This design comes from an exercise in tuning for a short achievable clock period and few clock cycles on the open sky130 flow, not from production work. Where RTL was checked, it was by simulation tests only, not by an equivalence proof against the original. The series may have gaps, and a smaller design here may also do less where the tests do not look. Only the layout flow was run in run 2; the RTL was not checked for function there.

--- flow/run.sh ---
#!/bin/bash
# synth_recipe.tcl (not shown) runs the flow's synth.tcl, then flattens the netlist and writes it again
# the make line also repeats each setting of config.mk as NAME=value (left out here)
make -C /OpenROAD-flow-scripts/flow DESIGN_CONFIG=/design/flow/config.mk WORK_HOME=/design/flow/orfs CLKGATE_MAP_FILE= SYNTH_SCRIPT=/design/flow/synth_recipe.tcl finish
--- flow/config.mk ---
export PLATFORM = sky130hd
export DESIGN_NAME = mips
export DESIGN_NICKNAME = mips
export VERILOG_FILES = /design/flow/design.v
export SDC_FILE = /design/flow/constraint.sdc
export NUM_CORES = 4
export LEC_CHECK = 0
export CAP_MARGIN = 20
export CORE_MARGIN = 2
export CORE_UTILIZATION = 45
export PLACE_DENSITY = 0.6
export SETUP_SLACK_MARGIN = 5
export SLEW_MARGIN = 20
--- flow/constraint.sdc ---
create_clock -name core_clock -period 180.0 [get_ports {clk}]
set_input_delay 36.0000 -clock core_clock [delete_from_list [all_inputs] [get_ports {clk}]]
set_output_delay 36.0000 -clock core_clock [all_outputs]
set_load 0.01 [all_outputs]
--- flow/design.v ---
`timescale 1ns / 1ps
`default_nettype none
module mips(
    input wire clk,
    input wire reset,
    output wire [31:0] i_addr,
    input wire [31:0] i_data,
    output wire [11:0] d_addr,
    output wire d_we,
    output wire [3:0] d_be,
    output wire [31:0] d_wdata,
    input wire [31:0] d_rdata,
    output wire rf_we,
    output wire [4:0] rf_waddr,
    output wire [31:0] rf_wdata,
    output wire [31:0] rf_wpc
    );
    localparam DIV_BPC = 16;
    localparam DIV_STEPS = 32 / DIV_BPC;
    reg [31:0] pcF;
    reg        vD;
    reg [31:0] irD, pcD;
    reg        vE;
    reg [3:0]  opE;
    reg [31:0] aE, bE, pcE;
    reg        fwdAE, fwdBE;           
    reg        weE, ldE;
    reg [4:0]  waE;
    reg [2:0]  ltE;                    
    reg [1:0]  alE;                    
    reg        multE, divE, sgnE, mthiE, mtloE;
    reg        vM;
    reg        weM, ldM;
    reg [4:0]  waM;
    reg [2:0]  ltM;
    reg [1:0]  alM;
    reg [31:0] resM_alu, rdM, pcM;
    reg        dwe_q;
    reg [11:0] daddr_q;
    reg [3:0]  dbe_q;
    reg [31:0] dwdata_q;
    reg        twe_q;
    reg [4:0]  twa_q;
    reg [31:0] twd_q, tpc_q;
    reg [31:0] HI, LO;
    reg [31:0] rf [1:31];
    reg [31:1] rfv;
    localparam LW = 3'd0, LH = 3'd1, LHU = 3'd2, LB = 3'd3, LBU = 3'd4;
    wire [15:0] halfM = alM[1] ? rdM[31:16] : rdM[15:0];
    wire [7:0]  byteM = alM[0] ? halfM[15:8] : halfM[7:0];
    reg  [31:0] ldvM;
    always @* begin
        case (ltM)
            LH:  ldvM = {{16{halfM[15]}}, halfM};
            LHU: ldvM = {16'h0, halfM};
            LB:  ldvM = {{24{byteM[7]}}, byteM};
            LBU: ldvM = {24'h0, byteM};
            default: ldvM = rdM;
        endcase
    end
    wire [31:0] resM = ldM ? ldvM : resM_alu;
    wire wrM = vM & weM;
    wire [31:0] A = fwdAE ? resM : aE;
    wire [31:0] B = fwdBE ? resM : bE;
    wire [32:0] sub33 = {1'b0, A} - {1'b0, B};
    wire        sltv = (A[31] ^ B[31]) ? A[31] : sub33[32];
    wire        sltuv = sub33[32];
    reg  [31:0] resE;
    always @* begin
        case (opE)
            4'd0:  resE = A + B;
            4'd1:  resE = sub33[31:0];
            4'd2:  resE = A & B;
            4'd3:   resE = A | B;
            4'd4:  resE = A ^ B;
            4'd5:  resE = ~(A | B);
            4'd6:  resE = {31'b0, sltv};
            4'd7: resE = {31'b0, sltuv};
            4'd8:  resE = B << A[4:0];
            4'd9:  resE = B >> A[4:0];
            4'd10:  resE = $signed(B) >>> A[4:0];
            4'd12: resE = HI;
            4'd13: resE = LO;
            default:  resE = B;
        endcase
    end
    wire wrE = vE & weE & ~ldE;        
    wire signed [32:0] mA = {sgnE & A[31], A};
    wire signed [32:0] mB = {sgnE & B[31], B};
    wire signed [65:0] prod = mA * mB;
    reg        dbusy;
    reg [4:0]  dcnt;
    reg [31:0] drem, dquo, ddvs;
    reg        dnegQ, dnegR;
    wire dlast = (dcnt == DIV_STEPS - 1);
    reg [31:0] nrem, nquo;
    reg [32:0] dpart, ddiff;
    integer k;
    always @* begin
        nrem = drem;
        nquo = dquo;
        for (k = 0; k < DIV_BPC; k = k + 1) begin
            dpart = {nrem, nquo[31]};
            ddiff = dpart - {1'b0, ddvs};
            nquo = {nquo[30:0], ~ddiff[32]};
            nrem = ddiff[32] ? dpart[31:0] : ddiff[31:0];
        end
    end
    wire [31:0] dq_fin = dnegQ ? -nquo : nquo;
    wire [31:0] dr_fin = dnegR ? -nrem : nrem;
    wire startDiv = vE & divE;
    wire negA = sgnE & A[31];
    wire negB = sgnE & B[31];
    always @(posedge clk) begin
        if (reset) begin
            dbusy <= 1'b0;
            HI <= 0;
            LO <= 0;
        end
        else begin
            if (startDiv) begin
                dbusy <= 1'b1;
                dcnt <= 0;
                drem <= 0;
                dquo <= negA ? -A : A;
                ddvs <= negB ? -B : B;
                dnegQ <= (negA ^ negB) & (B != 0);
                dnegR <= negA;
            end
            else if (vE & multE) begin
                dbusy <= 1'b0;
            end
            else if (dbusy) begin
                dcnt <= dcnt + 1'b1;
                drem <= nrem;
                dquo <= nquo;
                if (dlast) dbusy <= 1'b0;
            end
            if (vE & multE) begin
                HI <= prod[63:32];
                LO <= prod[31:0];
            end
            else if (vE & mthiE) HI <= A;
            else if (vE & mtloE) LO <= A;
            else if (dbusy & dlast & ~startDiv) begin
                HI <= dr_fin;
                LO <= dq_fin;
            end
        end
    end
    wire [5:0]  op = irD[31:26];
    wire [5:0]  fn = irD[5:0];
    wire [4:0]  rs = irD[25:21];
    wire [4:0]  rt = irD[20:16];
    wire [4:0]  rd = irD[15:11];
    wire [4:0]  sh = irD[10:6];
    wire [15:0] imm = irD[15:0];
    wire [31:0] sext = {{16{imm[15]}}, imm};
    wire rtype = (op == 6'h00);
    wire iSLL  = rtype & (fn == 6'h00);
    wire iSRL  = rtype & (fn == 6'h02);
    wire iSRA  = rtype & (fn == 6'h03);
    wire iSLLV = rtype & (fn == 6'h04);
    wire iSRLV = rtype & (fn == 6'h06);
    wire iSRAV = rtype & (fn == 6'h07);
    wire iJR   = rtype & (fn == 6'h08);
    wire iJALR = rtype & (fn == 6'h09);
    wire iMFHI = rtype & (fn == 6'h10);
    wire iMTHI = rtype & (fn == 6'h11);
    wire iMFLO = rtype & (fn == 6'h12);
    wire iMTLO = rtype & (fn == 6'h13);
    wire iMULT = rtype & (fn == 6'h18);
    wire iMULTU= rtype & (fn == 6'h19);
    wire iDIV  = rtype & (fn == 6'h1a);
    wire iDIVU = rtype & (fn == 6'h1b);
    wire iADD  = rtype & (fn == 6'h20 || fn == 6'h21);
    wire iSUB  = rtype & (fn == 6'h22 || fn == 6'h23);
    wire iAND  = rtype & (fn == 6'h24);
    wire iOR   = rtype & (fn == 6'h25);
    wire iXOR  = rtype & (fn == 6'h26);
    wire iNOR  = rtype & (fn == 6'h27);
    wire iSLT  = rtype & (fn == 6'h2a);
    wire iSLTU = rtype & (fn == 6'h2b);
    wire iREGIMM = (op == 6'h01);
    wire iJ    = (op == 6'h02);
    wire iJAL  = (op == 6'h03);
    wire iBEQ  = (op == 6'h04);
    wire iBNE  = (op == 6'h05);
    wire iBLEZ = (op == 6'h06);
    wire iBGTZ = (op == 6'h07);
    wire iADDI = (op == 6'h08 || op == 6'h09);
    wire iSLTI = (op == 6'h0a);
    wire iSLTIU= (op == 6'h0b);
    wire iANDI = (op == 6'h0c);
    wire iORI  = (op == 6'h0d);
    wire iXORI = (op == 6'h0e);
    wire iLUI  = (op == 6'h0f);
    wire iLB   = (op == 6'h20);
    wire iLH   = (op == 6'h21);
    wire iLW   = (op == 6'h23);
    wire iLBU  = (op == 6'h24);
    wire iLHU  = (op == 6'h25);
    wire iSB   = (op == 6'h28);
    wire iSH   = (op == 6'h29);
    wire iSW   = (op == 6'h2b);
    wire isLoad  = iLB | iLH | iLW | iLBU | iLHU;
    wire isStore = iSB | iSH | iSW;
    wire isBranch = iREGIMM | iBEQ | iBNE | iBLEZ | iBGTZ;
    wire isImmAlu = iADDI | iSLTI | iSLTIU | iANDI | iORI | iXORI | iLUI;
    wire isShImm = iSLL | iSRL | iSRA;
    wire isRAlu = iADD | iSUB | iAND | iOR | iXOR | iNOR | iSLT | iSLTU |
                  iSLLV | iSRLV | iSRAV | isShImm;
    wire isMdu = iMULT | iMULTU | iDIV | iDIVU | iMTHI | iMTLO;
    wire isHiLoRd = iMFHI | iMFLO;
    wire [4:0] wa = (isRAlu | isHiLoRd | iJALR) ? rd :
                    (isImmAlu | isLoad) ? rt :
                    iJAL ? 5'd31 : 5'd0;
    wire we = (wa != 5'd0);
    wire useRs = ~(iLUI | iJ | iJAL | isShImm | isHiLoRd);
    wire useRt = isRAlu | iBEQ | iBNE | isStore | iMULT | iMULTU | iDIV | iDIVU;
    wire needRsD = isBranch | iJR | iJALR | isLoad | isStore;
    wire needRtD = iBEQ | iBNE | isStore;
    wire [31:0] rf_rs = (rfv[rs] ? rf[rs] : 32'h0);
    wire [31:0] rf_rt = (rfv[rt] ? rf[rt] : 32'h0);
    wire eHitRs = vE & weE & (waE == rs);
    wire eHitRt = vE & weE & (waE == rt);
    wire mHitRs = wrM & (waM == rs);
    wire mHitRt = wrM & (waM == rt);
    wire [31:0] rsv = (rs == 5'd0) ? 32'h0 :
                      eHitRs ? resE :
                      mHitRs ? resM : rf_rs;
    wire [31:0] rtv = (rt == 5'd0) ? 32'h0 :
                      eHitRt ? resE :
                      mHitRt ? resM : rf_rt;
    wire ldHitRs = (rs != 5'd0) & eHitRs & ldE;
    wire ldHitRt = (rt != 5'd0) & eHitRt & ldE;
    wire mduPending = startDiv | (dbusy & ~dlast);
    wire stall = vD & ((ldHitRs & useRs & needRsD) |
                       (ldHitRt & useRt & needRtD) |
                       ((isHiLoRd | iMTHI | iMTLO) & mduPending));
    wire rsZero = (rsv == 32'h0);
    wire eq = (rsv == rtv);
    wire taken = iBEQ & eq |
                 iBNE & ~eq |
                 iBLEZ & (rsv[31] | rsZero) |
                 iBGTZ & ~(rsv[31] | rsZero) |
                 iREGIMM & (rt[0] ^ rsv[31]);
    wire [31:0] pcD4 = pcD + 32'd4;
    wire [31:0] npc = ~vD ? pcF + 32'd4 :
                      (isBranch & taken) ? pcD4 + {sext[29:0], 2'b00} :
                      (iJ | iJAL) ? {pcF[31:28], irD[25:0], 2'b00} :
                      (iJR | iJALR) ? rsv :
                      pcF + 32'd4;
    wire [31:0] agu = rsv + sext;
    reg [3:0] opD;
    always @* begin
        opD = 4'd11;
        if (iADD | iADDI) opD = 4'd0;
        else if (iSUB) opD = 4'd1;
        else if (iAND | iANDI) opD = 4'd2;
        else if (iOR | iORI) opD = 4'd3;
        else if (iXOR | iXORI) opD = 4'd4;
        else if (iNOR) opD = 4'd5;
        else if (iSLT | iSLTI) opD = 4'd6;
        else if (iSLTU | iSLTIU) opD = 4'd7;
        else if (iSLL | iSLLV) opD = 4'd8;
        else if (iSRL | iSRLV) opD = 4'd9;
        else if (iSRA | iSRAV) opD = 4'd10;
        else if (iMFHI) opD = 4'd12;
        else if (iMFLO) opD = 4'd13;
    end
    wire [31:0] aD = isShImm ? {27'b0, sh} : rsv;
    wire [31:0] zimm = {16'h0, imm};
    wire [31:0] bD = (iJAL | iJALR) ? pcD + 32'd8 :
                     iLUI ? {imm, 16'h0} :
                     (iANDI | iORI | iXORI) ? zimm :
                     (iADDI | iSLTI | iSLTIU) ? sext :
                     rtv;
    wire bIsReg = ~(iJAL | iJALR | isImmAlu);
    reg [3:0]  beD;
    reg [31:0] wdD;
    always @* begin
        if (iSW) begin
            beD = 4'b1111; wdD = rtv;
        end
        else if (iSH) begin
            beD = agu[1] ? 4'b1100 : 4'b0011; wdD = {2{rtv[15:0]}};
        end
        else begin
            beD = 4'b0001 << agu[1:0]; wdD = {4{rtv[7:0]}};
        end
    end
    wire [2:0] ltD = iLH ? LH : iLHU ? LHU : iLB ? LB : iLBU ? LBU : LW;
    wire go = vD & ~stall;             
    always @(posedge clk) begin
        if (reset) begin
            pcF <= 32'h00003000;
            vD <= 1'b0;
            vE <= 1'b0;
            vM <= 1'b0;
            dwe_q <= 1'b0;
            twe_q <= 1'b0;
            rfv <= 31'b0;
        end
        else begin
            if (~stall) begin
                pcF <= npc;
                irD <= i_data;
                pcD <= pcF;
                vD <= 1'b1;
            end
            vE <= go;
            dwe_q <= go & isStore;
            vM <= vE;
            twe_q <= wrM;
            if (wrM) rfv[waM] <= 1'b1;
        end
    end
    always @(posedge clk) begin
        opE <= opD;
        aE <= aD;
        bE <= bD;
        pcE <= pcD;
        fwdAE <= ldHitRs & ~isShImm;
        fwdBE <= ldHitRt & bIsReg;
        weE <= we & ~isStore & ~isBranch;
        waE <= wa;
        ldE <= isLoad;
        ltE <= ltD;
        alE <= agu[1:0];
        multE <= iMULT | iMULTU;
        divE <= iDIV | iDIVU;
        sgnE <= iMULT | iDIV;
        mthiE <= iMTHI;
        mtloE <= iMTLO;
        daddr_q <= agu[13:2];
        dbe_q <= beD;
        dwdata_q <= wdD;
        weM <= weE;
        ldM <= ldE;
        waM <= waE;
        ltM <= ltE;
        alM <= alE;
        resM_alu <= resE;
        rdM <= d_rdata;
        pcM <= pcE;
        twa_q <= waM;
        twd_q <= resM;
        tpc_q <= pcM;
        if (wrM) rf[waM] <= resM;
    end
    assign i_addr = pcF;
    assign d_addr = daddr_q;
    assign d_we = dwe_q;
    assign d_be = dbe_q;
    assign d_wdata = dwdata_q;
    assign rf_we = twe_q;
    assign rf_waddr = twa_q;
    assign rf_wdata = twd_q;
    assign rf_wpc = tpc_q;
endmodule
==> run_1/power_grid.png <==
Pins as bars on the die edge.
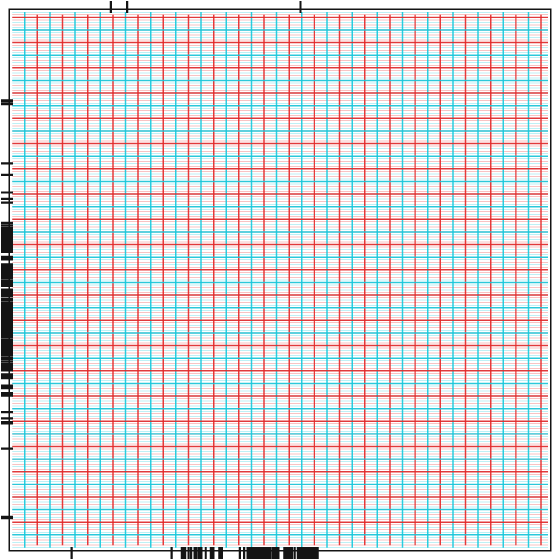
Key: red = VDD; cyan = VSS
213 met1 rails follow the rows. 42 straps on met5. 217 signal pins sit on the boundary. 42 straps on met4. The core has 212 rows.

==> run_1/placement_by_type.png <==
Drawn at 1 px/um.
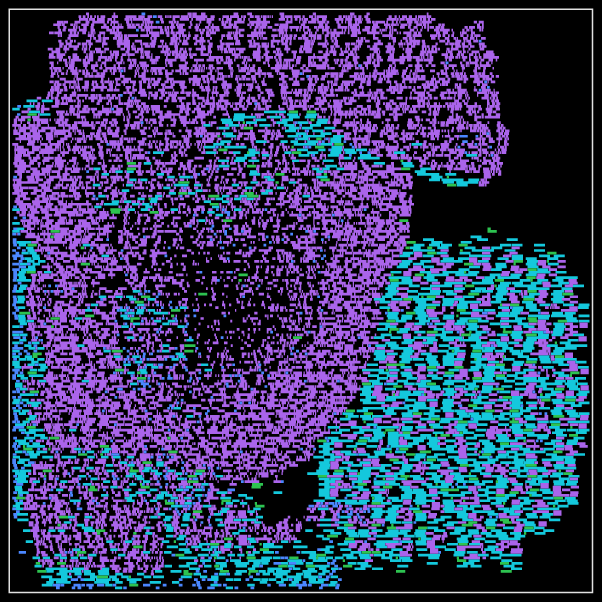
Key: green = clock drivers and dummy loads [cells 321]; purple = combinational and other logic [cells 12,757]; cyan = sequential cells [cells 1,646]; blue = remaining buffers and delay cells [cells 679]

==> run_1/clk_routes.png <==
Drawn at 1 px/um.
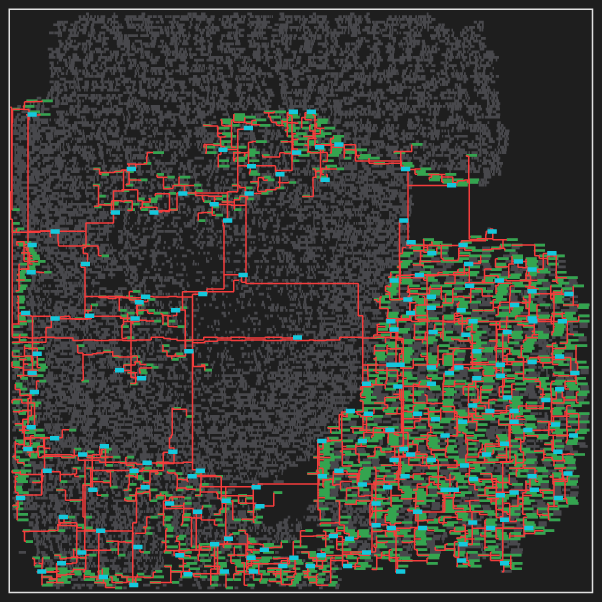
Key: green = flip-flops [count 1,646]; cyan = clock drivers [count 182]; red = clock wires [length 22.7 mm]
Position of the flops: all over the die. There are 183 routed clock nets.

run 1: cells in the final DEF, fill, tap and decap left out, drive strengths merged, types with 41 or more instances in the layout:
cell type      synthesis  final
nand2               1698   1698
inv                 1598   1609
nor2                1447   1447
edfxtp              1159   1159
fa                  1145   1145
a21oi               1006   1006
ha                   915    915
o21ai                760    760
mux4                 592    592
dfxtp                487    487
buf                  213    463
xnor2                458    458
mux2i                280    280
clkbuf               577    233
xor2                 217    217
clkdlybuf4s50          0    215
mux2                 203    203
nand3                195    195
a21o                 180    180
nor3                 169    169
a211oi               168    168
a21boi               132    132
o22ai                123    123
nand2b               115    115
o21bai               113    113
and3                  93     93
o211ai                89     89
a31oi                 85     85
nor2b                 79     79
o21a                  75     75
clkinv                19     73
and2                  68     68
o31ai                 59     59
or3                   54     54
a221oi                53     53
diode                  0     50
nand4                 49     49
a22oi                 43     43
o221ai                41     41
run 1: per-stage QoR:
stage | util (%) | cell area (sq um) | setup slack [ns] | instances
after detailed placement | 47.9 | 159000 | 94.45 | 19500
after floorplan | - | 150000 | 102.89 | 15200
after global placement | 47.9 | 159000 | 95.67 | 19500
after global routing | 49.7 | 165000 | 83.09 | 19800
after CTS | 49.7 | 165000 | 93.71 | 19800
final | 49.7 | 166000 | 92.29 | 19800
run 1: worst register-to-register path, delay by kind of cell (launching register included):
kind                     cells  cell delay (ns)
adder cells (fa/ha/maj)     18             6.16
AND/OR/NAND/NOR             43             9.31
XOR/XNOR                     7             2.12
multiplexers                 6             2.12
AO/OA/AOI/OAI              278            62.29
flip-flops                   1             0.85
buffers and inverters       16             4.70
run 1: per-layer routing:
metal,track usage [%],vias to the layer above,wire length [um]
met5,0.553,-,376
met3,13.7,1672,89300
met2,50.4,7883,251000
met1,49.9,62400,250000
li1,-,53500,-
met4,18.4,41,38400
run 1: final cells by class:
class / instances / area, sq um / share of cell area, %
Antenna cell: 50 / 125 / 0.0756
Clock buffer: 232 / 4910 / 2.97
Clock inverter: 89 / 972 / 0.587
Inverter: 1617 / 6070 / 3.67
Multi-Input combinational cell: 11100 / 97700 / 59.0
Sequential cell: 1646 / 44600 / 26.9
Tap cell: 4387 / 5490 / 3.32
Timing Repair Buffer: 679 / 5650 / 3.41
run 1: final timing paths:
path	endpoint	depth (start not counted)
worst max-delay path	LO[30]	368
worst min register to register	tpc_q[4]	0
worst min-delay path	tpc_q[4]	0
worst max register to register	LO[30]	368
run 1: cell families (layout without fill, tap and decap cells):
kind of cell,after synthesis,count (layout),share of synthesized area (%)
XOR/XNOR,675,675,3.95
flip-flops,1646,1646,29.6
AND/OR/NAND/NOR,4104,4104,11.7
adder cells (fa/ha/maj),2060,2060,22.9
buffers and inverters,2408,2617,6.08
AO/OA/AOI/OAI,3226,3226,13.5
other,0,50,0
multiplexers,1075,1075,12.3
==> run_results.csv, run 1 <==
group,metric,value,unit
run_status,run_status,"finished clean",
yosys,synth-edff-count,1159,
timing,period_minus_slack,87.71,ns
yosys,yosys_warnings,1,
global_routing,overflow,0,
worst_setup_path,cp_common_cell,"o21ai_0",
yosys,synth-seq-area-share,29.6,%
floorplan,start_util,45.1,%
detailed_routing,antenna_left,0,
cts,clk_latency,0.91,ns
global_routing,grt_pass1_vias,120000,
worst_hold_path,worstHoldStart,"pcM[4]",
cells_and_area,largest-register,"rf",
detailed_routing,routed_wl,629000,um
worst_setup_path,cp_max_fo,54,
floorplan,num_rows,212,
global_routing,grt_pass1_wl,884000,um
timing,finalSetupViolCount,0,
worst_setup_path,cp_top_family,"compound AO/OA/AOI/OAI gates",
detailed_routing,via_per_inst,6.33,
timing,whs,0.292,ns
worst_setup_path,start_kind,"flop",
global_routing,antenna_found_initial,78,
timing,final_max_slew_viol_count,0,
cts,ctsHoldBuffers,0,
timing,finalCritPeriodShare,48.7,%
timing,max_freq,11.4,MHz
yosys,yosys.area.top_type,"edfxtp_1",
worst_setup_path,worstSetupEndpointType,"flop",
floorplan,core-area,333000,sq um
cells_and_area,area_delta_synth_final,10.2,%
detailed_routing,dr.pass1.iters,10,
yosys,synth_top_area_share,23.2,%
yosys,yosys.cell_types.count,121,
cts,numCtsBuffers,182,
cts,clkTransAtPathRegs,0.06,ns
detailed_routing,drc_errors,0,
floorplan,die-area,339000,sq um
yosys,ys_async_sr_fraction,0,%
global_routing,grt_util_all_layers,36.6,%
yosys,synth_cells,15200,
floorplan,die_x,582,um
yosys,synthTopCellsByArea,"edfxtp_1 23%, fa_1 15%, mux4_2 8.9%, ha_1 7.6%, dfxtp_1 6.5%",
worst_setup_path,r2r-start,"ddvs[0]",
cts,clockRootBuffer,"clkbuf_16",
detailed_routing,wl_per_cell,31.7,um
timing,hold_violations,0,
cells_and_area,fill_cells,30400,
worst_setup_path,max_stage_delay,0.85,ns
worst_setup_path,crit_start,"ddvs[0]",
cts,htree_levels,4,
timing,rsz0062_at_grt,"no",
cts,cts_setup_buffers,0,
global_routing,grt_max_degree,66,
place,hpwlAfterDp,464000,um
place,routabilityCongestion,1.10,
yosys,syn_area,150000,sq um
yosys,syn-num-nets,17300,
worst_setup_path,worstPathRequired,180.68,ns
job,cap_violations,0,
worst_setup_path,cp.arrival,88.40,ns
cts,cts.sinks,1646,
place,portBuffers,216,
yosys,synth_seq_cells,1646,
yosys,ys.flop_type,"edfxtp_1",
cells_and_area,largest_reg_flops,992,
cts,cts_tree,"done",
yosys,yosys-top-cells-count,"1,693 x nand2_1, 1,587 x inv_1, 1,446 x nor2_1",
worst_setup_path,ff2ff_setup_slack,92.29,ns
timing,finClkSkew,0.0782,ns
timing,max_slew.worst_pin.slew,1.46,ns
floorplan,num_io_pins,217,
floorplan,die_y,582,um
worst_setup_path,crit_path_top_delay_cell,"edfxtp_1",
cts,cts_resized,0,
timing,slew_headroom,2.08,%
detailed_routing,drt_iter0_markers,16800,
yosys,syn_avg_cell_area,9.89,sq um
Testbench counts for the RTL of run 1, summed over its fixed seeds: cycles 27,632.
==> run_1/wires.png <==
Drawn at 1 px/um. Only two layers are drawn.
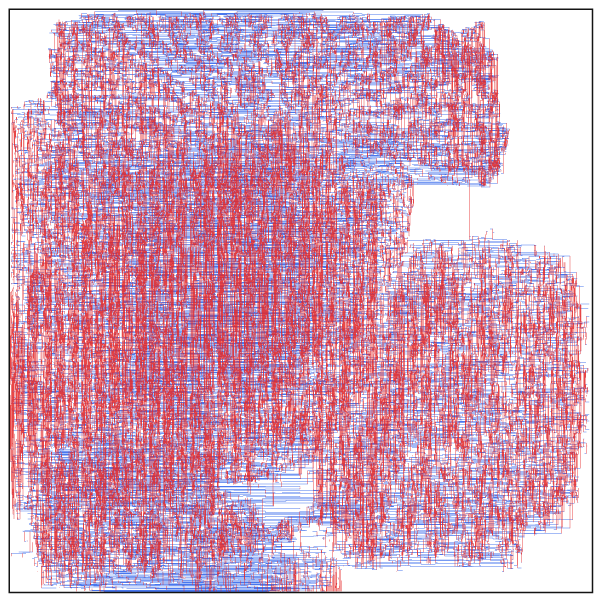

==> run 2: changes to the inputs <==
--- a/flow/design.v
+++ b/flow/design.v
@@ -79,8 +79,8 @@
             4'd8:  resE = B << A[4:0];
             4'd9:  resE = B >> A[4:0];
             4'd10:  resE = $signed(B) >>> A[4:0];
-            4'd12: resE = HI;
-            4'd13: resE = LO;
+            4'd12: resE = HIv;
+            4'd13: resE = LOv;
             default:  resE = B;
         endcase
     end
@@ -91,19 +91,33 @@
     reg        dbusy;
     reg [4:0]  dcnt;
     reg [31:0] drem, dquo, ddvs;
+    reg [33:0] ddvs3;
     reg        dnegQ, dnegR;
     wire dlast = (dcnt == DIV_STEPS - 1);
     reg [31:0] nrem, nquo;
-    reg [32:0] dpart, ddiff;
+    reg [33:0] dpart;
+    reg [34:0] s1, s2, s3;
     integer k;
     always @* begin
         nrem = drem;
         nquo = dquo;
-        for (k = 0; k < DIV_BPC; k = k + 1) begin
-            dpart = {nrem, nquo[31]};
-            ddiff = dpart - {1'b0, ddvs};
-            nquo = {nquo[30:0], ~ddiff[32]};
-            nrem = ddiff[32] ? dpart[31:0] : ddiff[31:0];
+        for (k = 0; k < DIV_BPC / 2; k = k + 1) begin
+            dpart = {nrem, nquo[31:30]};
+            s1 = {1'b0, dpart} - {3'b0, ddvs};
+            s2 = {1'b0, dpart} - {2'b0, ddvs, 1'b0};
+            s3 = {1'b0, dpart} - {1'b0, ddvs3};
+            if (!s3[34]) begin
+                nquo = {nquo[29:0], 2'd3}; nrem = s3[31:0];
+            end
+            else if (!s2[34]) begin
+                nquo = {nquo[29:0], 2'd2}; nrem = s2[31:0];
+            end
+            else if (!s1[34]) begin
+                nquo = {nquo[29:0], 2'd1}; nrem = s1[31:0];
+            end
+            else begin
+                nquo = {nquo[29:0], 2'd0}; nrem = dpart[31:0];
+            end
         end
     end
     wire [31:0] dq_fin = dnegQ ? -nquo : nquo;
@@ -111,41 +125,60 @@
     wire startDiv = vE & divE;
     wire negA = sgnE & A[31];
     wire negB = sgnE & B[31];
+    wire [31:0] magA = negA ? -A : A;
+    wire [31:0] magB = negB ? -B : B;
     always @(posedge clk) begin
-        if (reset) begin
+        if (reset)
+            dbusy <= 1'b0;
+        else if (startDiv)
+            dbusy <= 1'b1;
+        else if (vE & multE)
             dbusy <= 1'b0;
-            HI <= 0;
-            LO <= 0;
+        else if (dbusy & dlast)
+            dbusy <= 1'b0;
+    end
+    always @(posedge clk) begin
+        if (startDiv) begin
+            dcnt <= 0;
+            drem <= 0;
+            dquo <= magA;
+            ddvs <= magB;
+            ddvs3 <= {2'b0, magB} + {1'b0, magB, 1'b0};
+            dnegQ <= (negA ^ negB) & (B != 0);
+            dnegR <= negA;
+        end
+        else if (dbusy) begin
+            dcnt <= dcnt + 1'b1;
+            drem <= nrem;
+            dquo <= nquo;
+        end
+    end
+    reg hiv, lov;
+    wire [31:0] HIv = hiv ? HI : 32'h0;
+    wire [31:0] LOv = lov ? LO : 32'h0;
+    wire wHIdiv = dbusy & dlast & ~startDiv & ~(vE & multE);
+    wire wHI = vE & (multE | mthiE) | wHIdiv;
+    wire wLO = vE & (multE | mtloE) | wHIdiv;
+    always @(posedge clk) begin
+        if (reset) begin
+            hiv <= 1'b0;
+            lov <= 1'b0;
         end
         else begin
-            if (startDiv) begin
-                dbusy <= 1'b1;
-                dcnt <= 0;
-                drem <= 0;
-                dquo <= negA ? -A : A;
-                ddvs <= negB ? -B : B;
-                dnegQ <= (negA ^ negB) & (B != 0);
-                dnegR <= negA;
-            end
-            else if (vE & multE) begin
-                dbusy <= 1'b0;
-            end
-            else if (dbusy) begin
-                dcnt <= dcnt + 1'b1;
-                drem <= nrem;
-                dquo <= nquo;
-                if (dlast) dbusy <= 1'b0;
-            end
-            if (vE & multE) begin
-                HI <= prod[63:32];
-                LO <= prod[31:0];
-            end
-            else if (vE & mthiE) HI <= A;
-            else if (vE & mtloE) LO <= A;
-            else if (dbusy & dlast & ~startDiv) begin
-                HI <= dr_fin;
-                LO <= dq_fin;
-            end
+            if (wHI) hiv <= 1'b1;
+            if (wLO) lov <= 1'b1;
+        end
+    end
+    always @(posedge clk) begin
+        if (vE & multE) begin
+            HI <= prod[63:32];
+            LO <= prod[31:0];
+        end
+        else if (vE & mthiE) HI <= A;
+        else if (vE & mtloE) LO <= A;
+        else if (wHIdiv) begin
+            HI <= dr_fin;
+            LO <= dq_fin;
         end
     end
     wire [5:0]  op = irD[31:26];
@@ -305,8 +338,6 @@
         else begin
             if (~stall) begin
                 pcF <= npc;
-                irD <= i_data;
-                pcD <= pcF;
                 vD <= 1'b1;
             end
             vE <= go;
@@ -317,6 +348,10 @@
         end
     end
     always @(posedge clk) begin
+        if (~stall) begin
+            irD <= i_data;
+            pcD <= pcF;
+        end
         opE <= opD;
         aE <= aD;
         bE <= bD;
==> flow/flow/run.sh (new file) <==
#!/bin/bash
# Layout flow: the standard ORFS flow (standard.sh: standard synthesis,
# floorplan, placement, CTS, routing, finish) with the same constraint.sdc,
# but with ORFS's timing repair told to aim for a large setup slack margin,
# so that repair keeps sizing and buffering paths far below the 180 ns
# constraint. The make output goes to flow_make.log; each ORFS step writes
# its own log under orfs/logs/.
set -euo pipefail
MARGIN=${MARGIN:-141}
bash standard.sh SETUP_SLACK_MARGIN=$MARGIN finish > flow_make.log 2>&1
==> flow/standard.sh (new file) <==
#!/bin/bash
# synth_recipe.tcl (not shown) runs the flow's synth.tcl, then flattens the netlist and writes it again
# the make line also repeats each setting of config.mk as NAME=value (left out here)
make -C /OpenROAD-flow-scripts/flow DESIGN_CONFIG=/design/flow/config.mk WORK_HOME=/design/flow/orfs CLKGATE_MAP_FILE= SYNTH_SCRIPT=/design/flow/synth_recipe.tcl "${@:-finish}"
removed: flow/run.sh
==> run_2/wires.png <==
Drawn at 1 px/um. Only two layers are drawn.
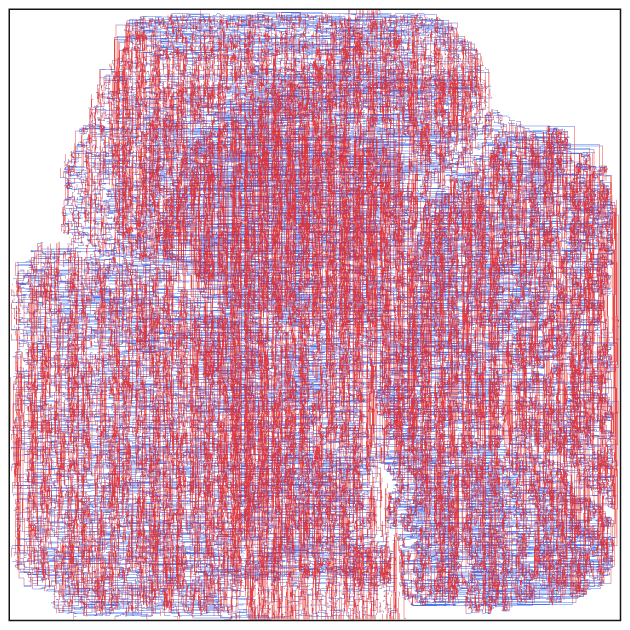
Key: blue = metal 1 [wire length 270 mm]; red = metal 2 [wire length 315 mm]

==> run_results.csv, run 2 <==
group,metric,value,unit
timing,finClkSkew,0.139,ns
worst_setup_path,crit_start,"dwdata_q[19]",
cells_and_area,final_common_cell,"nand2_1",
worst_setup_path,cp_max_fo,1,
timing,rsz0062_at_grt,"no",
detailed_routing,drc_errors,0,
timing,period_minus_slack,38.19,ns
global_routing,antenna_found_initial,61,
cells_and_area,fin_nets,19500,
cts,cts.sinks,1681,
run_status,run_status,"finished clean",
job,cap_violations,0,
detailed_routing,routed_wl,729000,um
global_routing,grt_util_all_layers,38.4,%
worst_setup_path,r2r-start,"ddvs3[0]",
worst_hold_path,worstHoldStart,"pcE[3]",
yosys,synth-edff-count,1219,
detailed_routing,antenna_left,0,
worst_setup_path,crit_path_top_delay_cell,"clkdlybuf4s50_1",
floorplan,die-area,372000,sq um
yosys,yosys.cell_types.count,113,
global_routing,grt_pass1_wl,1020000,um
worst_setup_path,cp.arrival,2.19,ns
yosys,syn_area,165000,sq um
cts,clockRootBuffer,"clkbuf_16",
yosys,syn_avg_cell_area,9.75,sq um
timing,max_freq,26.2,MHz
place,portBuffers,216,
floorplan,core-area,366000,sq um
yosys,yosys-top-cells-count,"1,673 x nand2_1, 1,542 x inv_1, 1,471 x nor2_1",
floorplan,die_x,610,um
worst_setup_path,cp_num_cells,1,
detailed_routing,wl_per_cell,32.9,um
yosys,synth_top_area_share,22.2,%
worst_setup_path,worstPathRequired,144.00,ns
worst_setup_path,max_stage_delay,0.68,ns
yosys,ys.flop_type,"edfxtp_1",
cts,htree_levels,4,
timing,final_max_slew_viol_count,0,
cts,ctsHoldBuffers,0,
timing,finalCritPeriodShare,21.2,%
yosys,synth-seq-area-share,27.8,%
cts,cts_tree,"done",
worst_setup_path,ff2ff_setup_slack,142.79,ns
cells_and_area,largest_reg_flops,992,
cts,numCtsBuffers,186,
worst_setup_path,worstSetupEndpointType,"output pin",
floorplan,die_y,610,um
timing,setup_tns,0,ns
timing,whs,0.294,ns
worst_setup_path,cp_num_buf_inv,1,
yosys,yosys_warnings,1,
place,routabilityCongestion,1.07,
detailed_routing,vias,143000,
global_routing,overflow,0,
timing,hold_violations,0,
yosys,syn-num-nets,19400,
detailed_routing,drt_iter0_markers,17900,
worst_setup_path,start_kind,"flop",
cts,clk_latency,0.97,ns
yosys,synth.most_common_cell,"nand2_1",
worst_setup_path,cp_top_family,"buffers and inverters",
yosys,synth_cells,16900,
global_routing,grtUsageMet1,47.9,%
global_routing,grtUsageMet2,57.6,%
cells_and_area,area_delta_synth_final,10.7,%
worst_hold_path,hold_class,"flop to flop",
global_routing,met3_usage,9.46,%
cells_and_area,largest-register,"rf",
cells_and_area,top_regs,"rf x992, ddvs3 x34",
global_routing,grt_max_degree,92,
cts,clkTransAtPathRegs,0.06,ns
worst_setup_path,r2r-end,"LO[20]",
detailed_routing,via_per_inst,6.45,
worst_setup_path,rr_worst_depth,165,
timing,max_slew.worst_pin.slew,1.34,ns
worst_setup_path,crit_path_end,"d_wdata[19]",
global_routing,top_usage_layer,"met2",
floorplan,start_util,45.2,%
detailed_routing,dr.pass1.iters,7,
place,hpwlAfterDp,534000,um
cells_and_area,drive_gt1_share,11.4,%
yosys,synth_seq_cells,1681,
floorplan,num_io_pins,217,
global_routing,grt_pass1_vias,137000,
timing,slew_headroom,10.0,%
timing,finalSetupViolCount,0,
yosys,synthTopCellsByArea,"edfxtp_1 22%, fa_1 14%, ha_1 9.2%, mux4_2 8.2%, dfxtp_1 5.6%",
worst_setup_path,crit_chain,"clkdlybuf4s50_1",
cts,clockBufferDepth,4,
yosys,yosys.area.top_type,"edfxtp_1",
cells_and_area,mostFrequentLayoutCells,"1,667 x nand2_1, 1,538 x inv_1, 1,433 x nor2_1, 1,219 x edfxtp_1, 1,212 x ha_1",
floorplan,num_rows,222,
cells_and_area,fill_cells,33600,
yosys,ys_async_sr_fraction,0,%
worst_setup_path,worstSetupPathType,"flop to output pin",
==> run_2/clk_routes.png <==
Drawn at 1 px/um.
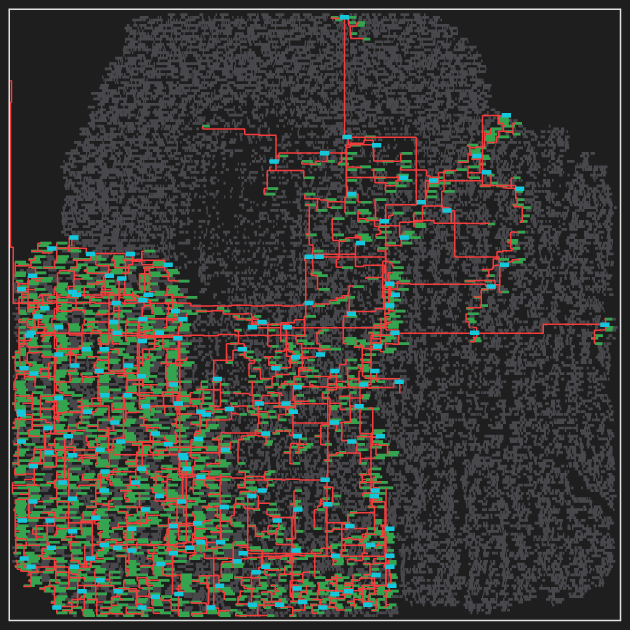
Key: cyan = clock drivers [count 186]; green = flip-flops [count 1,681]; red = clock wires [length 23.3 mm]
There are 187 routed clock nets.

-- run 2: changes by cell type after synthesis, moves of 60 or more --
cell      change
xnor2_1     +169
nand3_1      +73
o21a_1       +82
ha_1        +297
edfxtp_1     +60
a31oi_1      +94
a21oi_1      +77
nor3_1       +85
a21o_1      +122
mux2_2      -146
xor2_1       +81
nor2b_1      +68
-- run 2: repair_timing --
| action | in CTS | in global routing |
|---|---|---|
| setup buffers | 14 | 22 |
| endpoints found under the setup margin | 98 | 98 |
| pin swaps | 6 | 24 |
| resized for setup | 77 | 133 |
-- run 2: cell type report --
class | instances | area (sq um) | area share, %
diodes | 92 | 230 | 0.126
clock buffers | 243 | 5210 | 2.85
clock inverters | 99 | 1060 | 0.580
inverters | 1585 | 5960 | 3.26
multi-input cells | 12800 | 112000 | 61.1
flip-flops and latches | 1681 | 45900 | 25.1
well taps | 4816 | 6030 | 3.30
repair buffers | 797 | 6640 | 3.63
-- run 2: how the worst min path moves through the flow --
stage	to	slack, ns	cells after the start
final	pcM[3]	0.29	0
after global routing	pcM[12]	0.31	0
after CTS	pcM[3]	0.28	0
after detailed placement	pcM[12]	0.31	0
after global placement	pcM[21]	0.31	0
after floorplan	alM[0]	0.31	0
-- run 2: stage by stage --
step                      cell area (sq um)  instances  setup slack, ns  util (%)
after CTS                            182000      22000           141.01      49.7
after global placement               175000      21700           136.83      47.9
after global routing                 183000      22100           140.89      50.0
after detailed placement             175000      21700           136.33      47.9
after floorplan                      165000      16900           143.02         -
final                                183000      22100           141.81      50.0
-- run 2: cells by family after synthesis --
family / share of synthesized area [%]
XOR/XNOR: 4.89
AND/OR/NAND/NOR: 12.5
buffers and inverters: 5.56
flip-flops: 27.8
AO/OA/AOI/OAI: 15.8
multiplexers: 10.3
adder cells (fa/ha/maj): 23.2
-- run 2: worst reg2reg max path, delay by kind of cell (launching register included) --
family / cells / cell delay [ns]
compound gates: 108 / 23.43
simple gates: 28 / 5.49
buf+inv: 15 / 3.30
fa+ha+maj: 10 / 3.24
mux: 3 / 0.92
flops: 1 / 0.36
xor+xnor: 1 / 0.15
-- run 2: routing by layer --
| metal | up-vias | share of wire [%] |
|---|---|---|
| li1 | 61100 | - |
| met2 | 8698 | 43 |
| met1 | 71000 | 37 |
| met5 | - | 0.029 |
| met3 | 2085 | 11 |
| met4 | 34 | 9.0 |
==> run_2/power_grid.png <==
Pins as bars on the die edge.
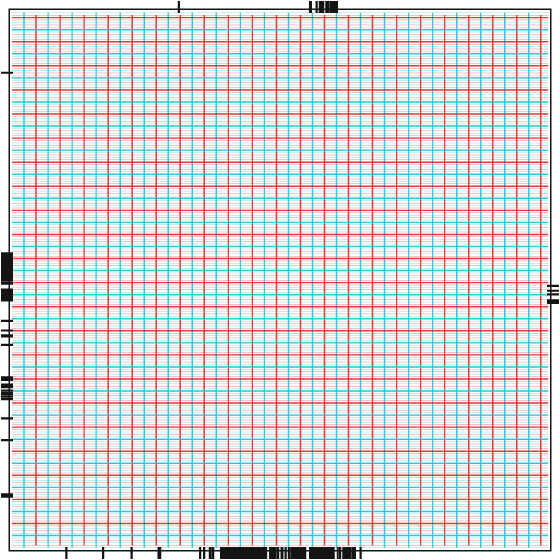

==> run 3: changes to the inputs <==
--- a/flow/design.v
+++ b/flow/design.v
@@ -1,4 +1,39 @@
 `timescale 1ns / 1ps
+module DivSteps #(parameter N = 1) (
+    input  [31:0] remIn,
+    input  [31:0] quoIn,
+    input  [31:0] dvs,
+    input  [33:0] dvs3,
+    output reg [31:0] remOut,
+    output reg [31:0] quoOut
+    );
+    reg [33:0] part;
+    reg [34:0] s1, s2, s3;
+    integer k;
+    always @* begin
+        remOut = remIn;
+        quoOut = quoIn;
+        for (k = 0; k < N; k = k + 1) begin
+            part = {remOut, quoOut[31:30]};
+            s1 = {1'b0, part} - {3'b0, dvs};
+            s2 = {1'b0, part} - {2'b0, dvs, 1'b0};
+            s3 = {1'b0, part} - {1'b0, dvs3};
+            if (!s3[34]) begin
+                quoOut = {quoOut[29:0], 2'd3}; remOut = s3[31:0];
+            end
+            else if (!s2[34]) begin
+                quoOut = {quoOut[29:0], 2'd2}; remOut = s2[31:0];
+            end
+            else if (!s1[34]) begin
+                quoOut = {quoOut[29:0], 2'd1}; remOut = s1[31:0];
+            end
+            else begin
+                quoOut = {quoOut[29:0], 2'd0}; remOut = part[31:0];
+            end
+        end
+    end
+endmodule
+`timescale 1ns / 1ps
 `default_nettype none
 module mips(
     input wire clk,
@@ -15,8 +50,6 @@
     output wire [31:0] rf_wdata,
     output wire [31:0] rf_wpc
     );
-    localparam DIV_BPC = 16;
-    localparam DIV_STEPS = 32 / DIV_BPC;
     reg [31:0] pcF;
     reg        vD;
     reg [31:0] irD, pcD;
@@ -88,75 +121,23 @@
     wire signed [32:0] mA = {sgnE & A[31], A};
     wire signed [32:0] mB = {sgnE & B[31], B};
     wire signed [65:0] prod = mA * mB;
-    reg        dbusy;
-    reg [4:0]  dcnt;
+    localparam DIV_D = 4, DIV_E = 6, DIV_C1 = 16 - DIV_D - DIV_E;
+    reg        dbusy, dph;             
     reg [31:0] drem, dquo, ddvs;
     reg [33:0] ddvs3;
     reg        dnegQ, dnegR;
-    wire dlast = (dcnt == DIV_STEPS - 1);
-    reg [31:0] nrem, nquo;
-    reg [33:0] dpart;
-    reg [34:0] s1, s2, s3;
-    integer k;
-    always @* begin
-        nrem = drem;
-        nquo = dquo;
-        for (k = 0; k < DIV_BPC / 2; k = k + 1) begin
-            dpart = {nrem, nquo[31:30]};
-            s1 = {1'b0, dpart} - {3'b0, ddvs};
-            s2 = {1'b0, dpart} - {2'b0, ddvs, 1'b0};
-            s3 = {1'b0, dpart} - {1'b0, ddvs3};
-            if (!s3[34]) begin
-                nquo = {nquo[29:0], 2'd3}; nrem = s3[31:0];
-            end
-            else if (!s2[34]) begin
-                nquo = {nquo[29:0], 2'd2}; nrem = s2[31:0];
-            end
-            else if (!s1[34]) begin
-                nquo = {nquo[29:0], 2'd1}; nrem = s1[31:0];
-            end
-            else begin
-                nquo = {nquo[29:0], 2'd0}; nrem = dpart[31:0];
-            end
-        end
-    end
-    wire [31:0] dq_fin = dnegQ ? -nquo : nquo;
-    wire [31:0] dr_fin = dnegR ? -nrem : nrem;
-    wire startDiv = vE & divE;
-    wire negA = sgnE & A[31];
-    wire negB = sgnE & B[31];
-    wire [31:0] magA = negA ? -A : A;
-    wire [31:0] magB = negB ? -B : B;
-    always @(posedge clk) begin
-        if (reset)
-            dbusy <= 1'b0;
-        else if (startDiv)
-            dbusy <= 1'b1;
-        else if (vE & multE)
-            dbusy <= 1'b0;
-        else if (dbusy & dlast)
-            dbusy <= 1'b0;
-    end
-    always @(posedge clk) begin
-        if (startDiv) begin
-            dcnt <= 0;
-            drem <= 0;
-            dquo <= magA;
-            ddvs <= magB;
-            ddvs3 <= {2'b0, magB} + {1'b0, magB, 1'b0};
-            dnegQ <= (negA ^ negB) & (B != 0);
-            dnegR <= negA;
-        end
-        else if (dbusy) begin
-            dcnt <= dcnt + 1'b1;
-            drem <= nrem;
-            dquo <= nquo;
-        end
-    end
+    wire [31:0] e_rem, e_quo, c1_rem, c1_quo;
+    DivSteps #(.N(DIV_E)) divSE (.remIn(drem), .quoIn(dquo), .dvs(ddvs), .dvs3(ddvs3),
+                                 .remOut(e_rem), .quoOut(e_quo));
+    DivSteps #(.N(DIV_C1)) divSC (.remIn(drem), .quoIn(dquo), .dvs(ddvs), .dvs3(ddvs3),
+                                  .remOut(c1_rem), .quoOut(c1_quo));
+    wire dlast = dph;
+    wire [31:0] dq_fin = dnegQ ? -c1_quo : c1_quo;
+    wire [31:0] dr_fin = dnegR ? -c1_rem : c1_rem;
     reg hiv, lov;
     wire [31:0] HIv = hiv ? HI : 32'h0;
     wire [31:0] LOv = lov ? LO : 32'h0;
-    wire wHIdiv = dbusy & dlast & ~startDiv & ~(vE & multE);
+    wire wHIdiv = dbusy & dlast & ~(vE & multE);
     wire wHI = vE & (multE | mthiE) | wHIdiv;
     wire wLO = vE & (multE | mtloE) | wHIdiv;
     always @(posedge clk) begin
@@ -251,8 +232,8 @@
     wire we = (wa != 5'd0);
     wire useRs = ~(iLUI | iJ | iJAL | isShImm | isHiLoRd);
     wire useRt = isRAlu | iBEQ | iBNE | isStore | iMULT | iMULTU | iDIV | iDIVU;
-    wire needRsD = isBranch | iJR | iJALR | isLoad | isStore;
-    wire needRtD = iBEQ | iBNE | isStore;
+    wire needRsD = isBranch | iJR | iJALR | isLoad | isStore | iDIV | iDIVU;
+    wire needRtD = iBEQ | iBNE | isStore | iDIV | iDIVU;
     wire [31:0] rf_rs = (rfv[rs] ? rf[rs] : 32'h0);
     wire [31:0] rf_rt = (rfv[rt] ? rf[rt] : 32'h0);
     wire eHitRs = vE & weE & (waE == rs);
@@ -267,10 +248,11 @@
                       mHitRt ? resM : rf_rt;
     wire ldHitRs = (rs != 5'd0) & eHitRs & ldE;
     wire ldHitRt = (rt != 5'd0) & eHitRt & ldE;
-    wire mduPending = startDiv | (dbusy & ~dlast);
+    wire mduPending = dbusy & ~dlast;
     wire stall = vD & ((ldHitRs & useRs & needRsD) |
                        (ldHitRt & useRt & needRtD) |
                        ((isHiLoRd | iMTHI | iMTLO) & mduPending));
+    wire go = vD & ~stall;             
     wire rsZero = (rsv == 32'h0);
     wire eq = (rsv == rtv);
     wire taken = iBEQ & eq |
@@ -284,6 +266,42 @@
                       (iJ | iJAL) ? {pcF[31:28], irD[25:0], 2'b00} :
                       (iJR | iJALR) ? rsv :
                       pcF + 32'd4;
+    wire isDiv = iDIV | iDIVU;
+    wire startDiv = go & isDiv;
+    wire dNegA = iDIV & rsv[31];
+    wire dNegB = iDIV & rtv[31];
+    wire [31:0] dMagA = dNegA ? -rsv : rsv;
+    wire [31:0] dMagB = dNegB ? -rtv : rtv;
+    wire [33:0] dMagB3 = {2'b0, dMagB} + {1'b0, dMagB, 1'b0};
+    wire [31:0] d_rem, d_quo;
+    DivSteps #(.N(DIV_D)) divSD (.remIn(32'h0), .quoIn(dMagA), .dvs(dMagB), .dvs3(dMagB3),
+                                 .remOut(d_rem), .quoOut(d_quo));
+    always @(posedge clk) begin
+        if (reset)
+            dbusy <= 1'b0;
+        else if (startDiv)
+            dbusy <= 1'b1;
+        else if (vE & multE)
+            dbusy <= 1'b0;
+        else if (dbusy & dlast)
+            dbusy <= 1'b0;
+    end
+    always @(posedge clk) begin
+        if (startDiv) begin
+            dph <= 1'b0;
+            drem <= d_rem;
+            dquo <= d_quo;
+            ddvs <= dMagB;
+            ddvs3 <= dMagB3;
+            dnegQ <= (dNegA ^ dNegB) & (rtv != 0);
+            dnegR <= dNegA;
+        end
+        else if (dbusy & ~dph) begin
+            dph <= 1'b1;
+            drem <= e_rem;
+            dquo <= e_quo;
+        end
+    end
     wire [31:0] agu = rsv + sext;
     reg [3:0] opD;
     always @* begin
@@ -324,7 +342,6 @@
         end
     end
     wire [2:0] ltD = iLH ? LH : iLHU ? LHU : iLB ? LB : iLBU ? LBU : LW;
-    wire go = vD & ~stall;             
     always @(posedge clk) begin
         if (reset) begin
             pcF <= 32'h00003000;
--- a/flow/flow/run.sh
+++ b/flow/flow/run.sh
@@ -6,5 +6,5 @@
 # constraint. The make output goes to flow_make.log; each ORFS step writes
 # its own log under orfs/logs/.
 set -euo pipefail
-MARGIN=${MARGIN:-141}
+MARGIN=${MARGIN:-143}
 bash standard.sh SETUP_SLACK_MARGIN=$MARGIN finish > flow_make.log 2>&1
--- a/flow/config.mk
+++ b/flow/config.mk
@@ -7,7 +7,7 @@
 export LEC_CHECK = 0
 export CAP_MARGIN = 20
 export CORE_MARGIN = 2
-export CORE_UTILIZATION = 45
-export PLACE_DENSITY = 0.6
+export CORE_UTILIZATION = 35
+export PLACE_DENSITY = 0.5
 export SETUP_SLACK_MARGIN = 5
 export SLEW_MARGIN = 20
==> run_3/power_grid.png <==
Drawn at 0.5 px/um. Pins as bars on the die edge.
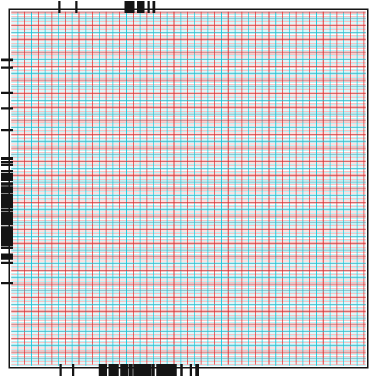
core area: 502,000 sq um
Die Ht: 714 um
die width: 714 um

==> run_3/placement_by_type.png <==
Drawn at 1 px/um.
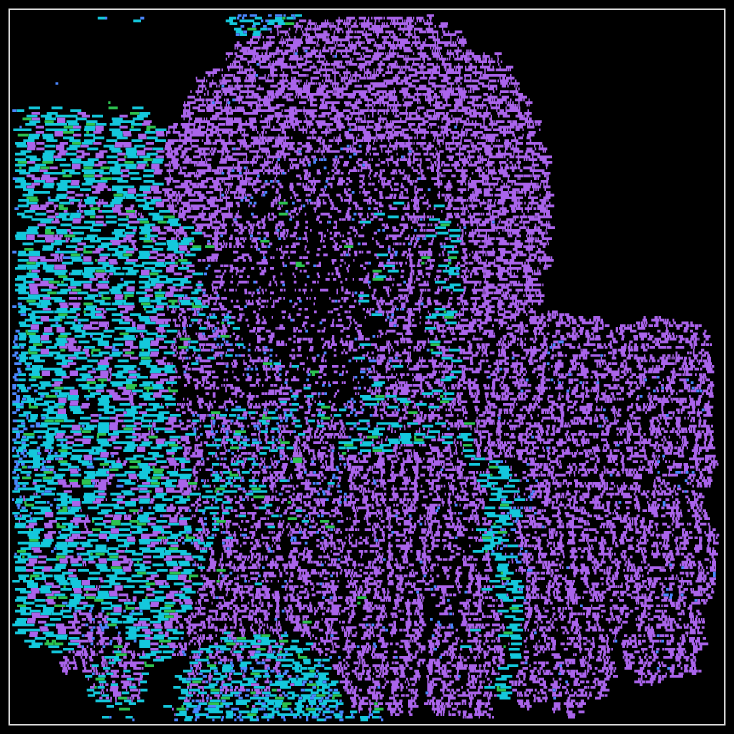
Key: blue = remaining buffers and delay cells [cells 861]; purple = combinational and other logic [cells 15,933]; cyan = sequential cells [cells 1,676]; green = clock drivers and dummy loads [cells 332]

==> run_results.csv, run 3 <==
group,metric,value,unit
timing,final_max_slew_viol_count,0,
cts,clk_latency,0.93,ns
cells_and_area,fin_nets,21200,
detailed_routing,antenna_left,0,
floorplan,die-area,510000,sq um
cts,htree_levels,4,
run_status,run_status,"finished clean",
worst_setup_path,r2r-end,"drem[21]",
yosys,yosys.cell_types.count,140,
cts,ctsHoldBuffers,0,
detailed_routing,wl_per_cell,32.7,um
cts,clockRootBuffer,"clkbuf_16",
yosys,synth_top_area_share,21.3,%
cells_and_area,largest_reg_flops,992,
timing,max_freq,26.7,MHz
floorplan,num_io_pins,217,
worst_setup_path,worstSetupPathType,"flop to output pin",
place,routabilityCongestion,1.06,
timing,whs,0.310,ns
yosys,synth-seq-area-share,26.1,%
floorplan,start_util,35.2,%
worst_setup_path,crit_path_top_delay_cell,"dfxtp_4",
cts,clkTransAtPathRegs,0.07,ns
worst_setup_path,rr_worst_depth,110,
global_routing,grt_pass1_wl,1160000,um
cells_and_area,mostFrequentLayoutCells,"1,803 x nand2_1, 1,595 x inv_1, 1,439 x nor2_1, 1,342 x ha_1, 1,251 x edfxtp_1",
yosys,ys.flop_type,"edfxtp_1",
cts,cts_tree,"done",
yosys,synth.most_common_cell,"nand2_1",
yosys,syn_avg_cell_area,9.55,sq um
cells_and_area,drive_gt1_share,12.1,%
worst_setup_path,cp.arrival,1.41,ns
timing,rsz0062_at_grt,"yes",
cells_and_area,final_common_cell,"nand2_1",
worst_setup_path,ff2ff_setup_slack,145.82,ns
timing,hold_violations,0,
timing,finalSetupViolCount,0,
detailed_routing,drc_errors,0,
timing,period_minus_slack,37.41,ns
global_routing,overflow,0,
worst_setup_path,cp_max_fo,2,
timing,finClkSkew,0.118,ns
global_routing,antenna_found_initial,68,
detailed_routing,routed_wl,835000,um
place,dp_worst_setup_slack,142.67,ns
cts,clockBufferDepth,4,
detailed_routing,dr.pass1.iters,8,
cells_and_area,largest-register,"rf",
timing,setup_ws,142.59,ns
floorplan,num_rows,260,
cells_and_area,top_regs,"rf x992, ddvs3 x33",
global_routing,grt_util_all_layers,31.8,%
yosys,syn-num-nets,21000,
timing,slew_headroom,11.6,%
worst_hold_path,hold_class,"flop to flop",
worst_setup_path,max_stage_delay,0.35,ns
yosys,synthTopCellsByArea,"edfxtp_1 21%, fa_1 13%, ha_1 9.5%, mux4_2 7.6%, dfxtp_1 4.8%",
worst_setup_path,crit_start,"pcF[13]",
yosys,yosys.area.top_type,"edfxtp_1",
place,hpwlAfterDp,628000,um
yosys,yosys_warnings,3,
yosys,synth_cells,18500,
worst_setup_path,crit_path_end,"i_addr[13]",
worst_setup_path,cp_top_family,"flip-flops",
yosys,synth_seq_cells,1676,
place,portBuffers,216,
cts,numCtsBuffers,184,
yosys,syn_area,176000,sq um
worst_setup_path,cp_num_buf_inv,1,
worst_setup_path,r2r-start,"ltM[2]",
cts,cts.sinks,1676,
detailed_routing,drt_iter0_markers,18100,
global_routing,grt_pass1_vias,149000,
yosys,ys_async_sr_fraction,0,%
worst_setup_path,worstPathRequired,144.00,ns
job,cap_violations,0,
global_routing,grt_max_degree,105,
yosys,yosys-top-cells-count,"1,806 x nand2_1, 1,602 x inv_1, 1,480 x nor2_1",
timing,max_slew.worst_pin.slew,1.32,ns
cells_and_area,area_delta_synth_final,11.1,%
worst_setup_path,start_kind,"flop",
timing,setup_tns,0,ns
worst_setup_path,crit_chain,"buf_6",
worst_setup_path,cp_num_cells,1,
Testbench counts for the RTL of run 3, summed over its fixed seeds: cycles 27,552.
[run 3: worst min path at each step]
stage	from	end	slack, ns	depth (start not counted)
finish	pcE[1]	pcM[1]	0.31	0
global route	pcE[1]	pcM[1]	0.32	0
CTS	pcE[1]	pcM[1]	0.30	0
detailed placement	pcE[23]	pcM[23]	0.31	0
global placement	pcE[5]	pcM[5]	0.31	0
floorplan	alE[0]	alM[0]	0.31	0
[run 3: through the flow]
stage,instance area (sq um),instances,utilization [%]
3_3_place_gp,189000,25100,37.7
3_5_place_dp,189000,25100,37.7
5_1_grt,196000,25500,39.1
6_report,196000,25500,39.1
4_1_cts,196000,25500,39.0
2_1_floorplan,176000,18500,-
[run 3: per-layer routing]
metal	wire [um]	GRT usage, %	part of all wire (%)	vias to the layer above
li1	-	-	-	67200
met1	329000	40.5	39	78100
met2	376000	50.6	45	7709
met3	67700	5.34	8.1	1787
met4	62300	19.3	7.5	20
met5	134	0.0283	0.016	-
[run 3: final cells by class]
type                            count  area, sq um  area share, %
Inverter                         1643         6180           3.15
Multi-Input combinational cell  14300       122000           62.2
Clock buffer                      228         5100           2.60
Tap cell                         6681         8360           4.26
Clock inverter                    104         1200          0.615
Sequential cell                  1676        46300           23.6
Timing Repair Buffer              861         6920           3.53
Antenna cell                       30         75.1         0.0383
[run 3: what timing repair did]
action	in CTS	in global routing
setup buffers	34	2
gates resized for setup	760	77
hold endpoints to repair	0	0
endpoints found under the setup margin	151	151
[run 3: cell families after synthesis]
kind of cell	Yosys count	synth area share, %
and+or+nand+nor	5048	13.0
buffers and inverters	2514	5.53
muxes	1041	10.2
DFF	1676	26.1
AOI/OAI and AO/OA	4668	17.4
adders and majority gates	2501	22.7
xor gates and xnor gates	1032	5.14
==> run_3/clk_routes.png <==
Drawn at 1 px/um.
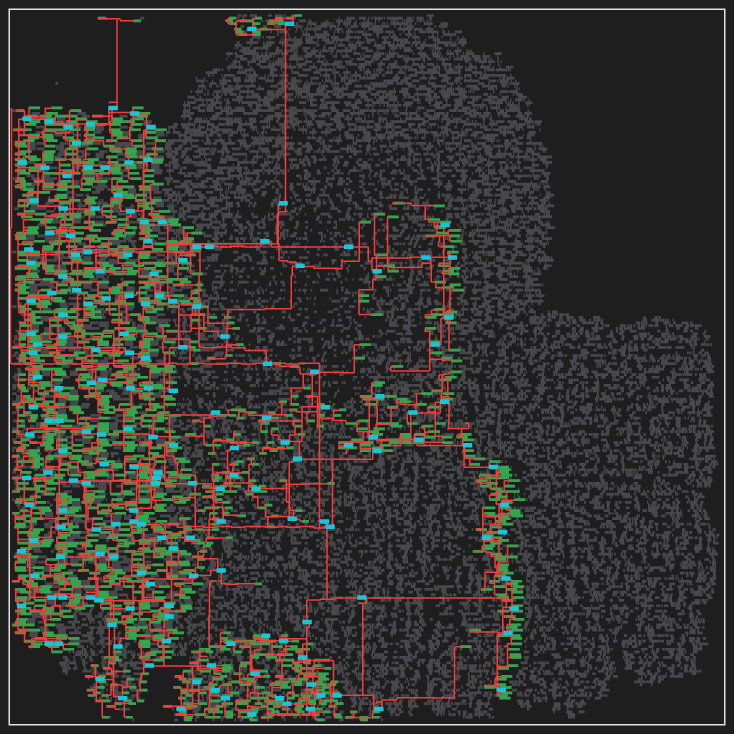

==> run 4: changes to the inputs <==
--- a/flow/design.v
+++ b/flow/design.v
@@ -117,7 +117,6 @@
             default:  resE = B;
         endcase
     end
-    wire wrE = vE & weE & ~ldE;        
     wire signed [32:0] mA = {sgnE & A[31], A};
     wire signed [32:0] mB = {sgnE & B[31], B};
     wire signed [65:0] prod = mA * mB;
@@ -139,6 +138,8 @@
     wire [31:0] LOv = lov ? LO : 32'h0;
     wire wHIdiv = dbusy & dlast & ~(vE & multE);
     wire wHI = vE & (multE | mthiE) | wHIdiv;
+    wire lateE = vE & dbusy & dlast & ((opE == 4'd12) | (opE == 4'd13));
+    wire [31:0] resEwb = ~lateE ? resE : (opE == 4'd12) ? dr_fin : dq_fin;
     wire wLO = vE & (multE | mtloE) | wHIdiv;
     always @(posedge clk) begin
         if (reset) begin
@@ -155,11 +156,11 @@
             HI <= prod[63:32];
             LO <= prod[31:0];
         end
-        else if (vE & mthiE) HI <= A;
-        else if (vE & mtloE) LO <= A;
-        else if (wHIdiv) begin
-            HI <= dr_fin;
-            LO <= dq_fin;
+        else begin
+            if (vE & mthiE) HI <= A;
+            else if (wHIdiv) HI <= dr_fin;
+            if (vE & mtloE) LO <= A;
+            else if (wHIdiv) LO <= dq_fin;
         end
     end
     wire [5:0]  op = irD[31:26];
@@ -246,12 +247,10 @@
     wire [31:0] rtv = (rt == 5'd0) ? 32'h0 :
                       eHitRt ? resE :
                       mHitRt ? resM : rf_rt;
-    wire ldHitRs = (rs != 5'd0) & eHitRs & ldE;
-    wire ldHitRt = (rt != 5'd0) & eHitRt & ldE;
-    wire mduPending = dbusy & ~dlast;
+    wire ldHitRs = (rs != 5'd0) & eHitRs & (ldE | lateE);
+    wire ldHitRt = (rt != 5'd0) & eHitRt & (ldE | lateE);
     wire stall = vD & ((ldHitRs & useRs & needRsD) |
-                       (ldHitRt & useRt & needRtD) |
-                       ((isHiLoRd | iMTHI | iMTLO) & mduPending));
+                       (ldHitRt & useRt & needRtD));
     wire go = vD & ~stall;             
     wire rsZero = (rsv == 32'h0);
     wire eq = (rsv == rtv);
@@ -393,7 +392,7 @@
         waM <= waE;
         ltM <= ltE;
         alM <= alE;
-        resM_alu <= resE;
+        resM_alu <= resEwb;
         rdM <= d_rdata;
         pcM <= pcE;
         twa_q <= waM;
==> run_4/clk_routes.png <==
Drawn at 1 px/um.
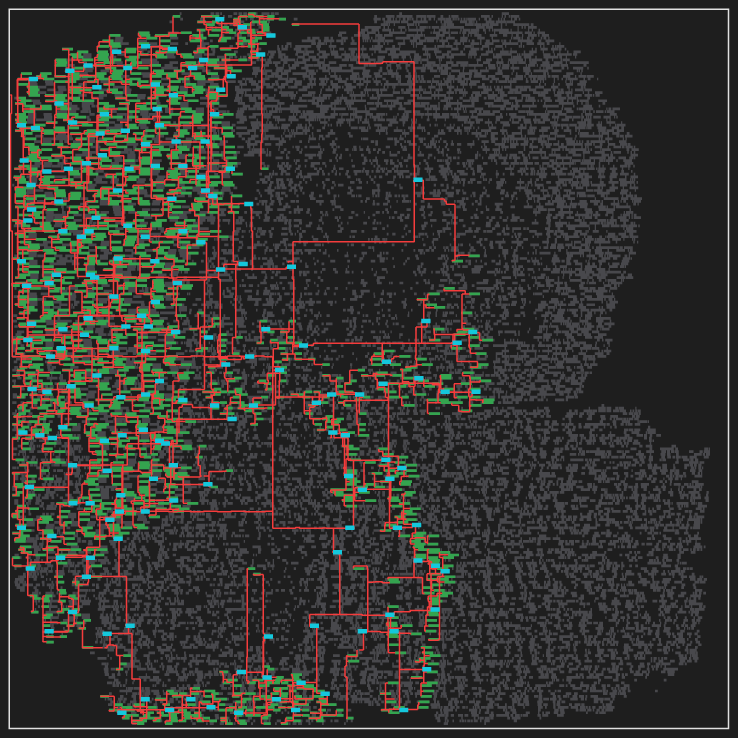
Key: cyan = clock drivers [count 182]; red = clock wires [length 24.6 mm]; green = flip-flops [count 1,676]
There are 183 routed clock nets.

==> run_results.csv, run 4 <==
group,metric,value,unit
cells_and_area,multi_input_area,123000,sq um
global_routing,grt_util_all_layers,34.5,%
cts,cts_tree,"done",
global_routing,top_usage_layer,"met2",
cells_and_area,mostFrequentLayoutCells,"1,753 x nand2_1, 1,660 x inv_1, 1,549 x nor2_1, 1,342 x ha_1, 1,251 x edfxtp_1",
worst_hold_path,hold_class,"flop to flop",
timing,hold_violations,0,
cells_and_area,largest-register,"rf",
timing,finalSetupViolCount,0,
detailed_routing,routed_wl,919000,um
detailed_routing,via_per_inst,6.19,
yosys,yosys_warnings,3,
yosys,synth_top_area_share,21.1,%
yosys,ys_async_sr_fraction,0,%
worst_setup_path,worstPathRequired,144.00,ns
yosys,yosys.area.top_type,"edfxtp_1",
place,placed_area,192000,sq um
global_routing,met3_usage,7.37,%
worst_hold_path,worstHoldStart,"pcM[17]",
worst_setup_path,crit_path_end,"i_addr[9]",
detailed_routing,drc_errors,0,
worst_setup_path,crit_chain,"buf_8 -> buf_6",
yosys,synth-seq-area-share,25.8,%
run_status,run_status,"finished clean",
global_routing,overflow,0,
cells_and_area,seq_area,46300,sq um
yosys,synth_seq_cells,1676,
cts,clk_latency,0.96,ns
worst_setup_path,start_kind,"flop",
worst_setup_path,cp.arrival,1.48,ns
worst_setup_path,crit_path_top_delay_cell,"dfxtp_4",
cells_and_area,fin_util,39.0,%
worst_setup_path,cp_max_fo,3,
timing,rsz0062_at_grt,"yes",
place,portBuffers,216,
yosys,synth_cells,18900,
worst_setup_path,cp_top_family,"flip-flops",
global_routing,antenna_found_initial,84,
timing,max_freq,26.7,MHz
timing,final_max_slew_viol_count,0,
cells_and_area,drive_gt1_share,12.4,%
place,hpwlAfterDp,698000,um
detailed_routing,wl_per_cell,35.3,um
detailed_routing,antenna_left,0,
timing,finalCritPeriodShare,20.8,%
floorplan,num_io_pins,217,
worst_setup_path,max_stage_delay,0.35,ns
worst_hold_path,holdPathStages,0,
global_routing,grt_pass1_vias,155000,
worst_setup_path,cp_num_cells,2,
timing,finClkSkew,0.126,ns
detailed_routing,drt_iter0_markers,20600,
cts,clockRootBuffer,"clkbuf_16",
cells_and_area,largest_reg_flops,992,
Testbench counts for the RTL of run 4, summed over its fixed seeds: cycles 27,490.
==> run_4/power_grid.png <==
Drawn at 0.5 px/um. Pins as bars on the die edge.
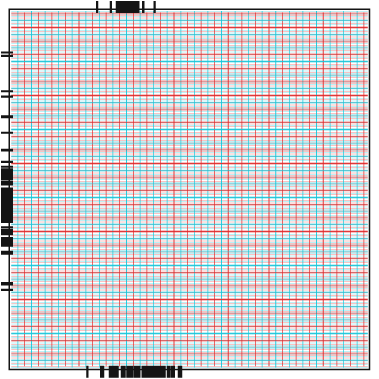
Die Ht: 718 um
core area: 508,000 sq um
die width: 718 um

[run 4: cell count changes in the layout (fill, tap and decap cells not counted), moves of 42 or more]
cell      previous run  this run
nor2_1            1439      1549
inv_1             1595      1660
a211oi_1           187       229
buf_4              636       717
mux2i_1            359       313
o211ai_1           159       203
nor3_1             290       357
nand2_1           1803      1753
xnor2_1            671       619
[run 4: cell type report]
class,count,area share [%]
Multi-Input combinational cell,14600,62.3
Clock inverter,92,0.416
Sequential cell,1676,23.4
Timing Repair Buffer,942,3.81
Clock buffer,234,2.58
Inverter,1730,3.28
Antenna cell,37,0.0467
Tap cell,6732,4.25
[run 4: through the flow]
step / std cells / hold WS (ns) / setup WS [ns]
after CTS: 26000 / 0.265 / 142.49
after global placement: 25600 / 0.310 / 142.45
final: 26000 / 0.272 / 142.52
after detailed placement: 25600 / 0.312 / 142.50
after global routing: 26000 / 0.266 / 142.50
after floorplan: 18900 / 0.310 / 143.28
[run 4: metal layers]
metal	wire, um	vias up	part of all wire, %
li1	-	68800	-
met3	86000	1876	9.4
met4	69400	38	7.5
met2	394000	8599	43
met1	369000	81800	40
met5	317	-	0.034
[run 4: kinds of logic after synthesis]
kind of cell	Yosys count	synth area share [%]
flops	1676	25.8
fa+ha+maj	2501	22.4
compound gates	4875	18.0
xor+xnor	1012	5.00
simple gates	5204	13.3
mux	986	9.75
buf+inv	2622	5.70
[run 4: worst min-delay path by stage]
stage	slack (ns)	end
finish	0.27	tpc_q[17]
floorplan	0.31	alM[0]
CTS	0.27	tpc_q[17]
global route	0.27	tpc_q[17]
global placement	0.31	pcM[8]
detailed placement	0.31	pcM[24]
[run 4: repair_timing]
action / 4_1_cts / 5_1_grt
resized for setup: 762 / 80
pin swaps: 0 / 0
cloned: 0 / 0
hold endpoints to repair: 0 / 0
setup buffers: 33 / 1
setup endpoints to repair: 151 / 151
==> run_4/placement_by_type.png <==
Drawn at 1 px/um.
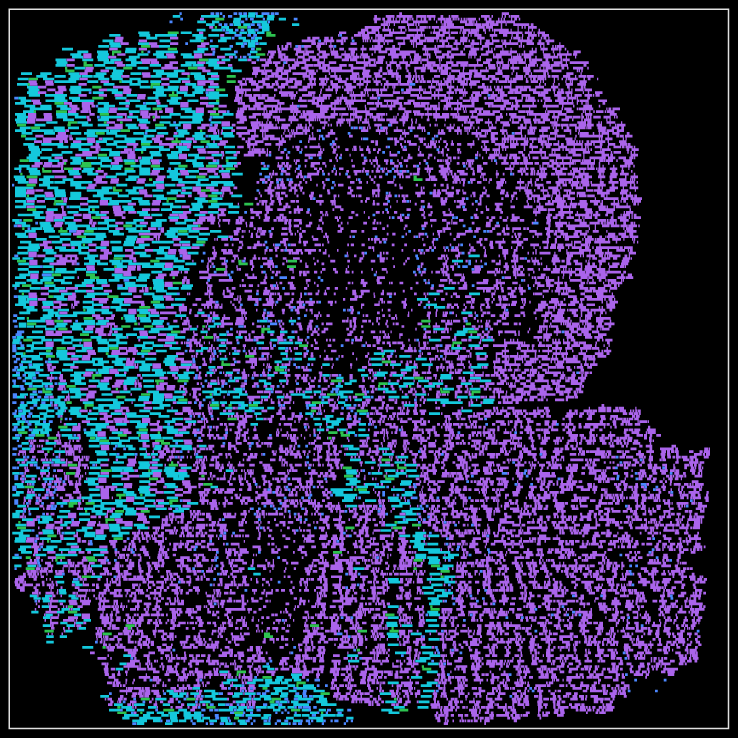

==> run 5: changes to the inputs <==
--- a/flow/design.v
+++ b/flow/design.v
@@ -249,8 +249,9 @@
                       mHitRt ? resM : rf_rt;
     wire ldHitRs = (rs != 5'd0) & eHitRs & (ldE | lateE);
     wire ldHitRt = (rt != 5'd0) & eHitRt & (ldE | lateE);
+    wire stFwd = isStore & ldE;
     wire stall = vD & ((ldHitRs & useRs & needRsD) |
-                       (ldHitRt & useRt & needRtD));
+                       (ldHitRt & useRt & needRtD & ~stFwd));
     wire go = vD & ~stall;             
     wire rsZero = (rsv == 32'h0);
     wire eq = (rsv == rtv);
@@ -329,15 +330,28 @@
     wire bIsReg = ~(iJAL | iJALR | isImmAlu);
     reg [3:0]  beD;
     reg [31:0] wdD;
+    wire [15:0] halfE = alE[1] ? d_rdata[31:16] : d_rdata[15:0];
+    wire [7:0]  byteE = alE[0] ? halfE[15:8] : halfE[7:0];
+    reg  [31:0] ldvE;
+    always @* begin
+        case (ltE)
+            LH:  ldvE = {{16{halfE[15]}}, halfE};
+            LHU: ldvE = {16'h0, halfE};
+            LB:  ldvE = {{24{byteE[7]}}, byteE};
+            LBU: ldvE = {24'h0, byteE};
+            default: ldvE = d_rdata;
+        endcase
+    end
+    wire [31:0] rtS = (ldHitRt & stFwd) ? ldvE : rtv;
     always @* begin
         if (iSW) begin
-            beD = 4'b1111; wdD = rtv;
+            beD = 4'b1111; wdD = rtS;
         end
         else if (iSH) begin
-            beD = agu[1] ? 4'b1100 : 4'b0011; wdD = {2{rtv[15:0]}};
+            beD = agu[1] ? 4'b1100 : 4'b0011; wdD = {2{rtS[15:0]}};
         end
         else begin
-            beD = 4'b0001 << agu[1:0]; wdD = {4{rtv[7:0]}};
+            beD = 4'b0001 << agu[1:0]; wdD = {4{rtS[7:0]}};
         end
     end
     wire [2:0] ltD = iLH ? LH : iLHU ? LHU : iLB ? LB : iLBU ? LBU : LW;
--- a/flow/config.mk
+++ b/flow/config.mk
@@ -8,6 +8,8 @@
 export CAP_MARGIN = 20
 export CORE_MARGIN = 2
 export CORE_UTILIZATION = 35
+export CTS_CLUSTER_DIAMETER = 100
+export CTS_CLUSTER_SIZE = 20
 export PLACE_DENSITY = 0.5
 export SETUP_SLACK_MARGIN = 5
 export SLEW_MARGIN = 20
==> run_5/placement_by_type.png <==
Drawn at 1 px/um.
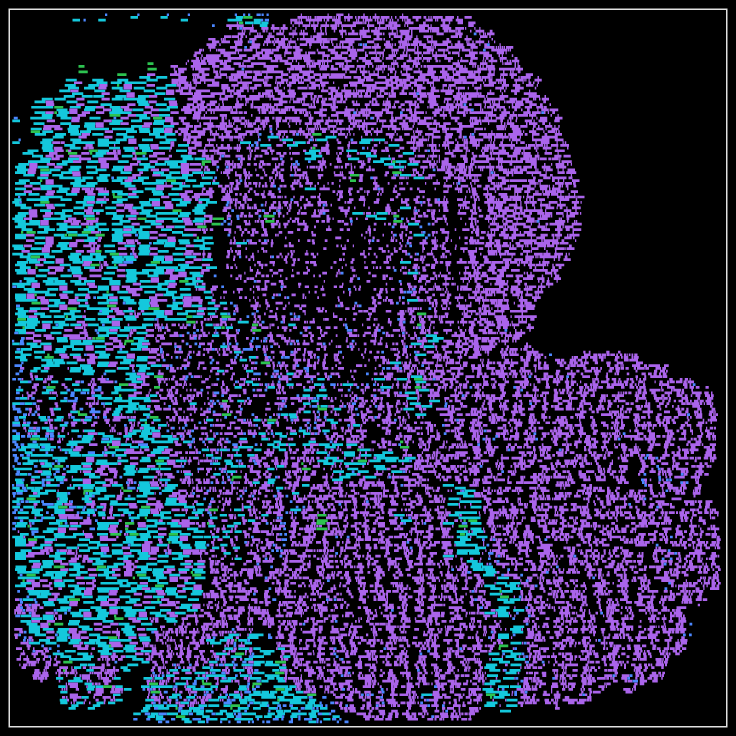
Key: green = clock drivers and dummy loads [cells 191]; cyan = sequential cells [cells 1,676]; purple = combinational and other logic [cells 16,242]; blue = remaining buffers and delay cells [cells 923]

==> run_5/clk_routes.png <==
Drawn at 1 px/um.
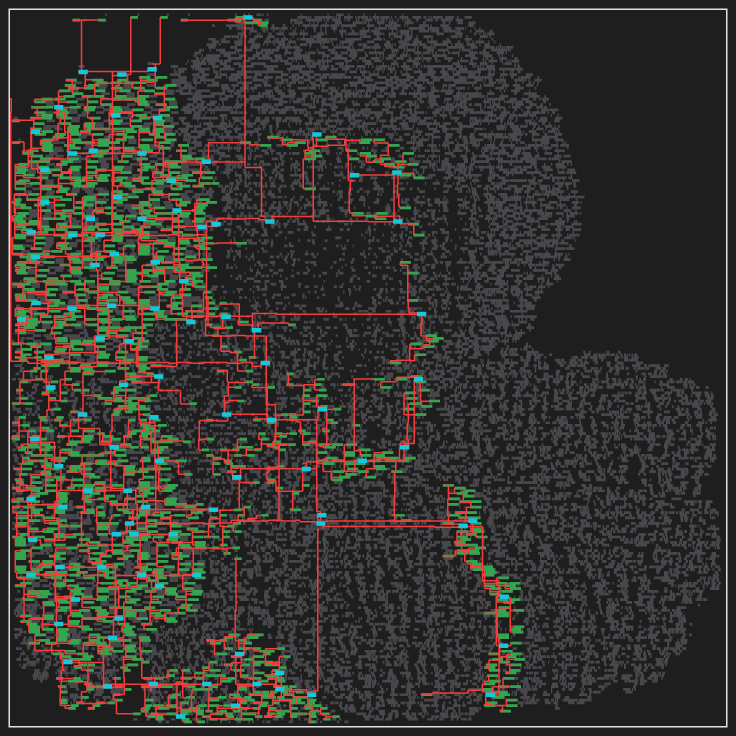
Key: cyan = clock drivers [count 103]; green = flip-flops [count 1,676]; red = clock wires [length 22.9 mm]
There are 104 routed clock nets.

==> run_results.csv, run 5 <==
group,metric,value,unit
run_status,run_status,"finished clean",
cts,clkTransAtPathRegs,0.09,ns
timing,slew_headroom,9.94,%
yosys,synth_cells,18800,
worst_setup_path,cp_num_buf_inv,1,
worst_hold_path,hold_class,"flop to flop",
worst_setup_path,worstPathRequired,144.00,ns
timing,hold_violations,0,
floorplan,die_x,716,um
timing,period_minus_slack,37.51,ns
cells_and_area,area_delta_synth_final,9.76,%
timing,finalSetupViolCount,0,
floorplan,num_io_pins,217,
cells_and_area,largest_reg_flops,992,
worst_setup_path,worstSetupEndpointType,"output pin",
detailed_routing,drt_iter0_markers,18500,
place,portBuffers,216,
yosys,muxShareOfSynthArea,9.48,%
yosys,yosys-top-cells-count,"1,839 x nand2_1, 1,677 x inv_1, 1,508 x nor2_1",
cts,cts.sinks,1676,
cts,clockBufferDepth,3,
timing,setup_ws,142.49,ns
place,placed_area,191000,sq um
worst_setup_path,worstSetupPathType,"flop to output pin",
place,dp_worst_setup_slack,141.54,ns
place,routabilityCongestion,1.07,
detailed_routing,wl_per_cell,32.8,um
place,dp_cells,25500,
cells_and_area,multi_input_area,123000,sq um
cells_and_area,top_regs,"rf x992, ddvs3 x33",
yosys,synth-seq-area-share,26.0,%
cts,cts_tree,"done",
detailed_routing,antenna_left,0,
cells_and_area,fin_nets,21500,
yosys,yosys_warnings,3,
yosys,syn-num-nets,21400,
detailed_routing,via_per_inst,6.11,
floorplan,start_util,35.1,%
timing,whs,0.325,ns
cts,ctsHoldBuffers,0,
yosys,yosys.cell_types.count,128,
cells_and_area,largest-register,"rf",
cells_and_area,stdcell_area,195000,sq um
yosys,ys.flop_type,"edfxtp_1",
yosys,synthSimpleGateAreaFrac,13.3,%
timing,rsz0062_at_grt,"yes",
cells_and_area,fin_util,38.6,%
timing,max_freq,26.7,MHz
yosys,synth-edff-count,1251,
timing,finalCritPeriodShare,20.8,%
cells_and_area,drive_gt1_share,11.5,%
cells_and_area,seq_area,46300,sq um
worst_setup_path,cp_top_family,"flip-flops",
floorplan,die-area,513000,sq um
yosys,syn_avg_cell_area,9.43,sq um
yosys,synth_top_area_share,21.2,%
cts,htree_levels,3,
detailed_routing,vias,157000,
worst_setup_path,crit_path_top_delay_cell,"dfxtp_4",
global_routing,antenna_found_initial,61,
cts,clockRootBuffer,"clkbuf_16",
cts,numCtsBuffers,103,
place,hpwlAfterDp,643000,um
global_routing,grt_max_degree,96,
yosys,synth_top_family_by_area,"adder cells",
yosys,syn_area,177000,sq um
yosys,synth.most_common_cell,"nand2_1",
yosys,synthTopCellsByArea,"edfxtp_1 21%, fa_1 13%, ha_1 9.5%, mux4_2 7.6%, dfxtp_1 4.8%",
cells_and_area,mostFrequentLayoutCells,"1,836 x nand2_1, 1,660 x inv_1, 1,462 x nor2_1, 1,342 x ha_1, 1,288 x a21oi_1",
global_routing,grt_pass1_vias,150000,
cells_and_area,instances_no_fill,25800,
timing,max_slew.worst_pin.slew,1.35,ns
yosys,synth_seq_cells,1676,
cts,clk_latency,0.86,ns
yosys,yosys.area.top_type,"edfxtp_1",
detailed_routing,dr.pass1.iters,9,
timing,final_max_slew_viol_count,0,
timing,finClkSkew,0.0525,ns
yosys,synthXorXnorAreaFrac,4.99,%
floorplan,num_rows,261,
Testbench counts for the RTL of run 5, summed over its fixed seeds: cycles 27,463.
run 5: changes by cell type in the layout (fill, tap and decap cells not counted), moves of 36 or more:
cell       previous run  this run
a21oi_1            1241      1288
clkbuf_1             22        58
clkbuf_16           191       105
nand2_1            1753      1836
nor2_1             1549      1462
nor2b_1             210       170
nor3_1              357       308
o21ai_1              31        77
run 5: metal layers:
metal / vias to the layer above / global-route usage, % / wire, um
li1: 68200 / - / -
met5: - / 0 / 283
met1: 79500 / 43.1 / 347000
met4: 46 / 18.5 / 60400
met2: 7929 / 48.9 / 364000
met3: 1740 / 5.83 / 74000
run 5: cell type report:
class / count / area share [%]
antenna: 33 / 0.0424
clock buffer: 164 / 1.47
clock inverter: 27 / 0.210
inverter: 1722 / 3.32
multi-input combinational: 14500 / 63.0
sequential: 1676 / 23.8
tap: 6706 / 4.31
timing repair buffer: 923 / 3.86
run 5: worst paths after layout:
| check | from | end | slack [ns] | cells past startpoint |
|---|---|---|---|---|
| max reg2reg | ddvs[0] | LO[24] | 144.97 | 110 |
| min | pcM[17] | tpc_q[17] | 0.32 | 0 |
| min reg2reg | pcM[17] | tpc_q[17] | 0.32 | 0 |
| max | dwdata_q[6] | d_wdata[6] | 142.49 | 1 |
run 5: worst reg2reg max path, delay by kind of cell, from the launching register on:
kind	cells	cell delay, ns
muxes	2	0.93
buffers and inverters	9	2.46
xor gates and xnor gates	1	0.87
and+or+nand+nor	24	5.57
adders and majority gates	8	2.88
DFF	1	0.36
AOI/OAI and AO/OA	66	21.70
run 5: kinds of logic (layout without fill, tap and decap cells):
group           after synthesis  count (layout)
flops                      1676            1676
other cells                   0              33
buf+inv                    2627            2836
compound gates             4891            4891
simple gates               5187            5187
fa+ha+maj                  2501            2501
mux                         929             929
xor+xnor                   1012            1012
run 5: timing repair:
| action | in CTS | in global routing |
|---|---|---|
| setup endpoints to repair | 175 | 171 |
| hold endpoints to repair | 0 | 0 |
| pin swaps | 1 | 9 |
| setup buffers | 41 | 4 |
| gates cloned | 1 | 0 |
| resized for setup | 849 | 94 |
==> run_5/wires.png <==
Drawn at 1 px/um. Only two layers are drawn.
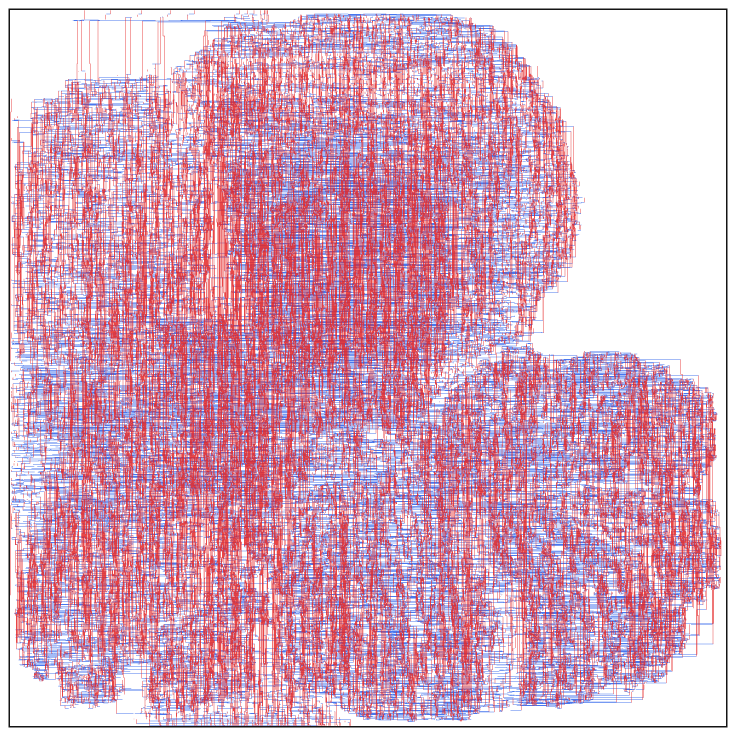

==> run 6: changes to the inputs <==
--- a/flow/design.v
+++ b/flow/design.v
@@ -61,7 +61,7 @@
     reg [4:0]  waE;
     reg [2:0]  ltE;                    
     reg [1:0]  alE;                    
-    reg        multE, divE, sgnE, mthiE, mtloE;
+    reg        multE, divE, divLE, sgnE, mthiE, mtloE;
     reg        vM;
     reg        weM, ldM;
     reg [4:0]  waM;
@@ -233,8 +233,8 @@
     wire we = (wa != 5'd0);
     wire useRs = ~(iLUI | iJ | iJAL | isShImm | isHiLoRd);
     wire useRt = isRAlu | iBEQ | iBNE | isStore | iMULT | iMULTU | iDIV | iDIVU;
-    wire needRsD = isBranch | iJR | iJALR | isLoad | isStore | iDIV | iDIVU;
-    wire needRtD = iBEQ | iBNE | isStore | iDIV | iDIVU;
+    wire needRsD = isBranch | iJR | iJALR | isLoad | isStore;
+    wire needRtD = iBEQ | iBNE | isStore;
     wire [31:0] rf_rs = (rfv[rs] ? rf[rs] : 32'h0);
     wire [31:0] rf_rt = (rfv[rt] ? rf[rt] : 32'h0);
     wire eHitRs = vE & weE & (waE == rs);
@@ -250,8 +250,11 @@
     wire ldHitRs = (rs != 5'd0) & eHitRs & (ldE | lateE);
     wire ldHitRt = (rt != 5'd0) & eHitRt & (ldE | lateE);
     wire stFwd = isStore & ldE;
+    wire divLate = ldHitRs | ldHitRt;
+    wire lateDivE = vE & divE & divLE;
     wire stall = vD & ((ldHitRs & useRs & needRsD) |
-                       (ldHitRt & useRt & needRtD & ~stFwd));
+                       (ldHitRt & useRt & needRtD & ~stFwd) |
+                       ((isHiLoRd | iMTHI | iMTLO) & lateDivE));
     wire go = vD & ~stall;             
     wire rsZero = (rsv == 32'h0);
     wire eq = (rsv == rtv);
@@ -267,7 +270,15 @@
                       (iJR | iJALR) ? rsv :
                       pcF + 32'd4;
     wire isDiv = iDIV | iDIVU;
-    wire startDiv = go & isDiv;
+    wire startDiv = go & isDiv & ~divLate;
+    wire eNegA = sgnE & A[31];
+    wire eNegB = sgnE & B[31];
+    wire [31:0] eMagA = eNegA ? -A : A;
+    wire [31:0] eMagB = eNegB ? -B : B;
+    wire [33:0] eMagB3 = {2'b0, eMagB} + {1'b0, eMagB, 1'b0};
+    wire [31:0] l_rem, l_quo;
+    DivSteps #(.N(DIV_D)) divSL (.remIn(32'h0), .quoIn(eMagA), .dvs(eMagB), .dvs3(eMagB3),
+                                 .remOut(l_rem), .quoOut(l_quo));
     wire dNegA = iDIV & rsv[31];
     wire dNegB = iDIV & rtv[31];
     wire [31:0] dMagA = dNegA ? -rsv : rsv;
@@ -279,7 +290,7 @@
     always @(posedge clk) begin
         if (reset)
             dbusy <= 1'b0;
-        else if (startDiv)
+        else if (startDiv | lateDivE)
             dbusy <= 1'b1;
         else if (vE & multE)
             dbusy <= 1'b0;
@@ -296,6 +307,15 @@
             dnegQ <= (dNegA ^ dNegB) & (rtv != 0);
             dnegR <= dNegA;
         end
+        else if (lateDivE) begin
+            dph <= 1'b0;
+            drem <= l_rem;
+            dquo <= l_quo;
+            ddvs <= eMagB;
+            ddvs3 <= eMagB3;
+            dnegQ <= (eNegA ^ eNegB) & (B != 0);
+            dnegR <= eNegA;
+        end
         else if (dbusy & ~dph) begin
             dph <= 1'b1;
             drem <= e_rem;
@@ -395,6 +415,7 @@
         alE <= agu[1:0];
         multE <= iMULT | iMULTU;
         divE <= iDIV | iDIVU;
+        divLE <= divLate;
         sgnE <= iMULT | iDIV;
         mthiE <= iMTHI;
         mtloE <= iMTLO;
--- a/flow/config.mk
+++ b/flow/config.mk
@@ -8,8 +8,6 @@
 export CAP_MARGIN = 20
 export CORE_MARGIN = 2
 export CORE_UTILIZATION = 35
-export CTS_CLUSTER_DIAMETER = 100
-export CTS_CLUSTER_SIZE = 20
 export PLACE_DENSITY = 0.5
 export SETUP_SLACK_MARGIN = 5
 export SLEW_MARGIN = 20
==> run_6/wires.png <==
Drawn at 1 px/um. Only two layers are drawn.
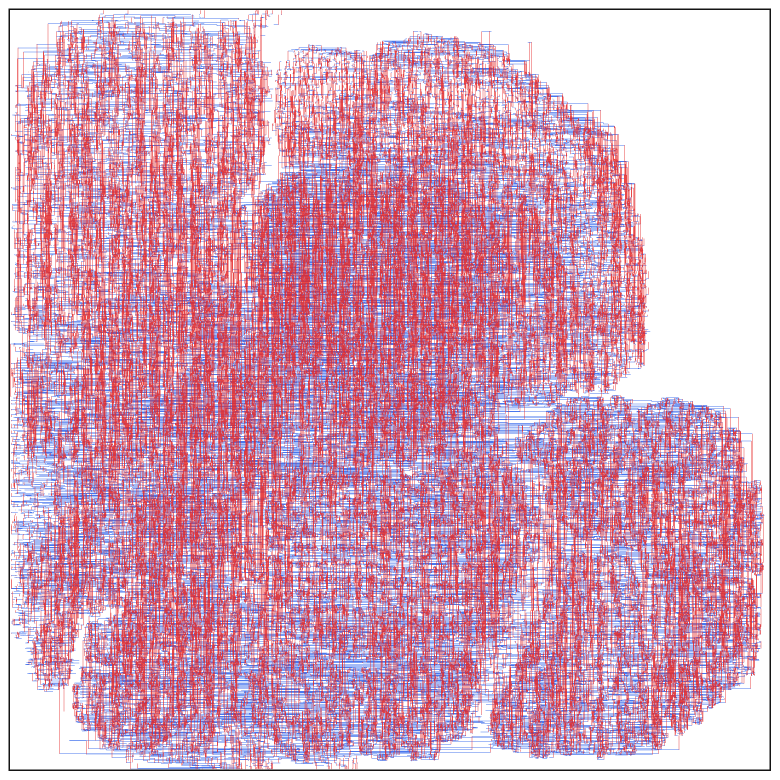
Key: red = metal 2 [wire length 429 mm]; blue = metal 1 [wire length 422 mm]

==> run_6/chip.png <==
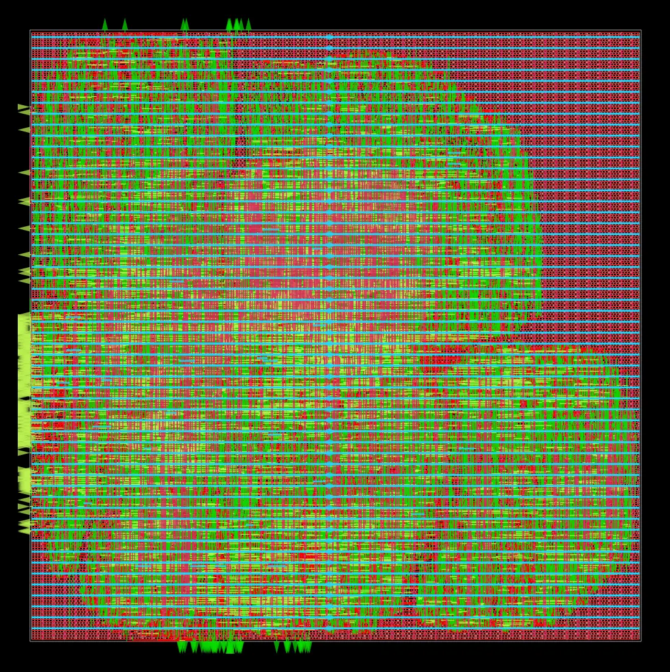
die width: 760 um
Die Ht: 760 um
Die ar.: 577,000 sq um
fin util: 39.0%

==> run_results.csv, run 6 <==
group,metric,value,unit
place,routabilityCongestion,1.08,
cells_and_area,instances_no_fill,30100,
worst_setup_path,rr_worst_depth,111,
cells_and_area,largest_reg_flops,992,
cells_and_area,top_regs,"rf x992, ddvs3 x33",
timing,finClkSkew,0.112,ns
cells_and_area,drive_gt1_share,11.7,%
cts,clkTransAtPathRegs,0.07,ns
cells_and_area,seq_area,46300,sq um
yosys,synth-seq-area-share,23.1,%
worst_hold_path,holdPathEnd,"pcM[20]",
timing,max_freq,26.7,MHz
detailed_routing,drc_errors,0,
worst_setup_path,ff2ff_setup_slack,144.82,ns
detailed_routing,via_per_inst,6.28,
yosys,syn_area,200000,sq um
global_routing,overflow,0,
cts,clockBufferDepth,4,
worst_setup_path,crit_path_top_delay_cell,"dfxtp_4",
worst_hold_path,holdPathStages,0,
floorplan,num_rows,277,
worst_hold_path,hold_class,"flop to flop",
detailed_routing,drt_iter0_markers,24600,
worst_setup_path,cp_max_fo,2,
worst_setup_path,worstSetupEndpointType,"output pin",
yosys,ys.flop_type,"edfxtp_1",
detailed_routing,antenna_left,0,
cts,clockRootBuffer,"clkbuf_16",
yosys,syn-num-nets,25100,
timing,max_slew.worst_pin.slew,1.43,ns
yosys,synthTopCellsByArea,"edfxtp_1 19%, fa_1 12%, ha_1 11%, mux4_2 6.7%, dfxtp_1 4.3%",
global_routing,grt_util_all_layers,34.3,%
cells_and_area,largest-register,"rf",
cells_and_area,fin_nets,25300,
worst_setup_path,cp_num_buf_inv,1,
detailed_routing,dr.pass1.iters,9,
cells_and_area,fill_cells,57600,
timing,setup_ws,142.54,ns
cells_and_area,stdcell_area,222000,sq um
global_routing,grt_pass1_vias,177000,
timing,finalSetupViolCount,0,
floorplan,start_util,35.1,%
cts,numCtsBuffers,188,
cts,htree_levels,4,
timing,slew_headroom,4.23,%
yosys,synth_cells,22100,
detailed_routing,vias,189000,
detailed_routing,wl_per_cell,34.3,um
worst_setup_path,worstSetupPathType,"flop to output pin",
job,cap_violations,0,
run_status,run_status,"finished clean",
timing,hold_violations,0,
place,portBuffers,216,
worst_setup_path,r2r-start,"ddvs[25]",
yosys,ys_async_sr_fraction,0,%
yosys,yosys.area.top_type,"edfxtp_1",
cells_and_area,area_delta_synth_final,11.0,%
floorplan,num_io_pins,217,
worst_hold_path,worstHoldStart,"pcE[20]",
timing,setup_tns,0,ns
place,dp_worst_setup_slack,141.62,ns
cts,cts_tree,"done",
cells_and_area,mostFrequentLayoutCells,"2,114 x nand2_1, 1,839 x nor2_1, 1,722 x inv_1, 1,702 x ha_1, 1,546 x a21oi_1",
place,hpwlAfterDp,782000,um
Testbench counts for the RTL of run 6, summed over its fixed seeds: cycles 27,444.
==> run 6: how the worst max path moves through the flow <==
stage	end	cells past startpoint	from	slack, ns
4_1_cts	i_addr[10]	1	pcF[10]	142.48
6_report	i_addr[10]	1	pcF[10]	142.54
3_3_place_gp	dwdata_q[24]	8	d_rdata[31]	141.62
5_1_grt	i_addr[10]	1	pcF[10]	142.53
3_5_place_dp	dwdata_q[24]	8	d_rdata[31]	141.62
2_1_floorplan	dwdata_q[25]	8	d_rdata[31]	142.69
==> run 6: kinds of logic (layout without fill, tap and decap cells) <==
| kind of cell | count (synthesis) | in the layout | synth area share (%) |
|---|---|---|---|
| AO/OA/AOI/OAI | 5980 | 5980 | 19.5 |
| buffers and inverters | 2832 | 3170 | 5.46 |
| adder cells (fa/ha/maj) | 2874 | 2874 | 22.4 |
| AND/OR/NAND/NOR | 6388 | 6388 | 14.6 |
| multiplexers | 1074 | 1074 | 9.18 |
| other | 0 | 85 | 0 |
| flip-flops | 1678 | 1678 | 23.1 |
| XOR/XNOR | 1308 | 1308 | 5.74 |
==> run 6: timing repair <==
| item | CTS | global route |
|---|---|---|
| pin swaps | 1 | 2 |
| gates resized for setup | 796 | 76 |
| endpoints found under the setup margin | 167 | 165 |
| hold endpoints to repair | 0 | 0 |
| hold buffers | 0 | 0 |
| setup buffers | 35 | 7 |
| cloned | 0 | 0 |
==> run 6: per-stage QoR <==
step	utilization, %
floorplan	-
global placement	37.8
detailed placement	37.8
CTS	38.9
global route	39.0
finish	39.0
==> run 6: per-layer routing <==
metal	track usage (%)	vias up	wire length (um)
met2	50.3	10700	429000
met1	45.7	94900	422000
met4	20.2	52	74300
li1	-	80900	-
met3	8.55	2389	106000
met5	0	-	368
==> run 6: final cells by class <==
class | count | share of cell area (%)
diodes | 85 | 0.0959
clock buffers | 238 | 2.29
multi-input cells | 17600 | 65.1
flip-flops and latches | 1678 | 20.9
well taps | 7533 | 4.25
repair buffers | 1060 | 3.85
clock inverters | 111 | 0.535
inverters | 1761 | 2.98
==> run_6/clk_routes.png <==
Drawn at 1 px/um.
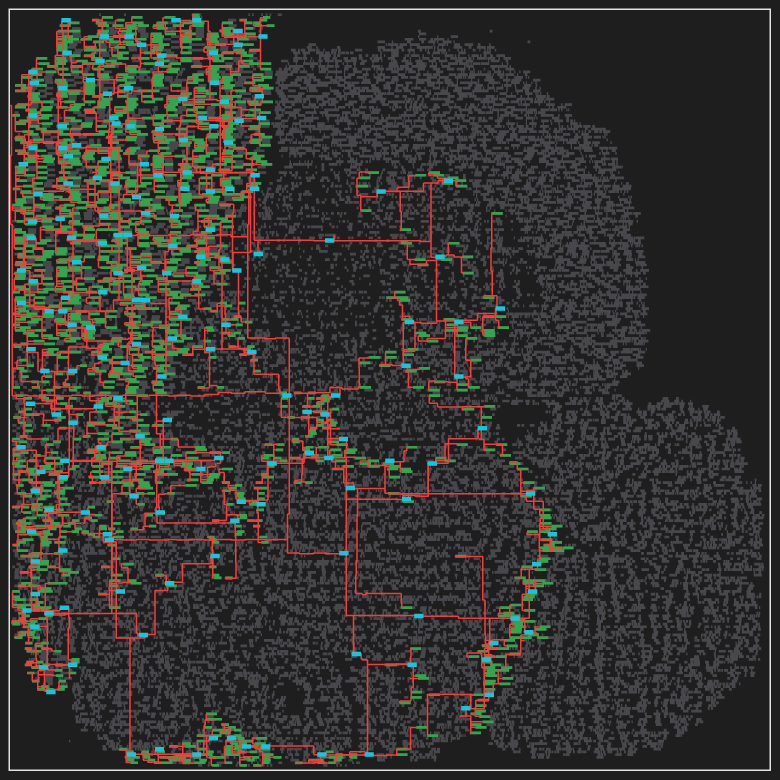

==> run 7: changes to the inputs <==
--- a/flow/design.v
+++ b/flow/design.v
@@ -50,12 +50,12 @@
     output wire [31:0] rf_wdata,
     output wire [31:0] rf_wpc
     );
-    reg [31:0] pcF;
+    reg [31:0] pcF, pcF4;
     reg        vD;
-    reg [31:0] irD, pcD;
+    reg [31:0] irD, pcD4;             
     reg        vE;
     reg [3:0]  opE;
-    reg [31:0] aE, bE, pcE;
+    reg [31:0] aE, bE, pcE;           
     reg        fwdAE, fwdBE;           
     reg        weE, ldE;
     reg [4:0]  waE;
@@ -263,12 +263,11 @@
                  iBLEZ & (rsv[31] | rsZero) |
                  iBGTZ & ~(rsv[31] | rsZero) |
                  iREGIMM & (rt[0] ^ rsv[31]);
-    wire [31:0] pcD4 = pcD + 32'd4;
-    wire [31:0] npc = ~vD ? pcF + 32'd4 :
+    wire [31:0] npc = ~vD ? pcF4 :
                       (isBranch & taken) ? pcD4 + {sext[29:0], 2'b00} :
-                      (iJ | iJAL) ? {pcF[31:28], irD[25:0], 2'b00} :
+                      (iJ | iJAL) ? {pcD4[31:28], irD[25:0], 2'b00} :
                       (iJR | iJALR) ? rsv :
-                      pcF + 32'd4;
+                      pcF4;
     wire isDiv = iDIV | iDIVU;
     wire startDiv = go & isDiv & ~divLate;
     wire eNegA = sgnE & A[31];
@@ -342,7 +341,7 @@
     end
     wire [31:0] aD = isShImm ? {27'b0, sh} : rsv;
     wire [31:0] zimm = {16'h0, imm};
-    wire [31:0] bD = (iJAL | iJALR) ? pcD + 32'd8 :
+    wire [31:0] bD = (iJAL | iJALR) ? pcD4 + 32'd4 :
                      iLUI ? {imm, 16'h0} :
                      (iANDI | iORI | iXORI) ? zimm :
                      (iADDI | iSLTI | iSLTIU) ? sext :
@@ -378,6 +377,7 @@
     always @(posedge clk) begin
         if (reset) begin
             pcF <= 32'h00003000;
+            pcF4 <= 32'h00003004;
             vD <= 1'b0;
             vE <= 1'b0;
             vM <= 1'b0;
@@ -388,6 +388,7 @@
         else begin
             if (~stall) begin
                 pcF <= npc;
+                pcF4 <= npc + 32'd4;
                 vD <= 1'b1;
             end
             vE <= go;
@@ -400,12 +401,12 @@
     always @(posedge clk) begin
         if (~stall) begin
             irD <= i_data;
-            pcD <= pcF;
+            pcD4 <= pcF4;
         end
         opE <= opD;
         aE <= aD;
         bE <= bD;
-        pcE <= pcD;
+        pcE <= pcD4;
         fwdAE <= ldHitRs & ~isShImm;
         fwdBE <= ldHitRt & bIsReg;
         weE <= we & ~isStore & ~isBranch;
@@ -432,7 +433,7 @@
         pcM <= pcE;
         twa_q <= waM;
         twd_q <= resM;
-        tpc_q <= pcM;
+        tpc_q <= pcM - 32'd4;
         if (wrM) rf[waM] <= resM;
     end
     assign i_addr = pcF;
--- a/flow/config.mk
+++ b/flow/config.mk
@@ -8,6 +8,8 @@
 export CAP_MARGIN = 20
 export CORE_MARGIN = 2
 export CORE_UTILIZATION = 35
+export CTS_CLUSTER_DIAMETER = 100
+export CTS_CLUSTER_SIZE = 20
 export PLACE_DENSITY = 0.5
 export SETUP_SLACK_MARGIN = 5
 export SLEW_MARGIN = 20
==> run_7/clk_routes.png <==
Drawn at 1 px/um.
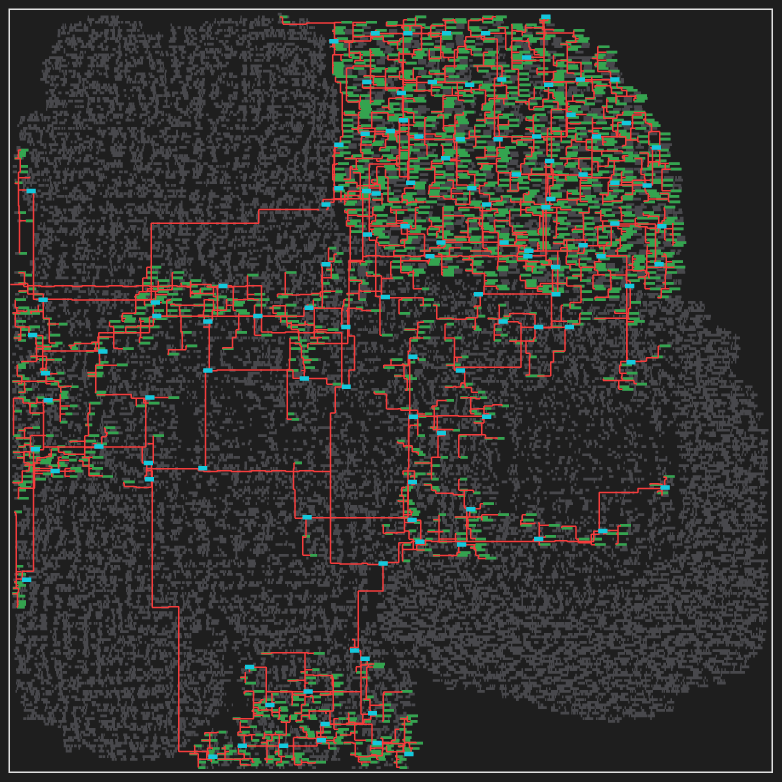
Key: red = clock wires [length 24.5 mm]; cyan = clock drivers [count 116]; green = flip-flops [count 1,708]
There are 117 routed clock nets.

==> run_7/chip.png <==
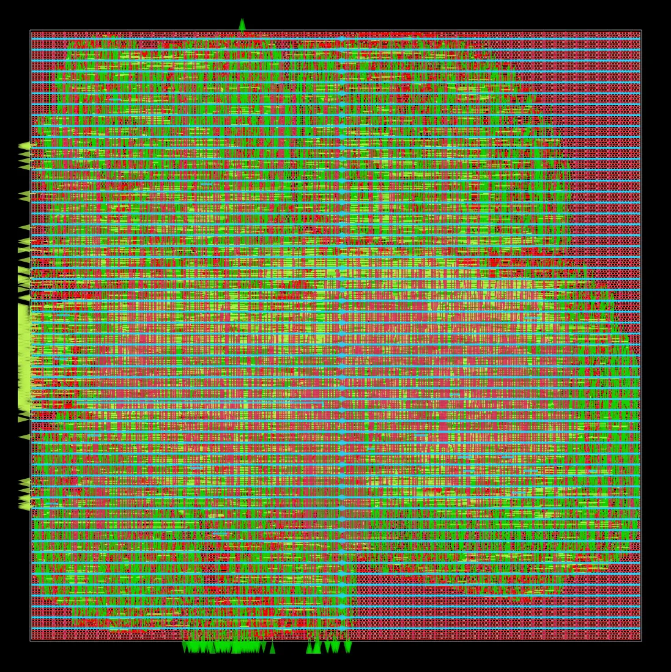
post-route cell area: 221,000 sq um
die width: 762 um
Cell Rows: 278

==> run_results.csv, run 7 <==
group,metric,value,unit
place,routabilityCongestion,1.10,
yosys,synth-edff-count,1251,
cts,cts.sinks,1708,
worst_setup_path,start_kind,"flop",
worst_setup_path,worstSetupEndpointType,"output pin",
cts,clkTransAtPathRegs,0.09,ns
global_routing,grt_pass1_vias,180000,
detailed_routing,dr.pass1.iters,10,
place,placed_area,217000,sq um
global_routing,grt_pass1_wl,1490000,um
yosys,synth_top_area_share,18.7,%
yosys,ys_async_sr_fraction,0,%
worst_hold_path,holdPathEnd,"pcM[11]",
timing,setup_ws,142.57,ns
timing,max_freq,26.7,MHz
global_routing,grt_util_all_layers,36.5,%
timing,finalSetupViolCount,0,
cts,clockBufferDepth,4,
timing,hold_violations,0,
timing,finalCritPeriodShare,20.8,%
detailed_routing,vias,190000,
timing,rsz0062_at_grt,"yes",
yosys,synthTopCellsByArea,"edfxtp_1 19%, fa_1 12%, ha_1 10%, mux4_2 6.7%, dfxtp_1 4.6%",
job,cap_violations,0,
yosys,yosys.cell_types.count,143,
detailed_routing,wl_per_cell,36.6,um
floorplan,die-area,580000,sq um
worst_hold_path,holdPathStages,0,
worst_setup_path,worstPathRequired,144.00,ns
worst_setup_path,max_stage_delay,0.36,ns
worst_setup_path,cp.arrival,1.43,ns
worst_setup_path,cp_num_cells,1,
worst_setup_path,cp_num_buf_inv,1,
worst_setup_path,rr_worst_depth,112,
global_routing,overflow,0,
detailed_routing,drt-met1-wl,431000,um
place,portBuffers,216,
detailed_routing,met3_length,120000,um
timing,max_slew.worst_pin.slew,1.40,ns
floorplan,core-area,573000,sq um
yosys,ys.flop_type,"edfxtp_1",
place,dp_worst_setup_slack,141.71,ns
global_routing,grt_max_degree,89,
timing,setup_tns,0,ns
floorplan,start_util,35.1,%
yosys,synth_cells,22100,
worst_hold_path,worstHoldStart,"pcE[11]",
run_status,run_status,"finished clean",
worst_setup_path,r2r-start,"ldM",
cells_and_area,instances_no_fill,30000,
cts,clockRootBuffer,"clkbuf_16",
timing,finClkSkew,0.147,ns
yosys,synth.most_common_cell,"nand2_1",
yosys,syn-num-nets,25000,
timing,final_max_slew_viol_count,0,
cells_and_area,largest-register,"rf",
cts,clk_latency,1.01,ns
yosys,synth-seq-area-share,23.3,%
cells_and_area,top_regs,"rf x992, ddvs3 x33",
worst_setup_path,cp_max_fo,1,
worst_setup_path,cp_top_family,"flip-flops",
cells_and_area,drive_gt1_share,11.5,%
timing,period_minus_slack,37.44,ns
worst_setup_path,r2r-end,"drem[25]",
detailed_routing,antenna_left,0,
yosys,yosys-top-cells-count,"2,172 x nand2_1, 1,864 x nor2_1, 1,712 x inv_1",
cells_and_area,mostFrequentLayoutCells,"2,164 x nand2_1, 1,815 x nor2_1, 1,711 x inv_1, 1,676 x ha_1, 1,580 x a21oi_1",
cells_and_area,area_delta_synth_final,9.85,%
cells_and_area,final_common_cell,"nand2_1",
detailed_routing,route.met2.wl,456000,um
global_routing,antenna_found_initial,164,
timing,slew_headroom,6.56,%
worst_hold_path,hold_class,"flop to flop",
cells_and_area,fin_nets,25200,
detailed_routing,drt_iter0_markers,26100,
detailed_routing,via_per_inst,6.33,
detailed_routing,drc_errors,0,
worst_setup_path,ff2ff_setup_slack,144.65,ns
cts,htree_levels,3,
cells_and_area,largest_reg_flops,992,
yosys,synth_seq_cells,1708,
cells_and_area,fill_cells,58000,
timing,whs,0.335,ns
worst_setup_path,crit_path_top_delay_cell,"dfxtp_2",
cts,numCtsBuffers,116,
worst_setup_path,crit_chain,"buf_12",
cells_and_area,fin_util,38.5,%
Testbench counts for the RTL of run 7, summed over its fixed seeds: cycles 27,444.
## run 7: timing repair
item	4_1_cts	5_1_grt
setup endpoints to repair	170	180
gates cloned	0	0
pin swaps	3	4
setup buffers	5	2
resized for setup	770	114
## run 7: cell families (layout without fill, tap and decap cells)
logic type | Yosys count | in the layout | synth area share (%)
XOR/XNOR | 1356 | 1356 | 5.91
AO/OA/AOI/OAI | 5828 | 5828 | 19.1
buffers and inverters | 2783 | 3023 | 5.40
adder cells (fa/ha/maj) | 2847 | 2847 | 22.1
other | 0 | 87 | 0
flip-flops | 1708 | 1708 | 23.3
AND/OR/NAND/NOR | 6404 | 6404 | 14.7
multiplexers | 1156 | 1156 | 9.54
## run 7: metal layers
layer  global-route usage [%]  up-vias
met1                     46.7    95100
met3                     10.4     2776
met5                    0.606        -
li1                         -    80500
met4                     23.7       38
met2                     53.8    11300
## run 7: how the worst max path moves through the flow
stage | from | slack, ns | end
finish | twe_q | 142.57 | rf_we
global placement | d_rdata[15] | 141.63 | dwdata_q[19]
global route | twe_q | 142.54 | rf_we
CTS | twd_q[21] | 142.53 | rf_wdata[21]
floorplan | d_rdata[31] | 142.59 | dwdata_q[31]
detailed placement | d_rdata[31] | 141.71 | dwdata_q[19]
## run 7: worst reg2reg max path: cells and delay by family (launching register included)
family                     cells  cell delay [ns]
DFF                            1             0.32
xor gates and xnor gates       1             0.37
and+or+nand+nor               20             5.01
muxes                          3             1.74
buffers and inverters         10             3.72
adders and majority gates      6             2.28
AOI/OAI and AO/OA             72            21.67
## run 7: final cells by class
type	instances	area, sq um	share of cell area (%)
multi-input combinational	17600	145000	65.8
antenna	87	218	0.0987
timing repair buffer	1074	8640	3.91
inverter	1764	6630	3.00
tap	7560	9460	4.29
clock buffer	149	3110	1.41
sequential	1708	46900	21.3
clock inverter	36	500	0.227

==> layout pictures side by side <==
Placed cells, one color a class.
Drawn at 1 px/um.
panel A
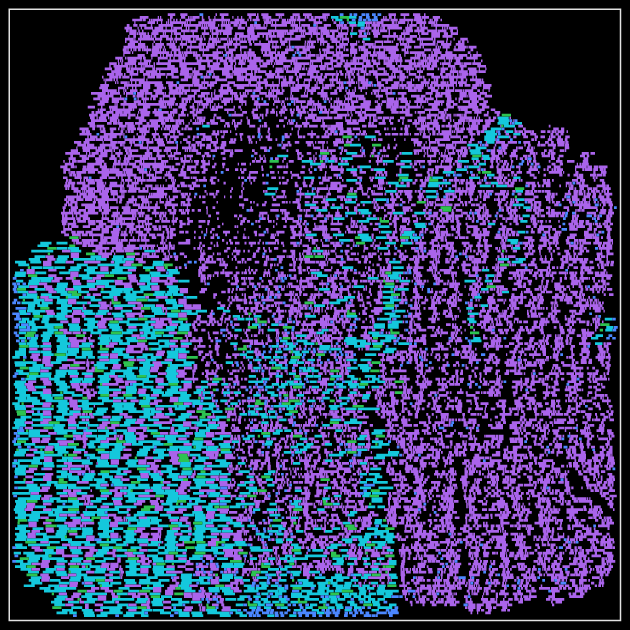
panel B
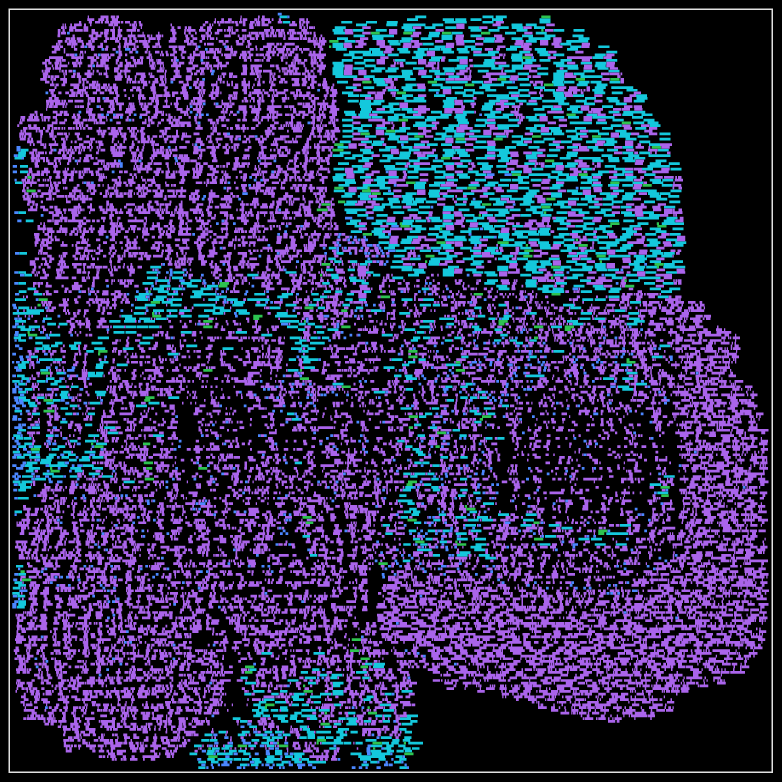
panel C
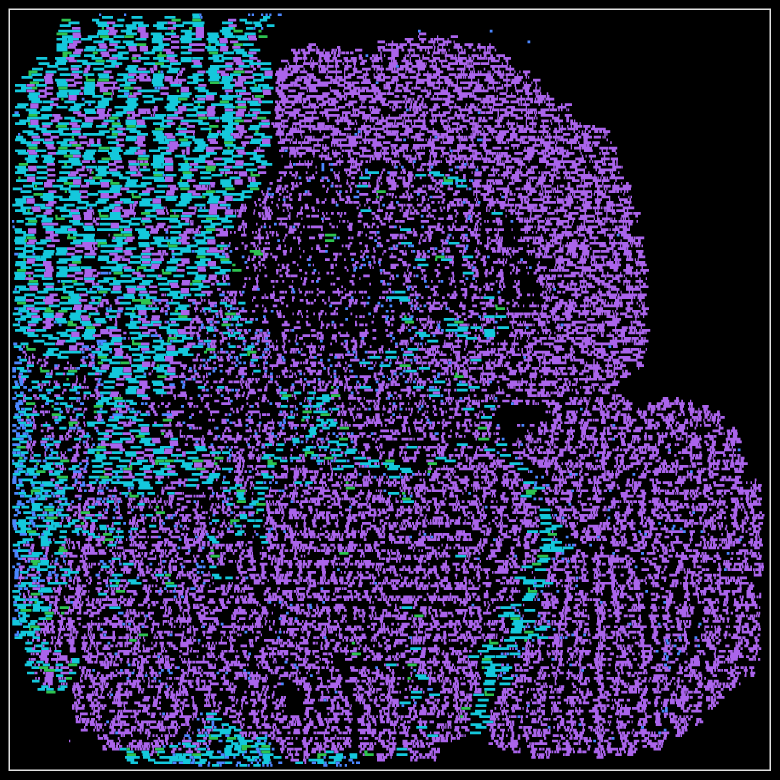
- highest utilization: panel A
- smallest die: panel A
Panel B is run 7.
Panel C is run 6.
Panel A is run 2.

Key to panel A:
Key: purple = combinational and other logic [cells 14,407]; green = clock drivers and dummy loads [cells 342]; blue = remaining buffers and delay cells [cells 797]; cyan = sequential cells [cells 1,681]


==> gallery <==
Metal layers overlaid.
Drawn at 1 px/um. Only two layers are drawn.
image #1
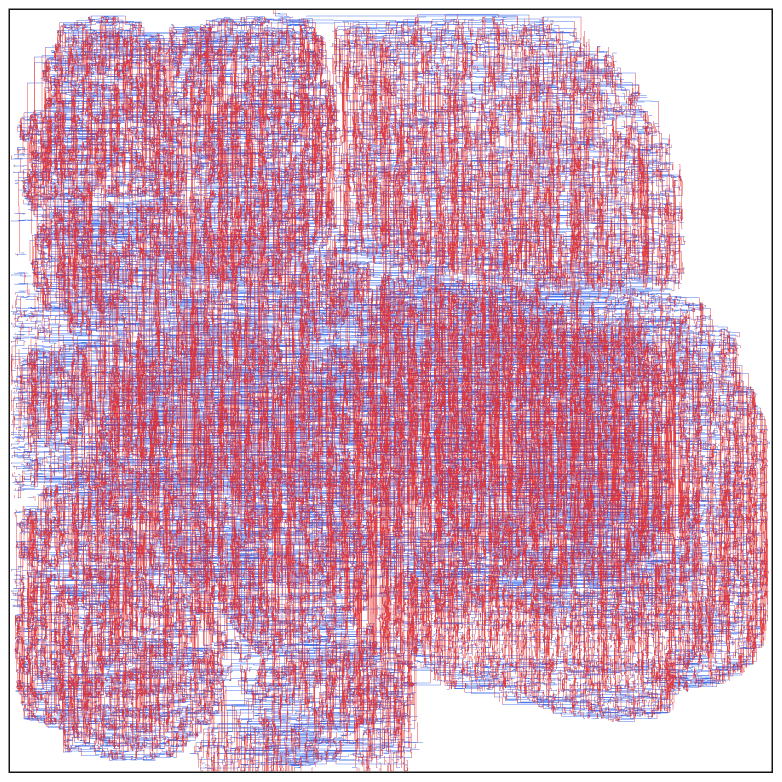
image #2
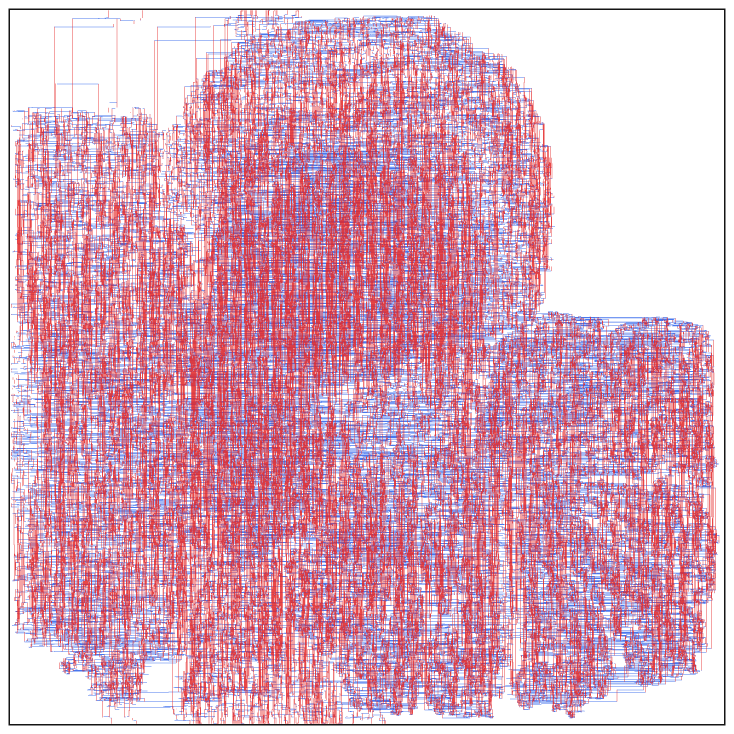
image #3
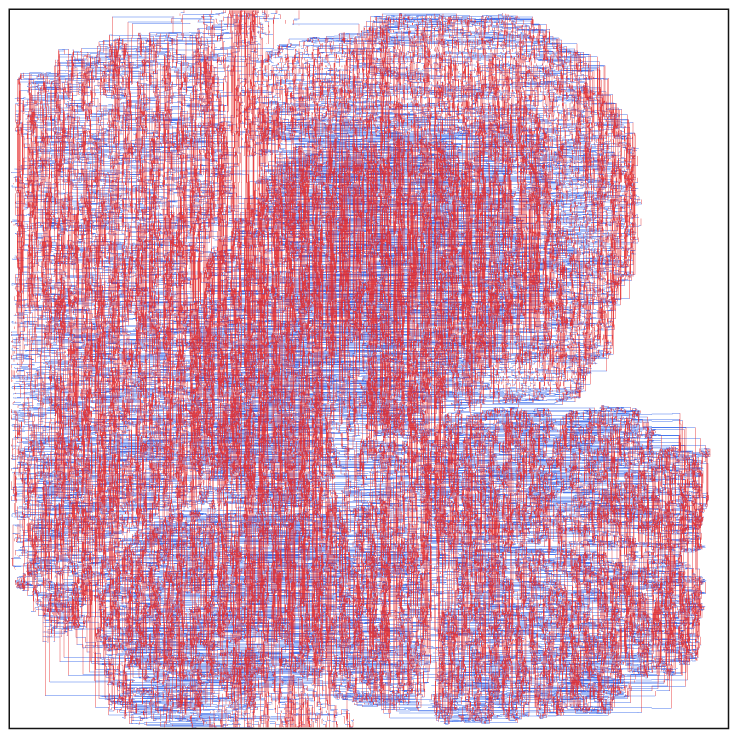
- most wire: image #1
run 4 -> image #3
run 7 -> image #1
run 3 -> image #2

Key to image #1:
Key: blue = metal 1 [wire length 431 mm]; red = metal 2 [wire length 456 mm]

port drivers added, routing unchanged:
Ports are ideal in the flow. The routed layouts listed here were re-timed in OpenROAD. Step 1 (the two cells are an assumption about what drives the block):
set clk [get_ports {clk}]
set_driving_cell -lib_cell sky130_fd_sc_hd__clkbuf_16 $clk
set_driving_cell -lib_cell sky130_fd_sc_hd__buf_2 [delete_from_list [all_inputs] $clk]
Step 2 adds t to the input delays and takes it off the output delays; t is the mean of the earliest and latest rising clock arrival at the registers after step 1. Input paths then give back, and output paths get back, about the clock's delay inside the block. Slacks: no drivers / after step 1 / after step 2; pairs: no drivers / after step 1.
| run | t, ns | slack for setup (ns) | slew at the worst register clock pin (ns) | worst slew at a driven data input, ns | cell pins on the clock port's net |
|---|---|---|---|---|---|
| run 1 | 0.992 | 92.287 / 92.287 / 92.287 | 0.07 / 0.07 | 0.14 | 1 |
| run 2 | 1.006 | 141.807 / 141.702 / 142.271 | 0.08 / 0.08 | 0.11 | 1 |
| run 3 | 0.974 | 142.594 / 142.498 / 142.638 | 0.09 / 0.09 | 0.06 | 1 |
| run 4 | 0.994 | 142.524 / 142.424 / 142.366 | 0.11 / 0.11 | 0.06 | 1 |
| run 5 | 0.919 | 142.491 / 142.405 / 142.110 | 0.11 / 0.11 | 0.11 | 1 |
| run 6 | 1.015 | 142.543 / 142.430 / 142.124 | 0.08 / 0.08 | 0.08 | 1 |
| run 7 | 1.034 | 142.565 / 142.463 / 142.157 | 0.10 / 0.10 | 0.09 | 1 |
After both steps setup and hold are still met in every run listed. The setup slack of run 6, which loses most, moves by -0.113 ns with the drivers and by -0.419 ns with both steps.
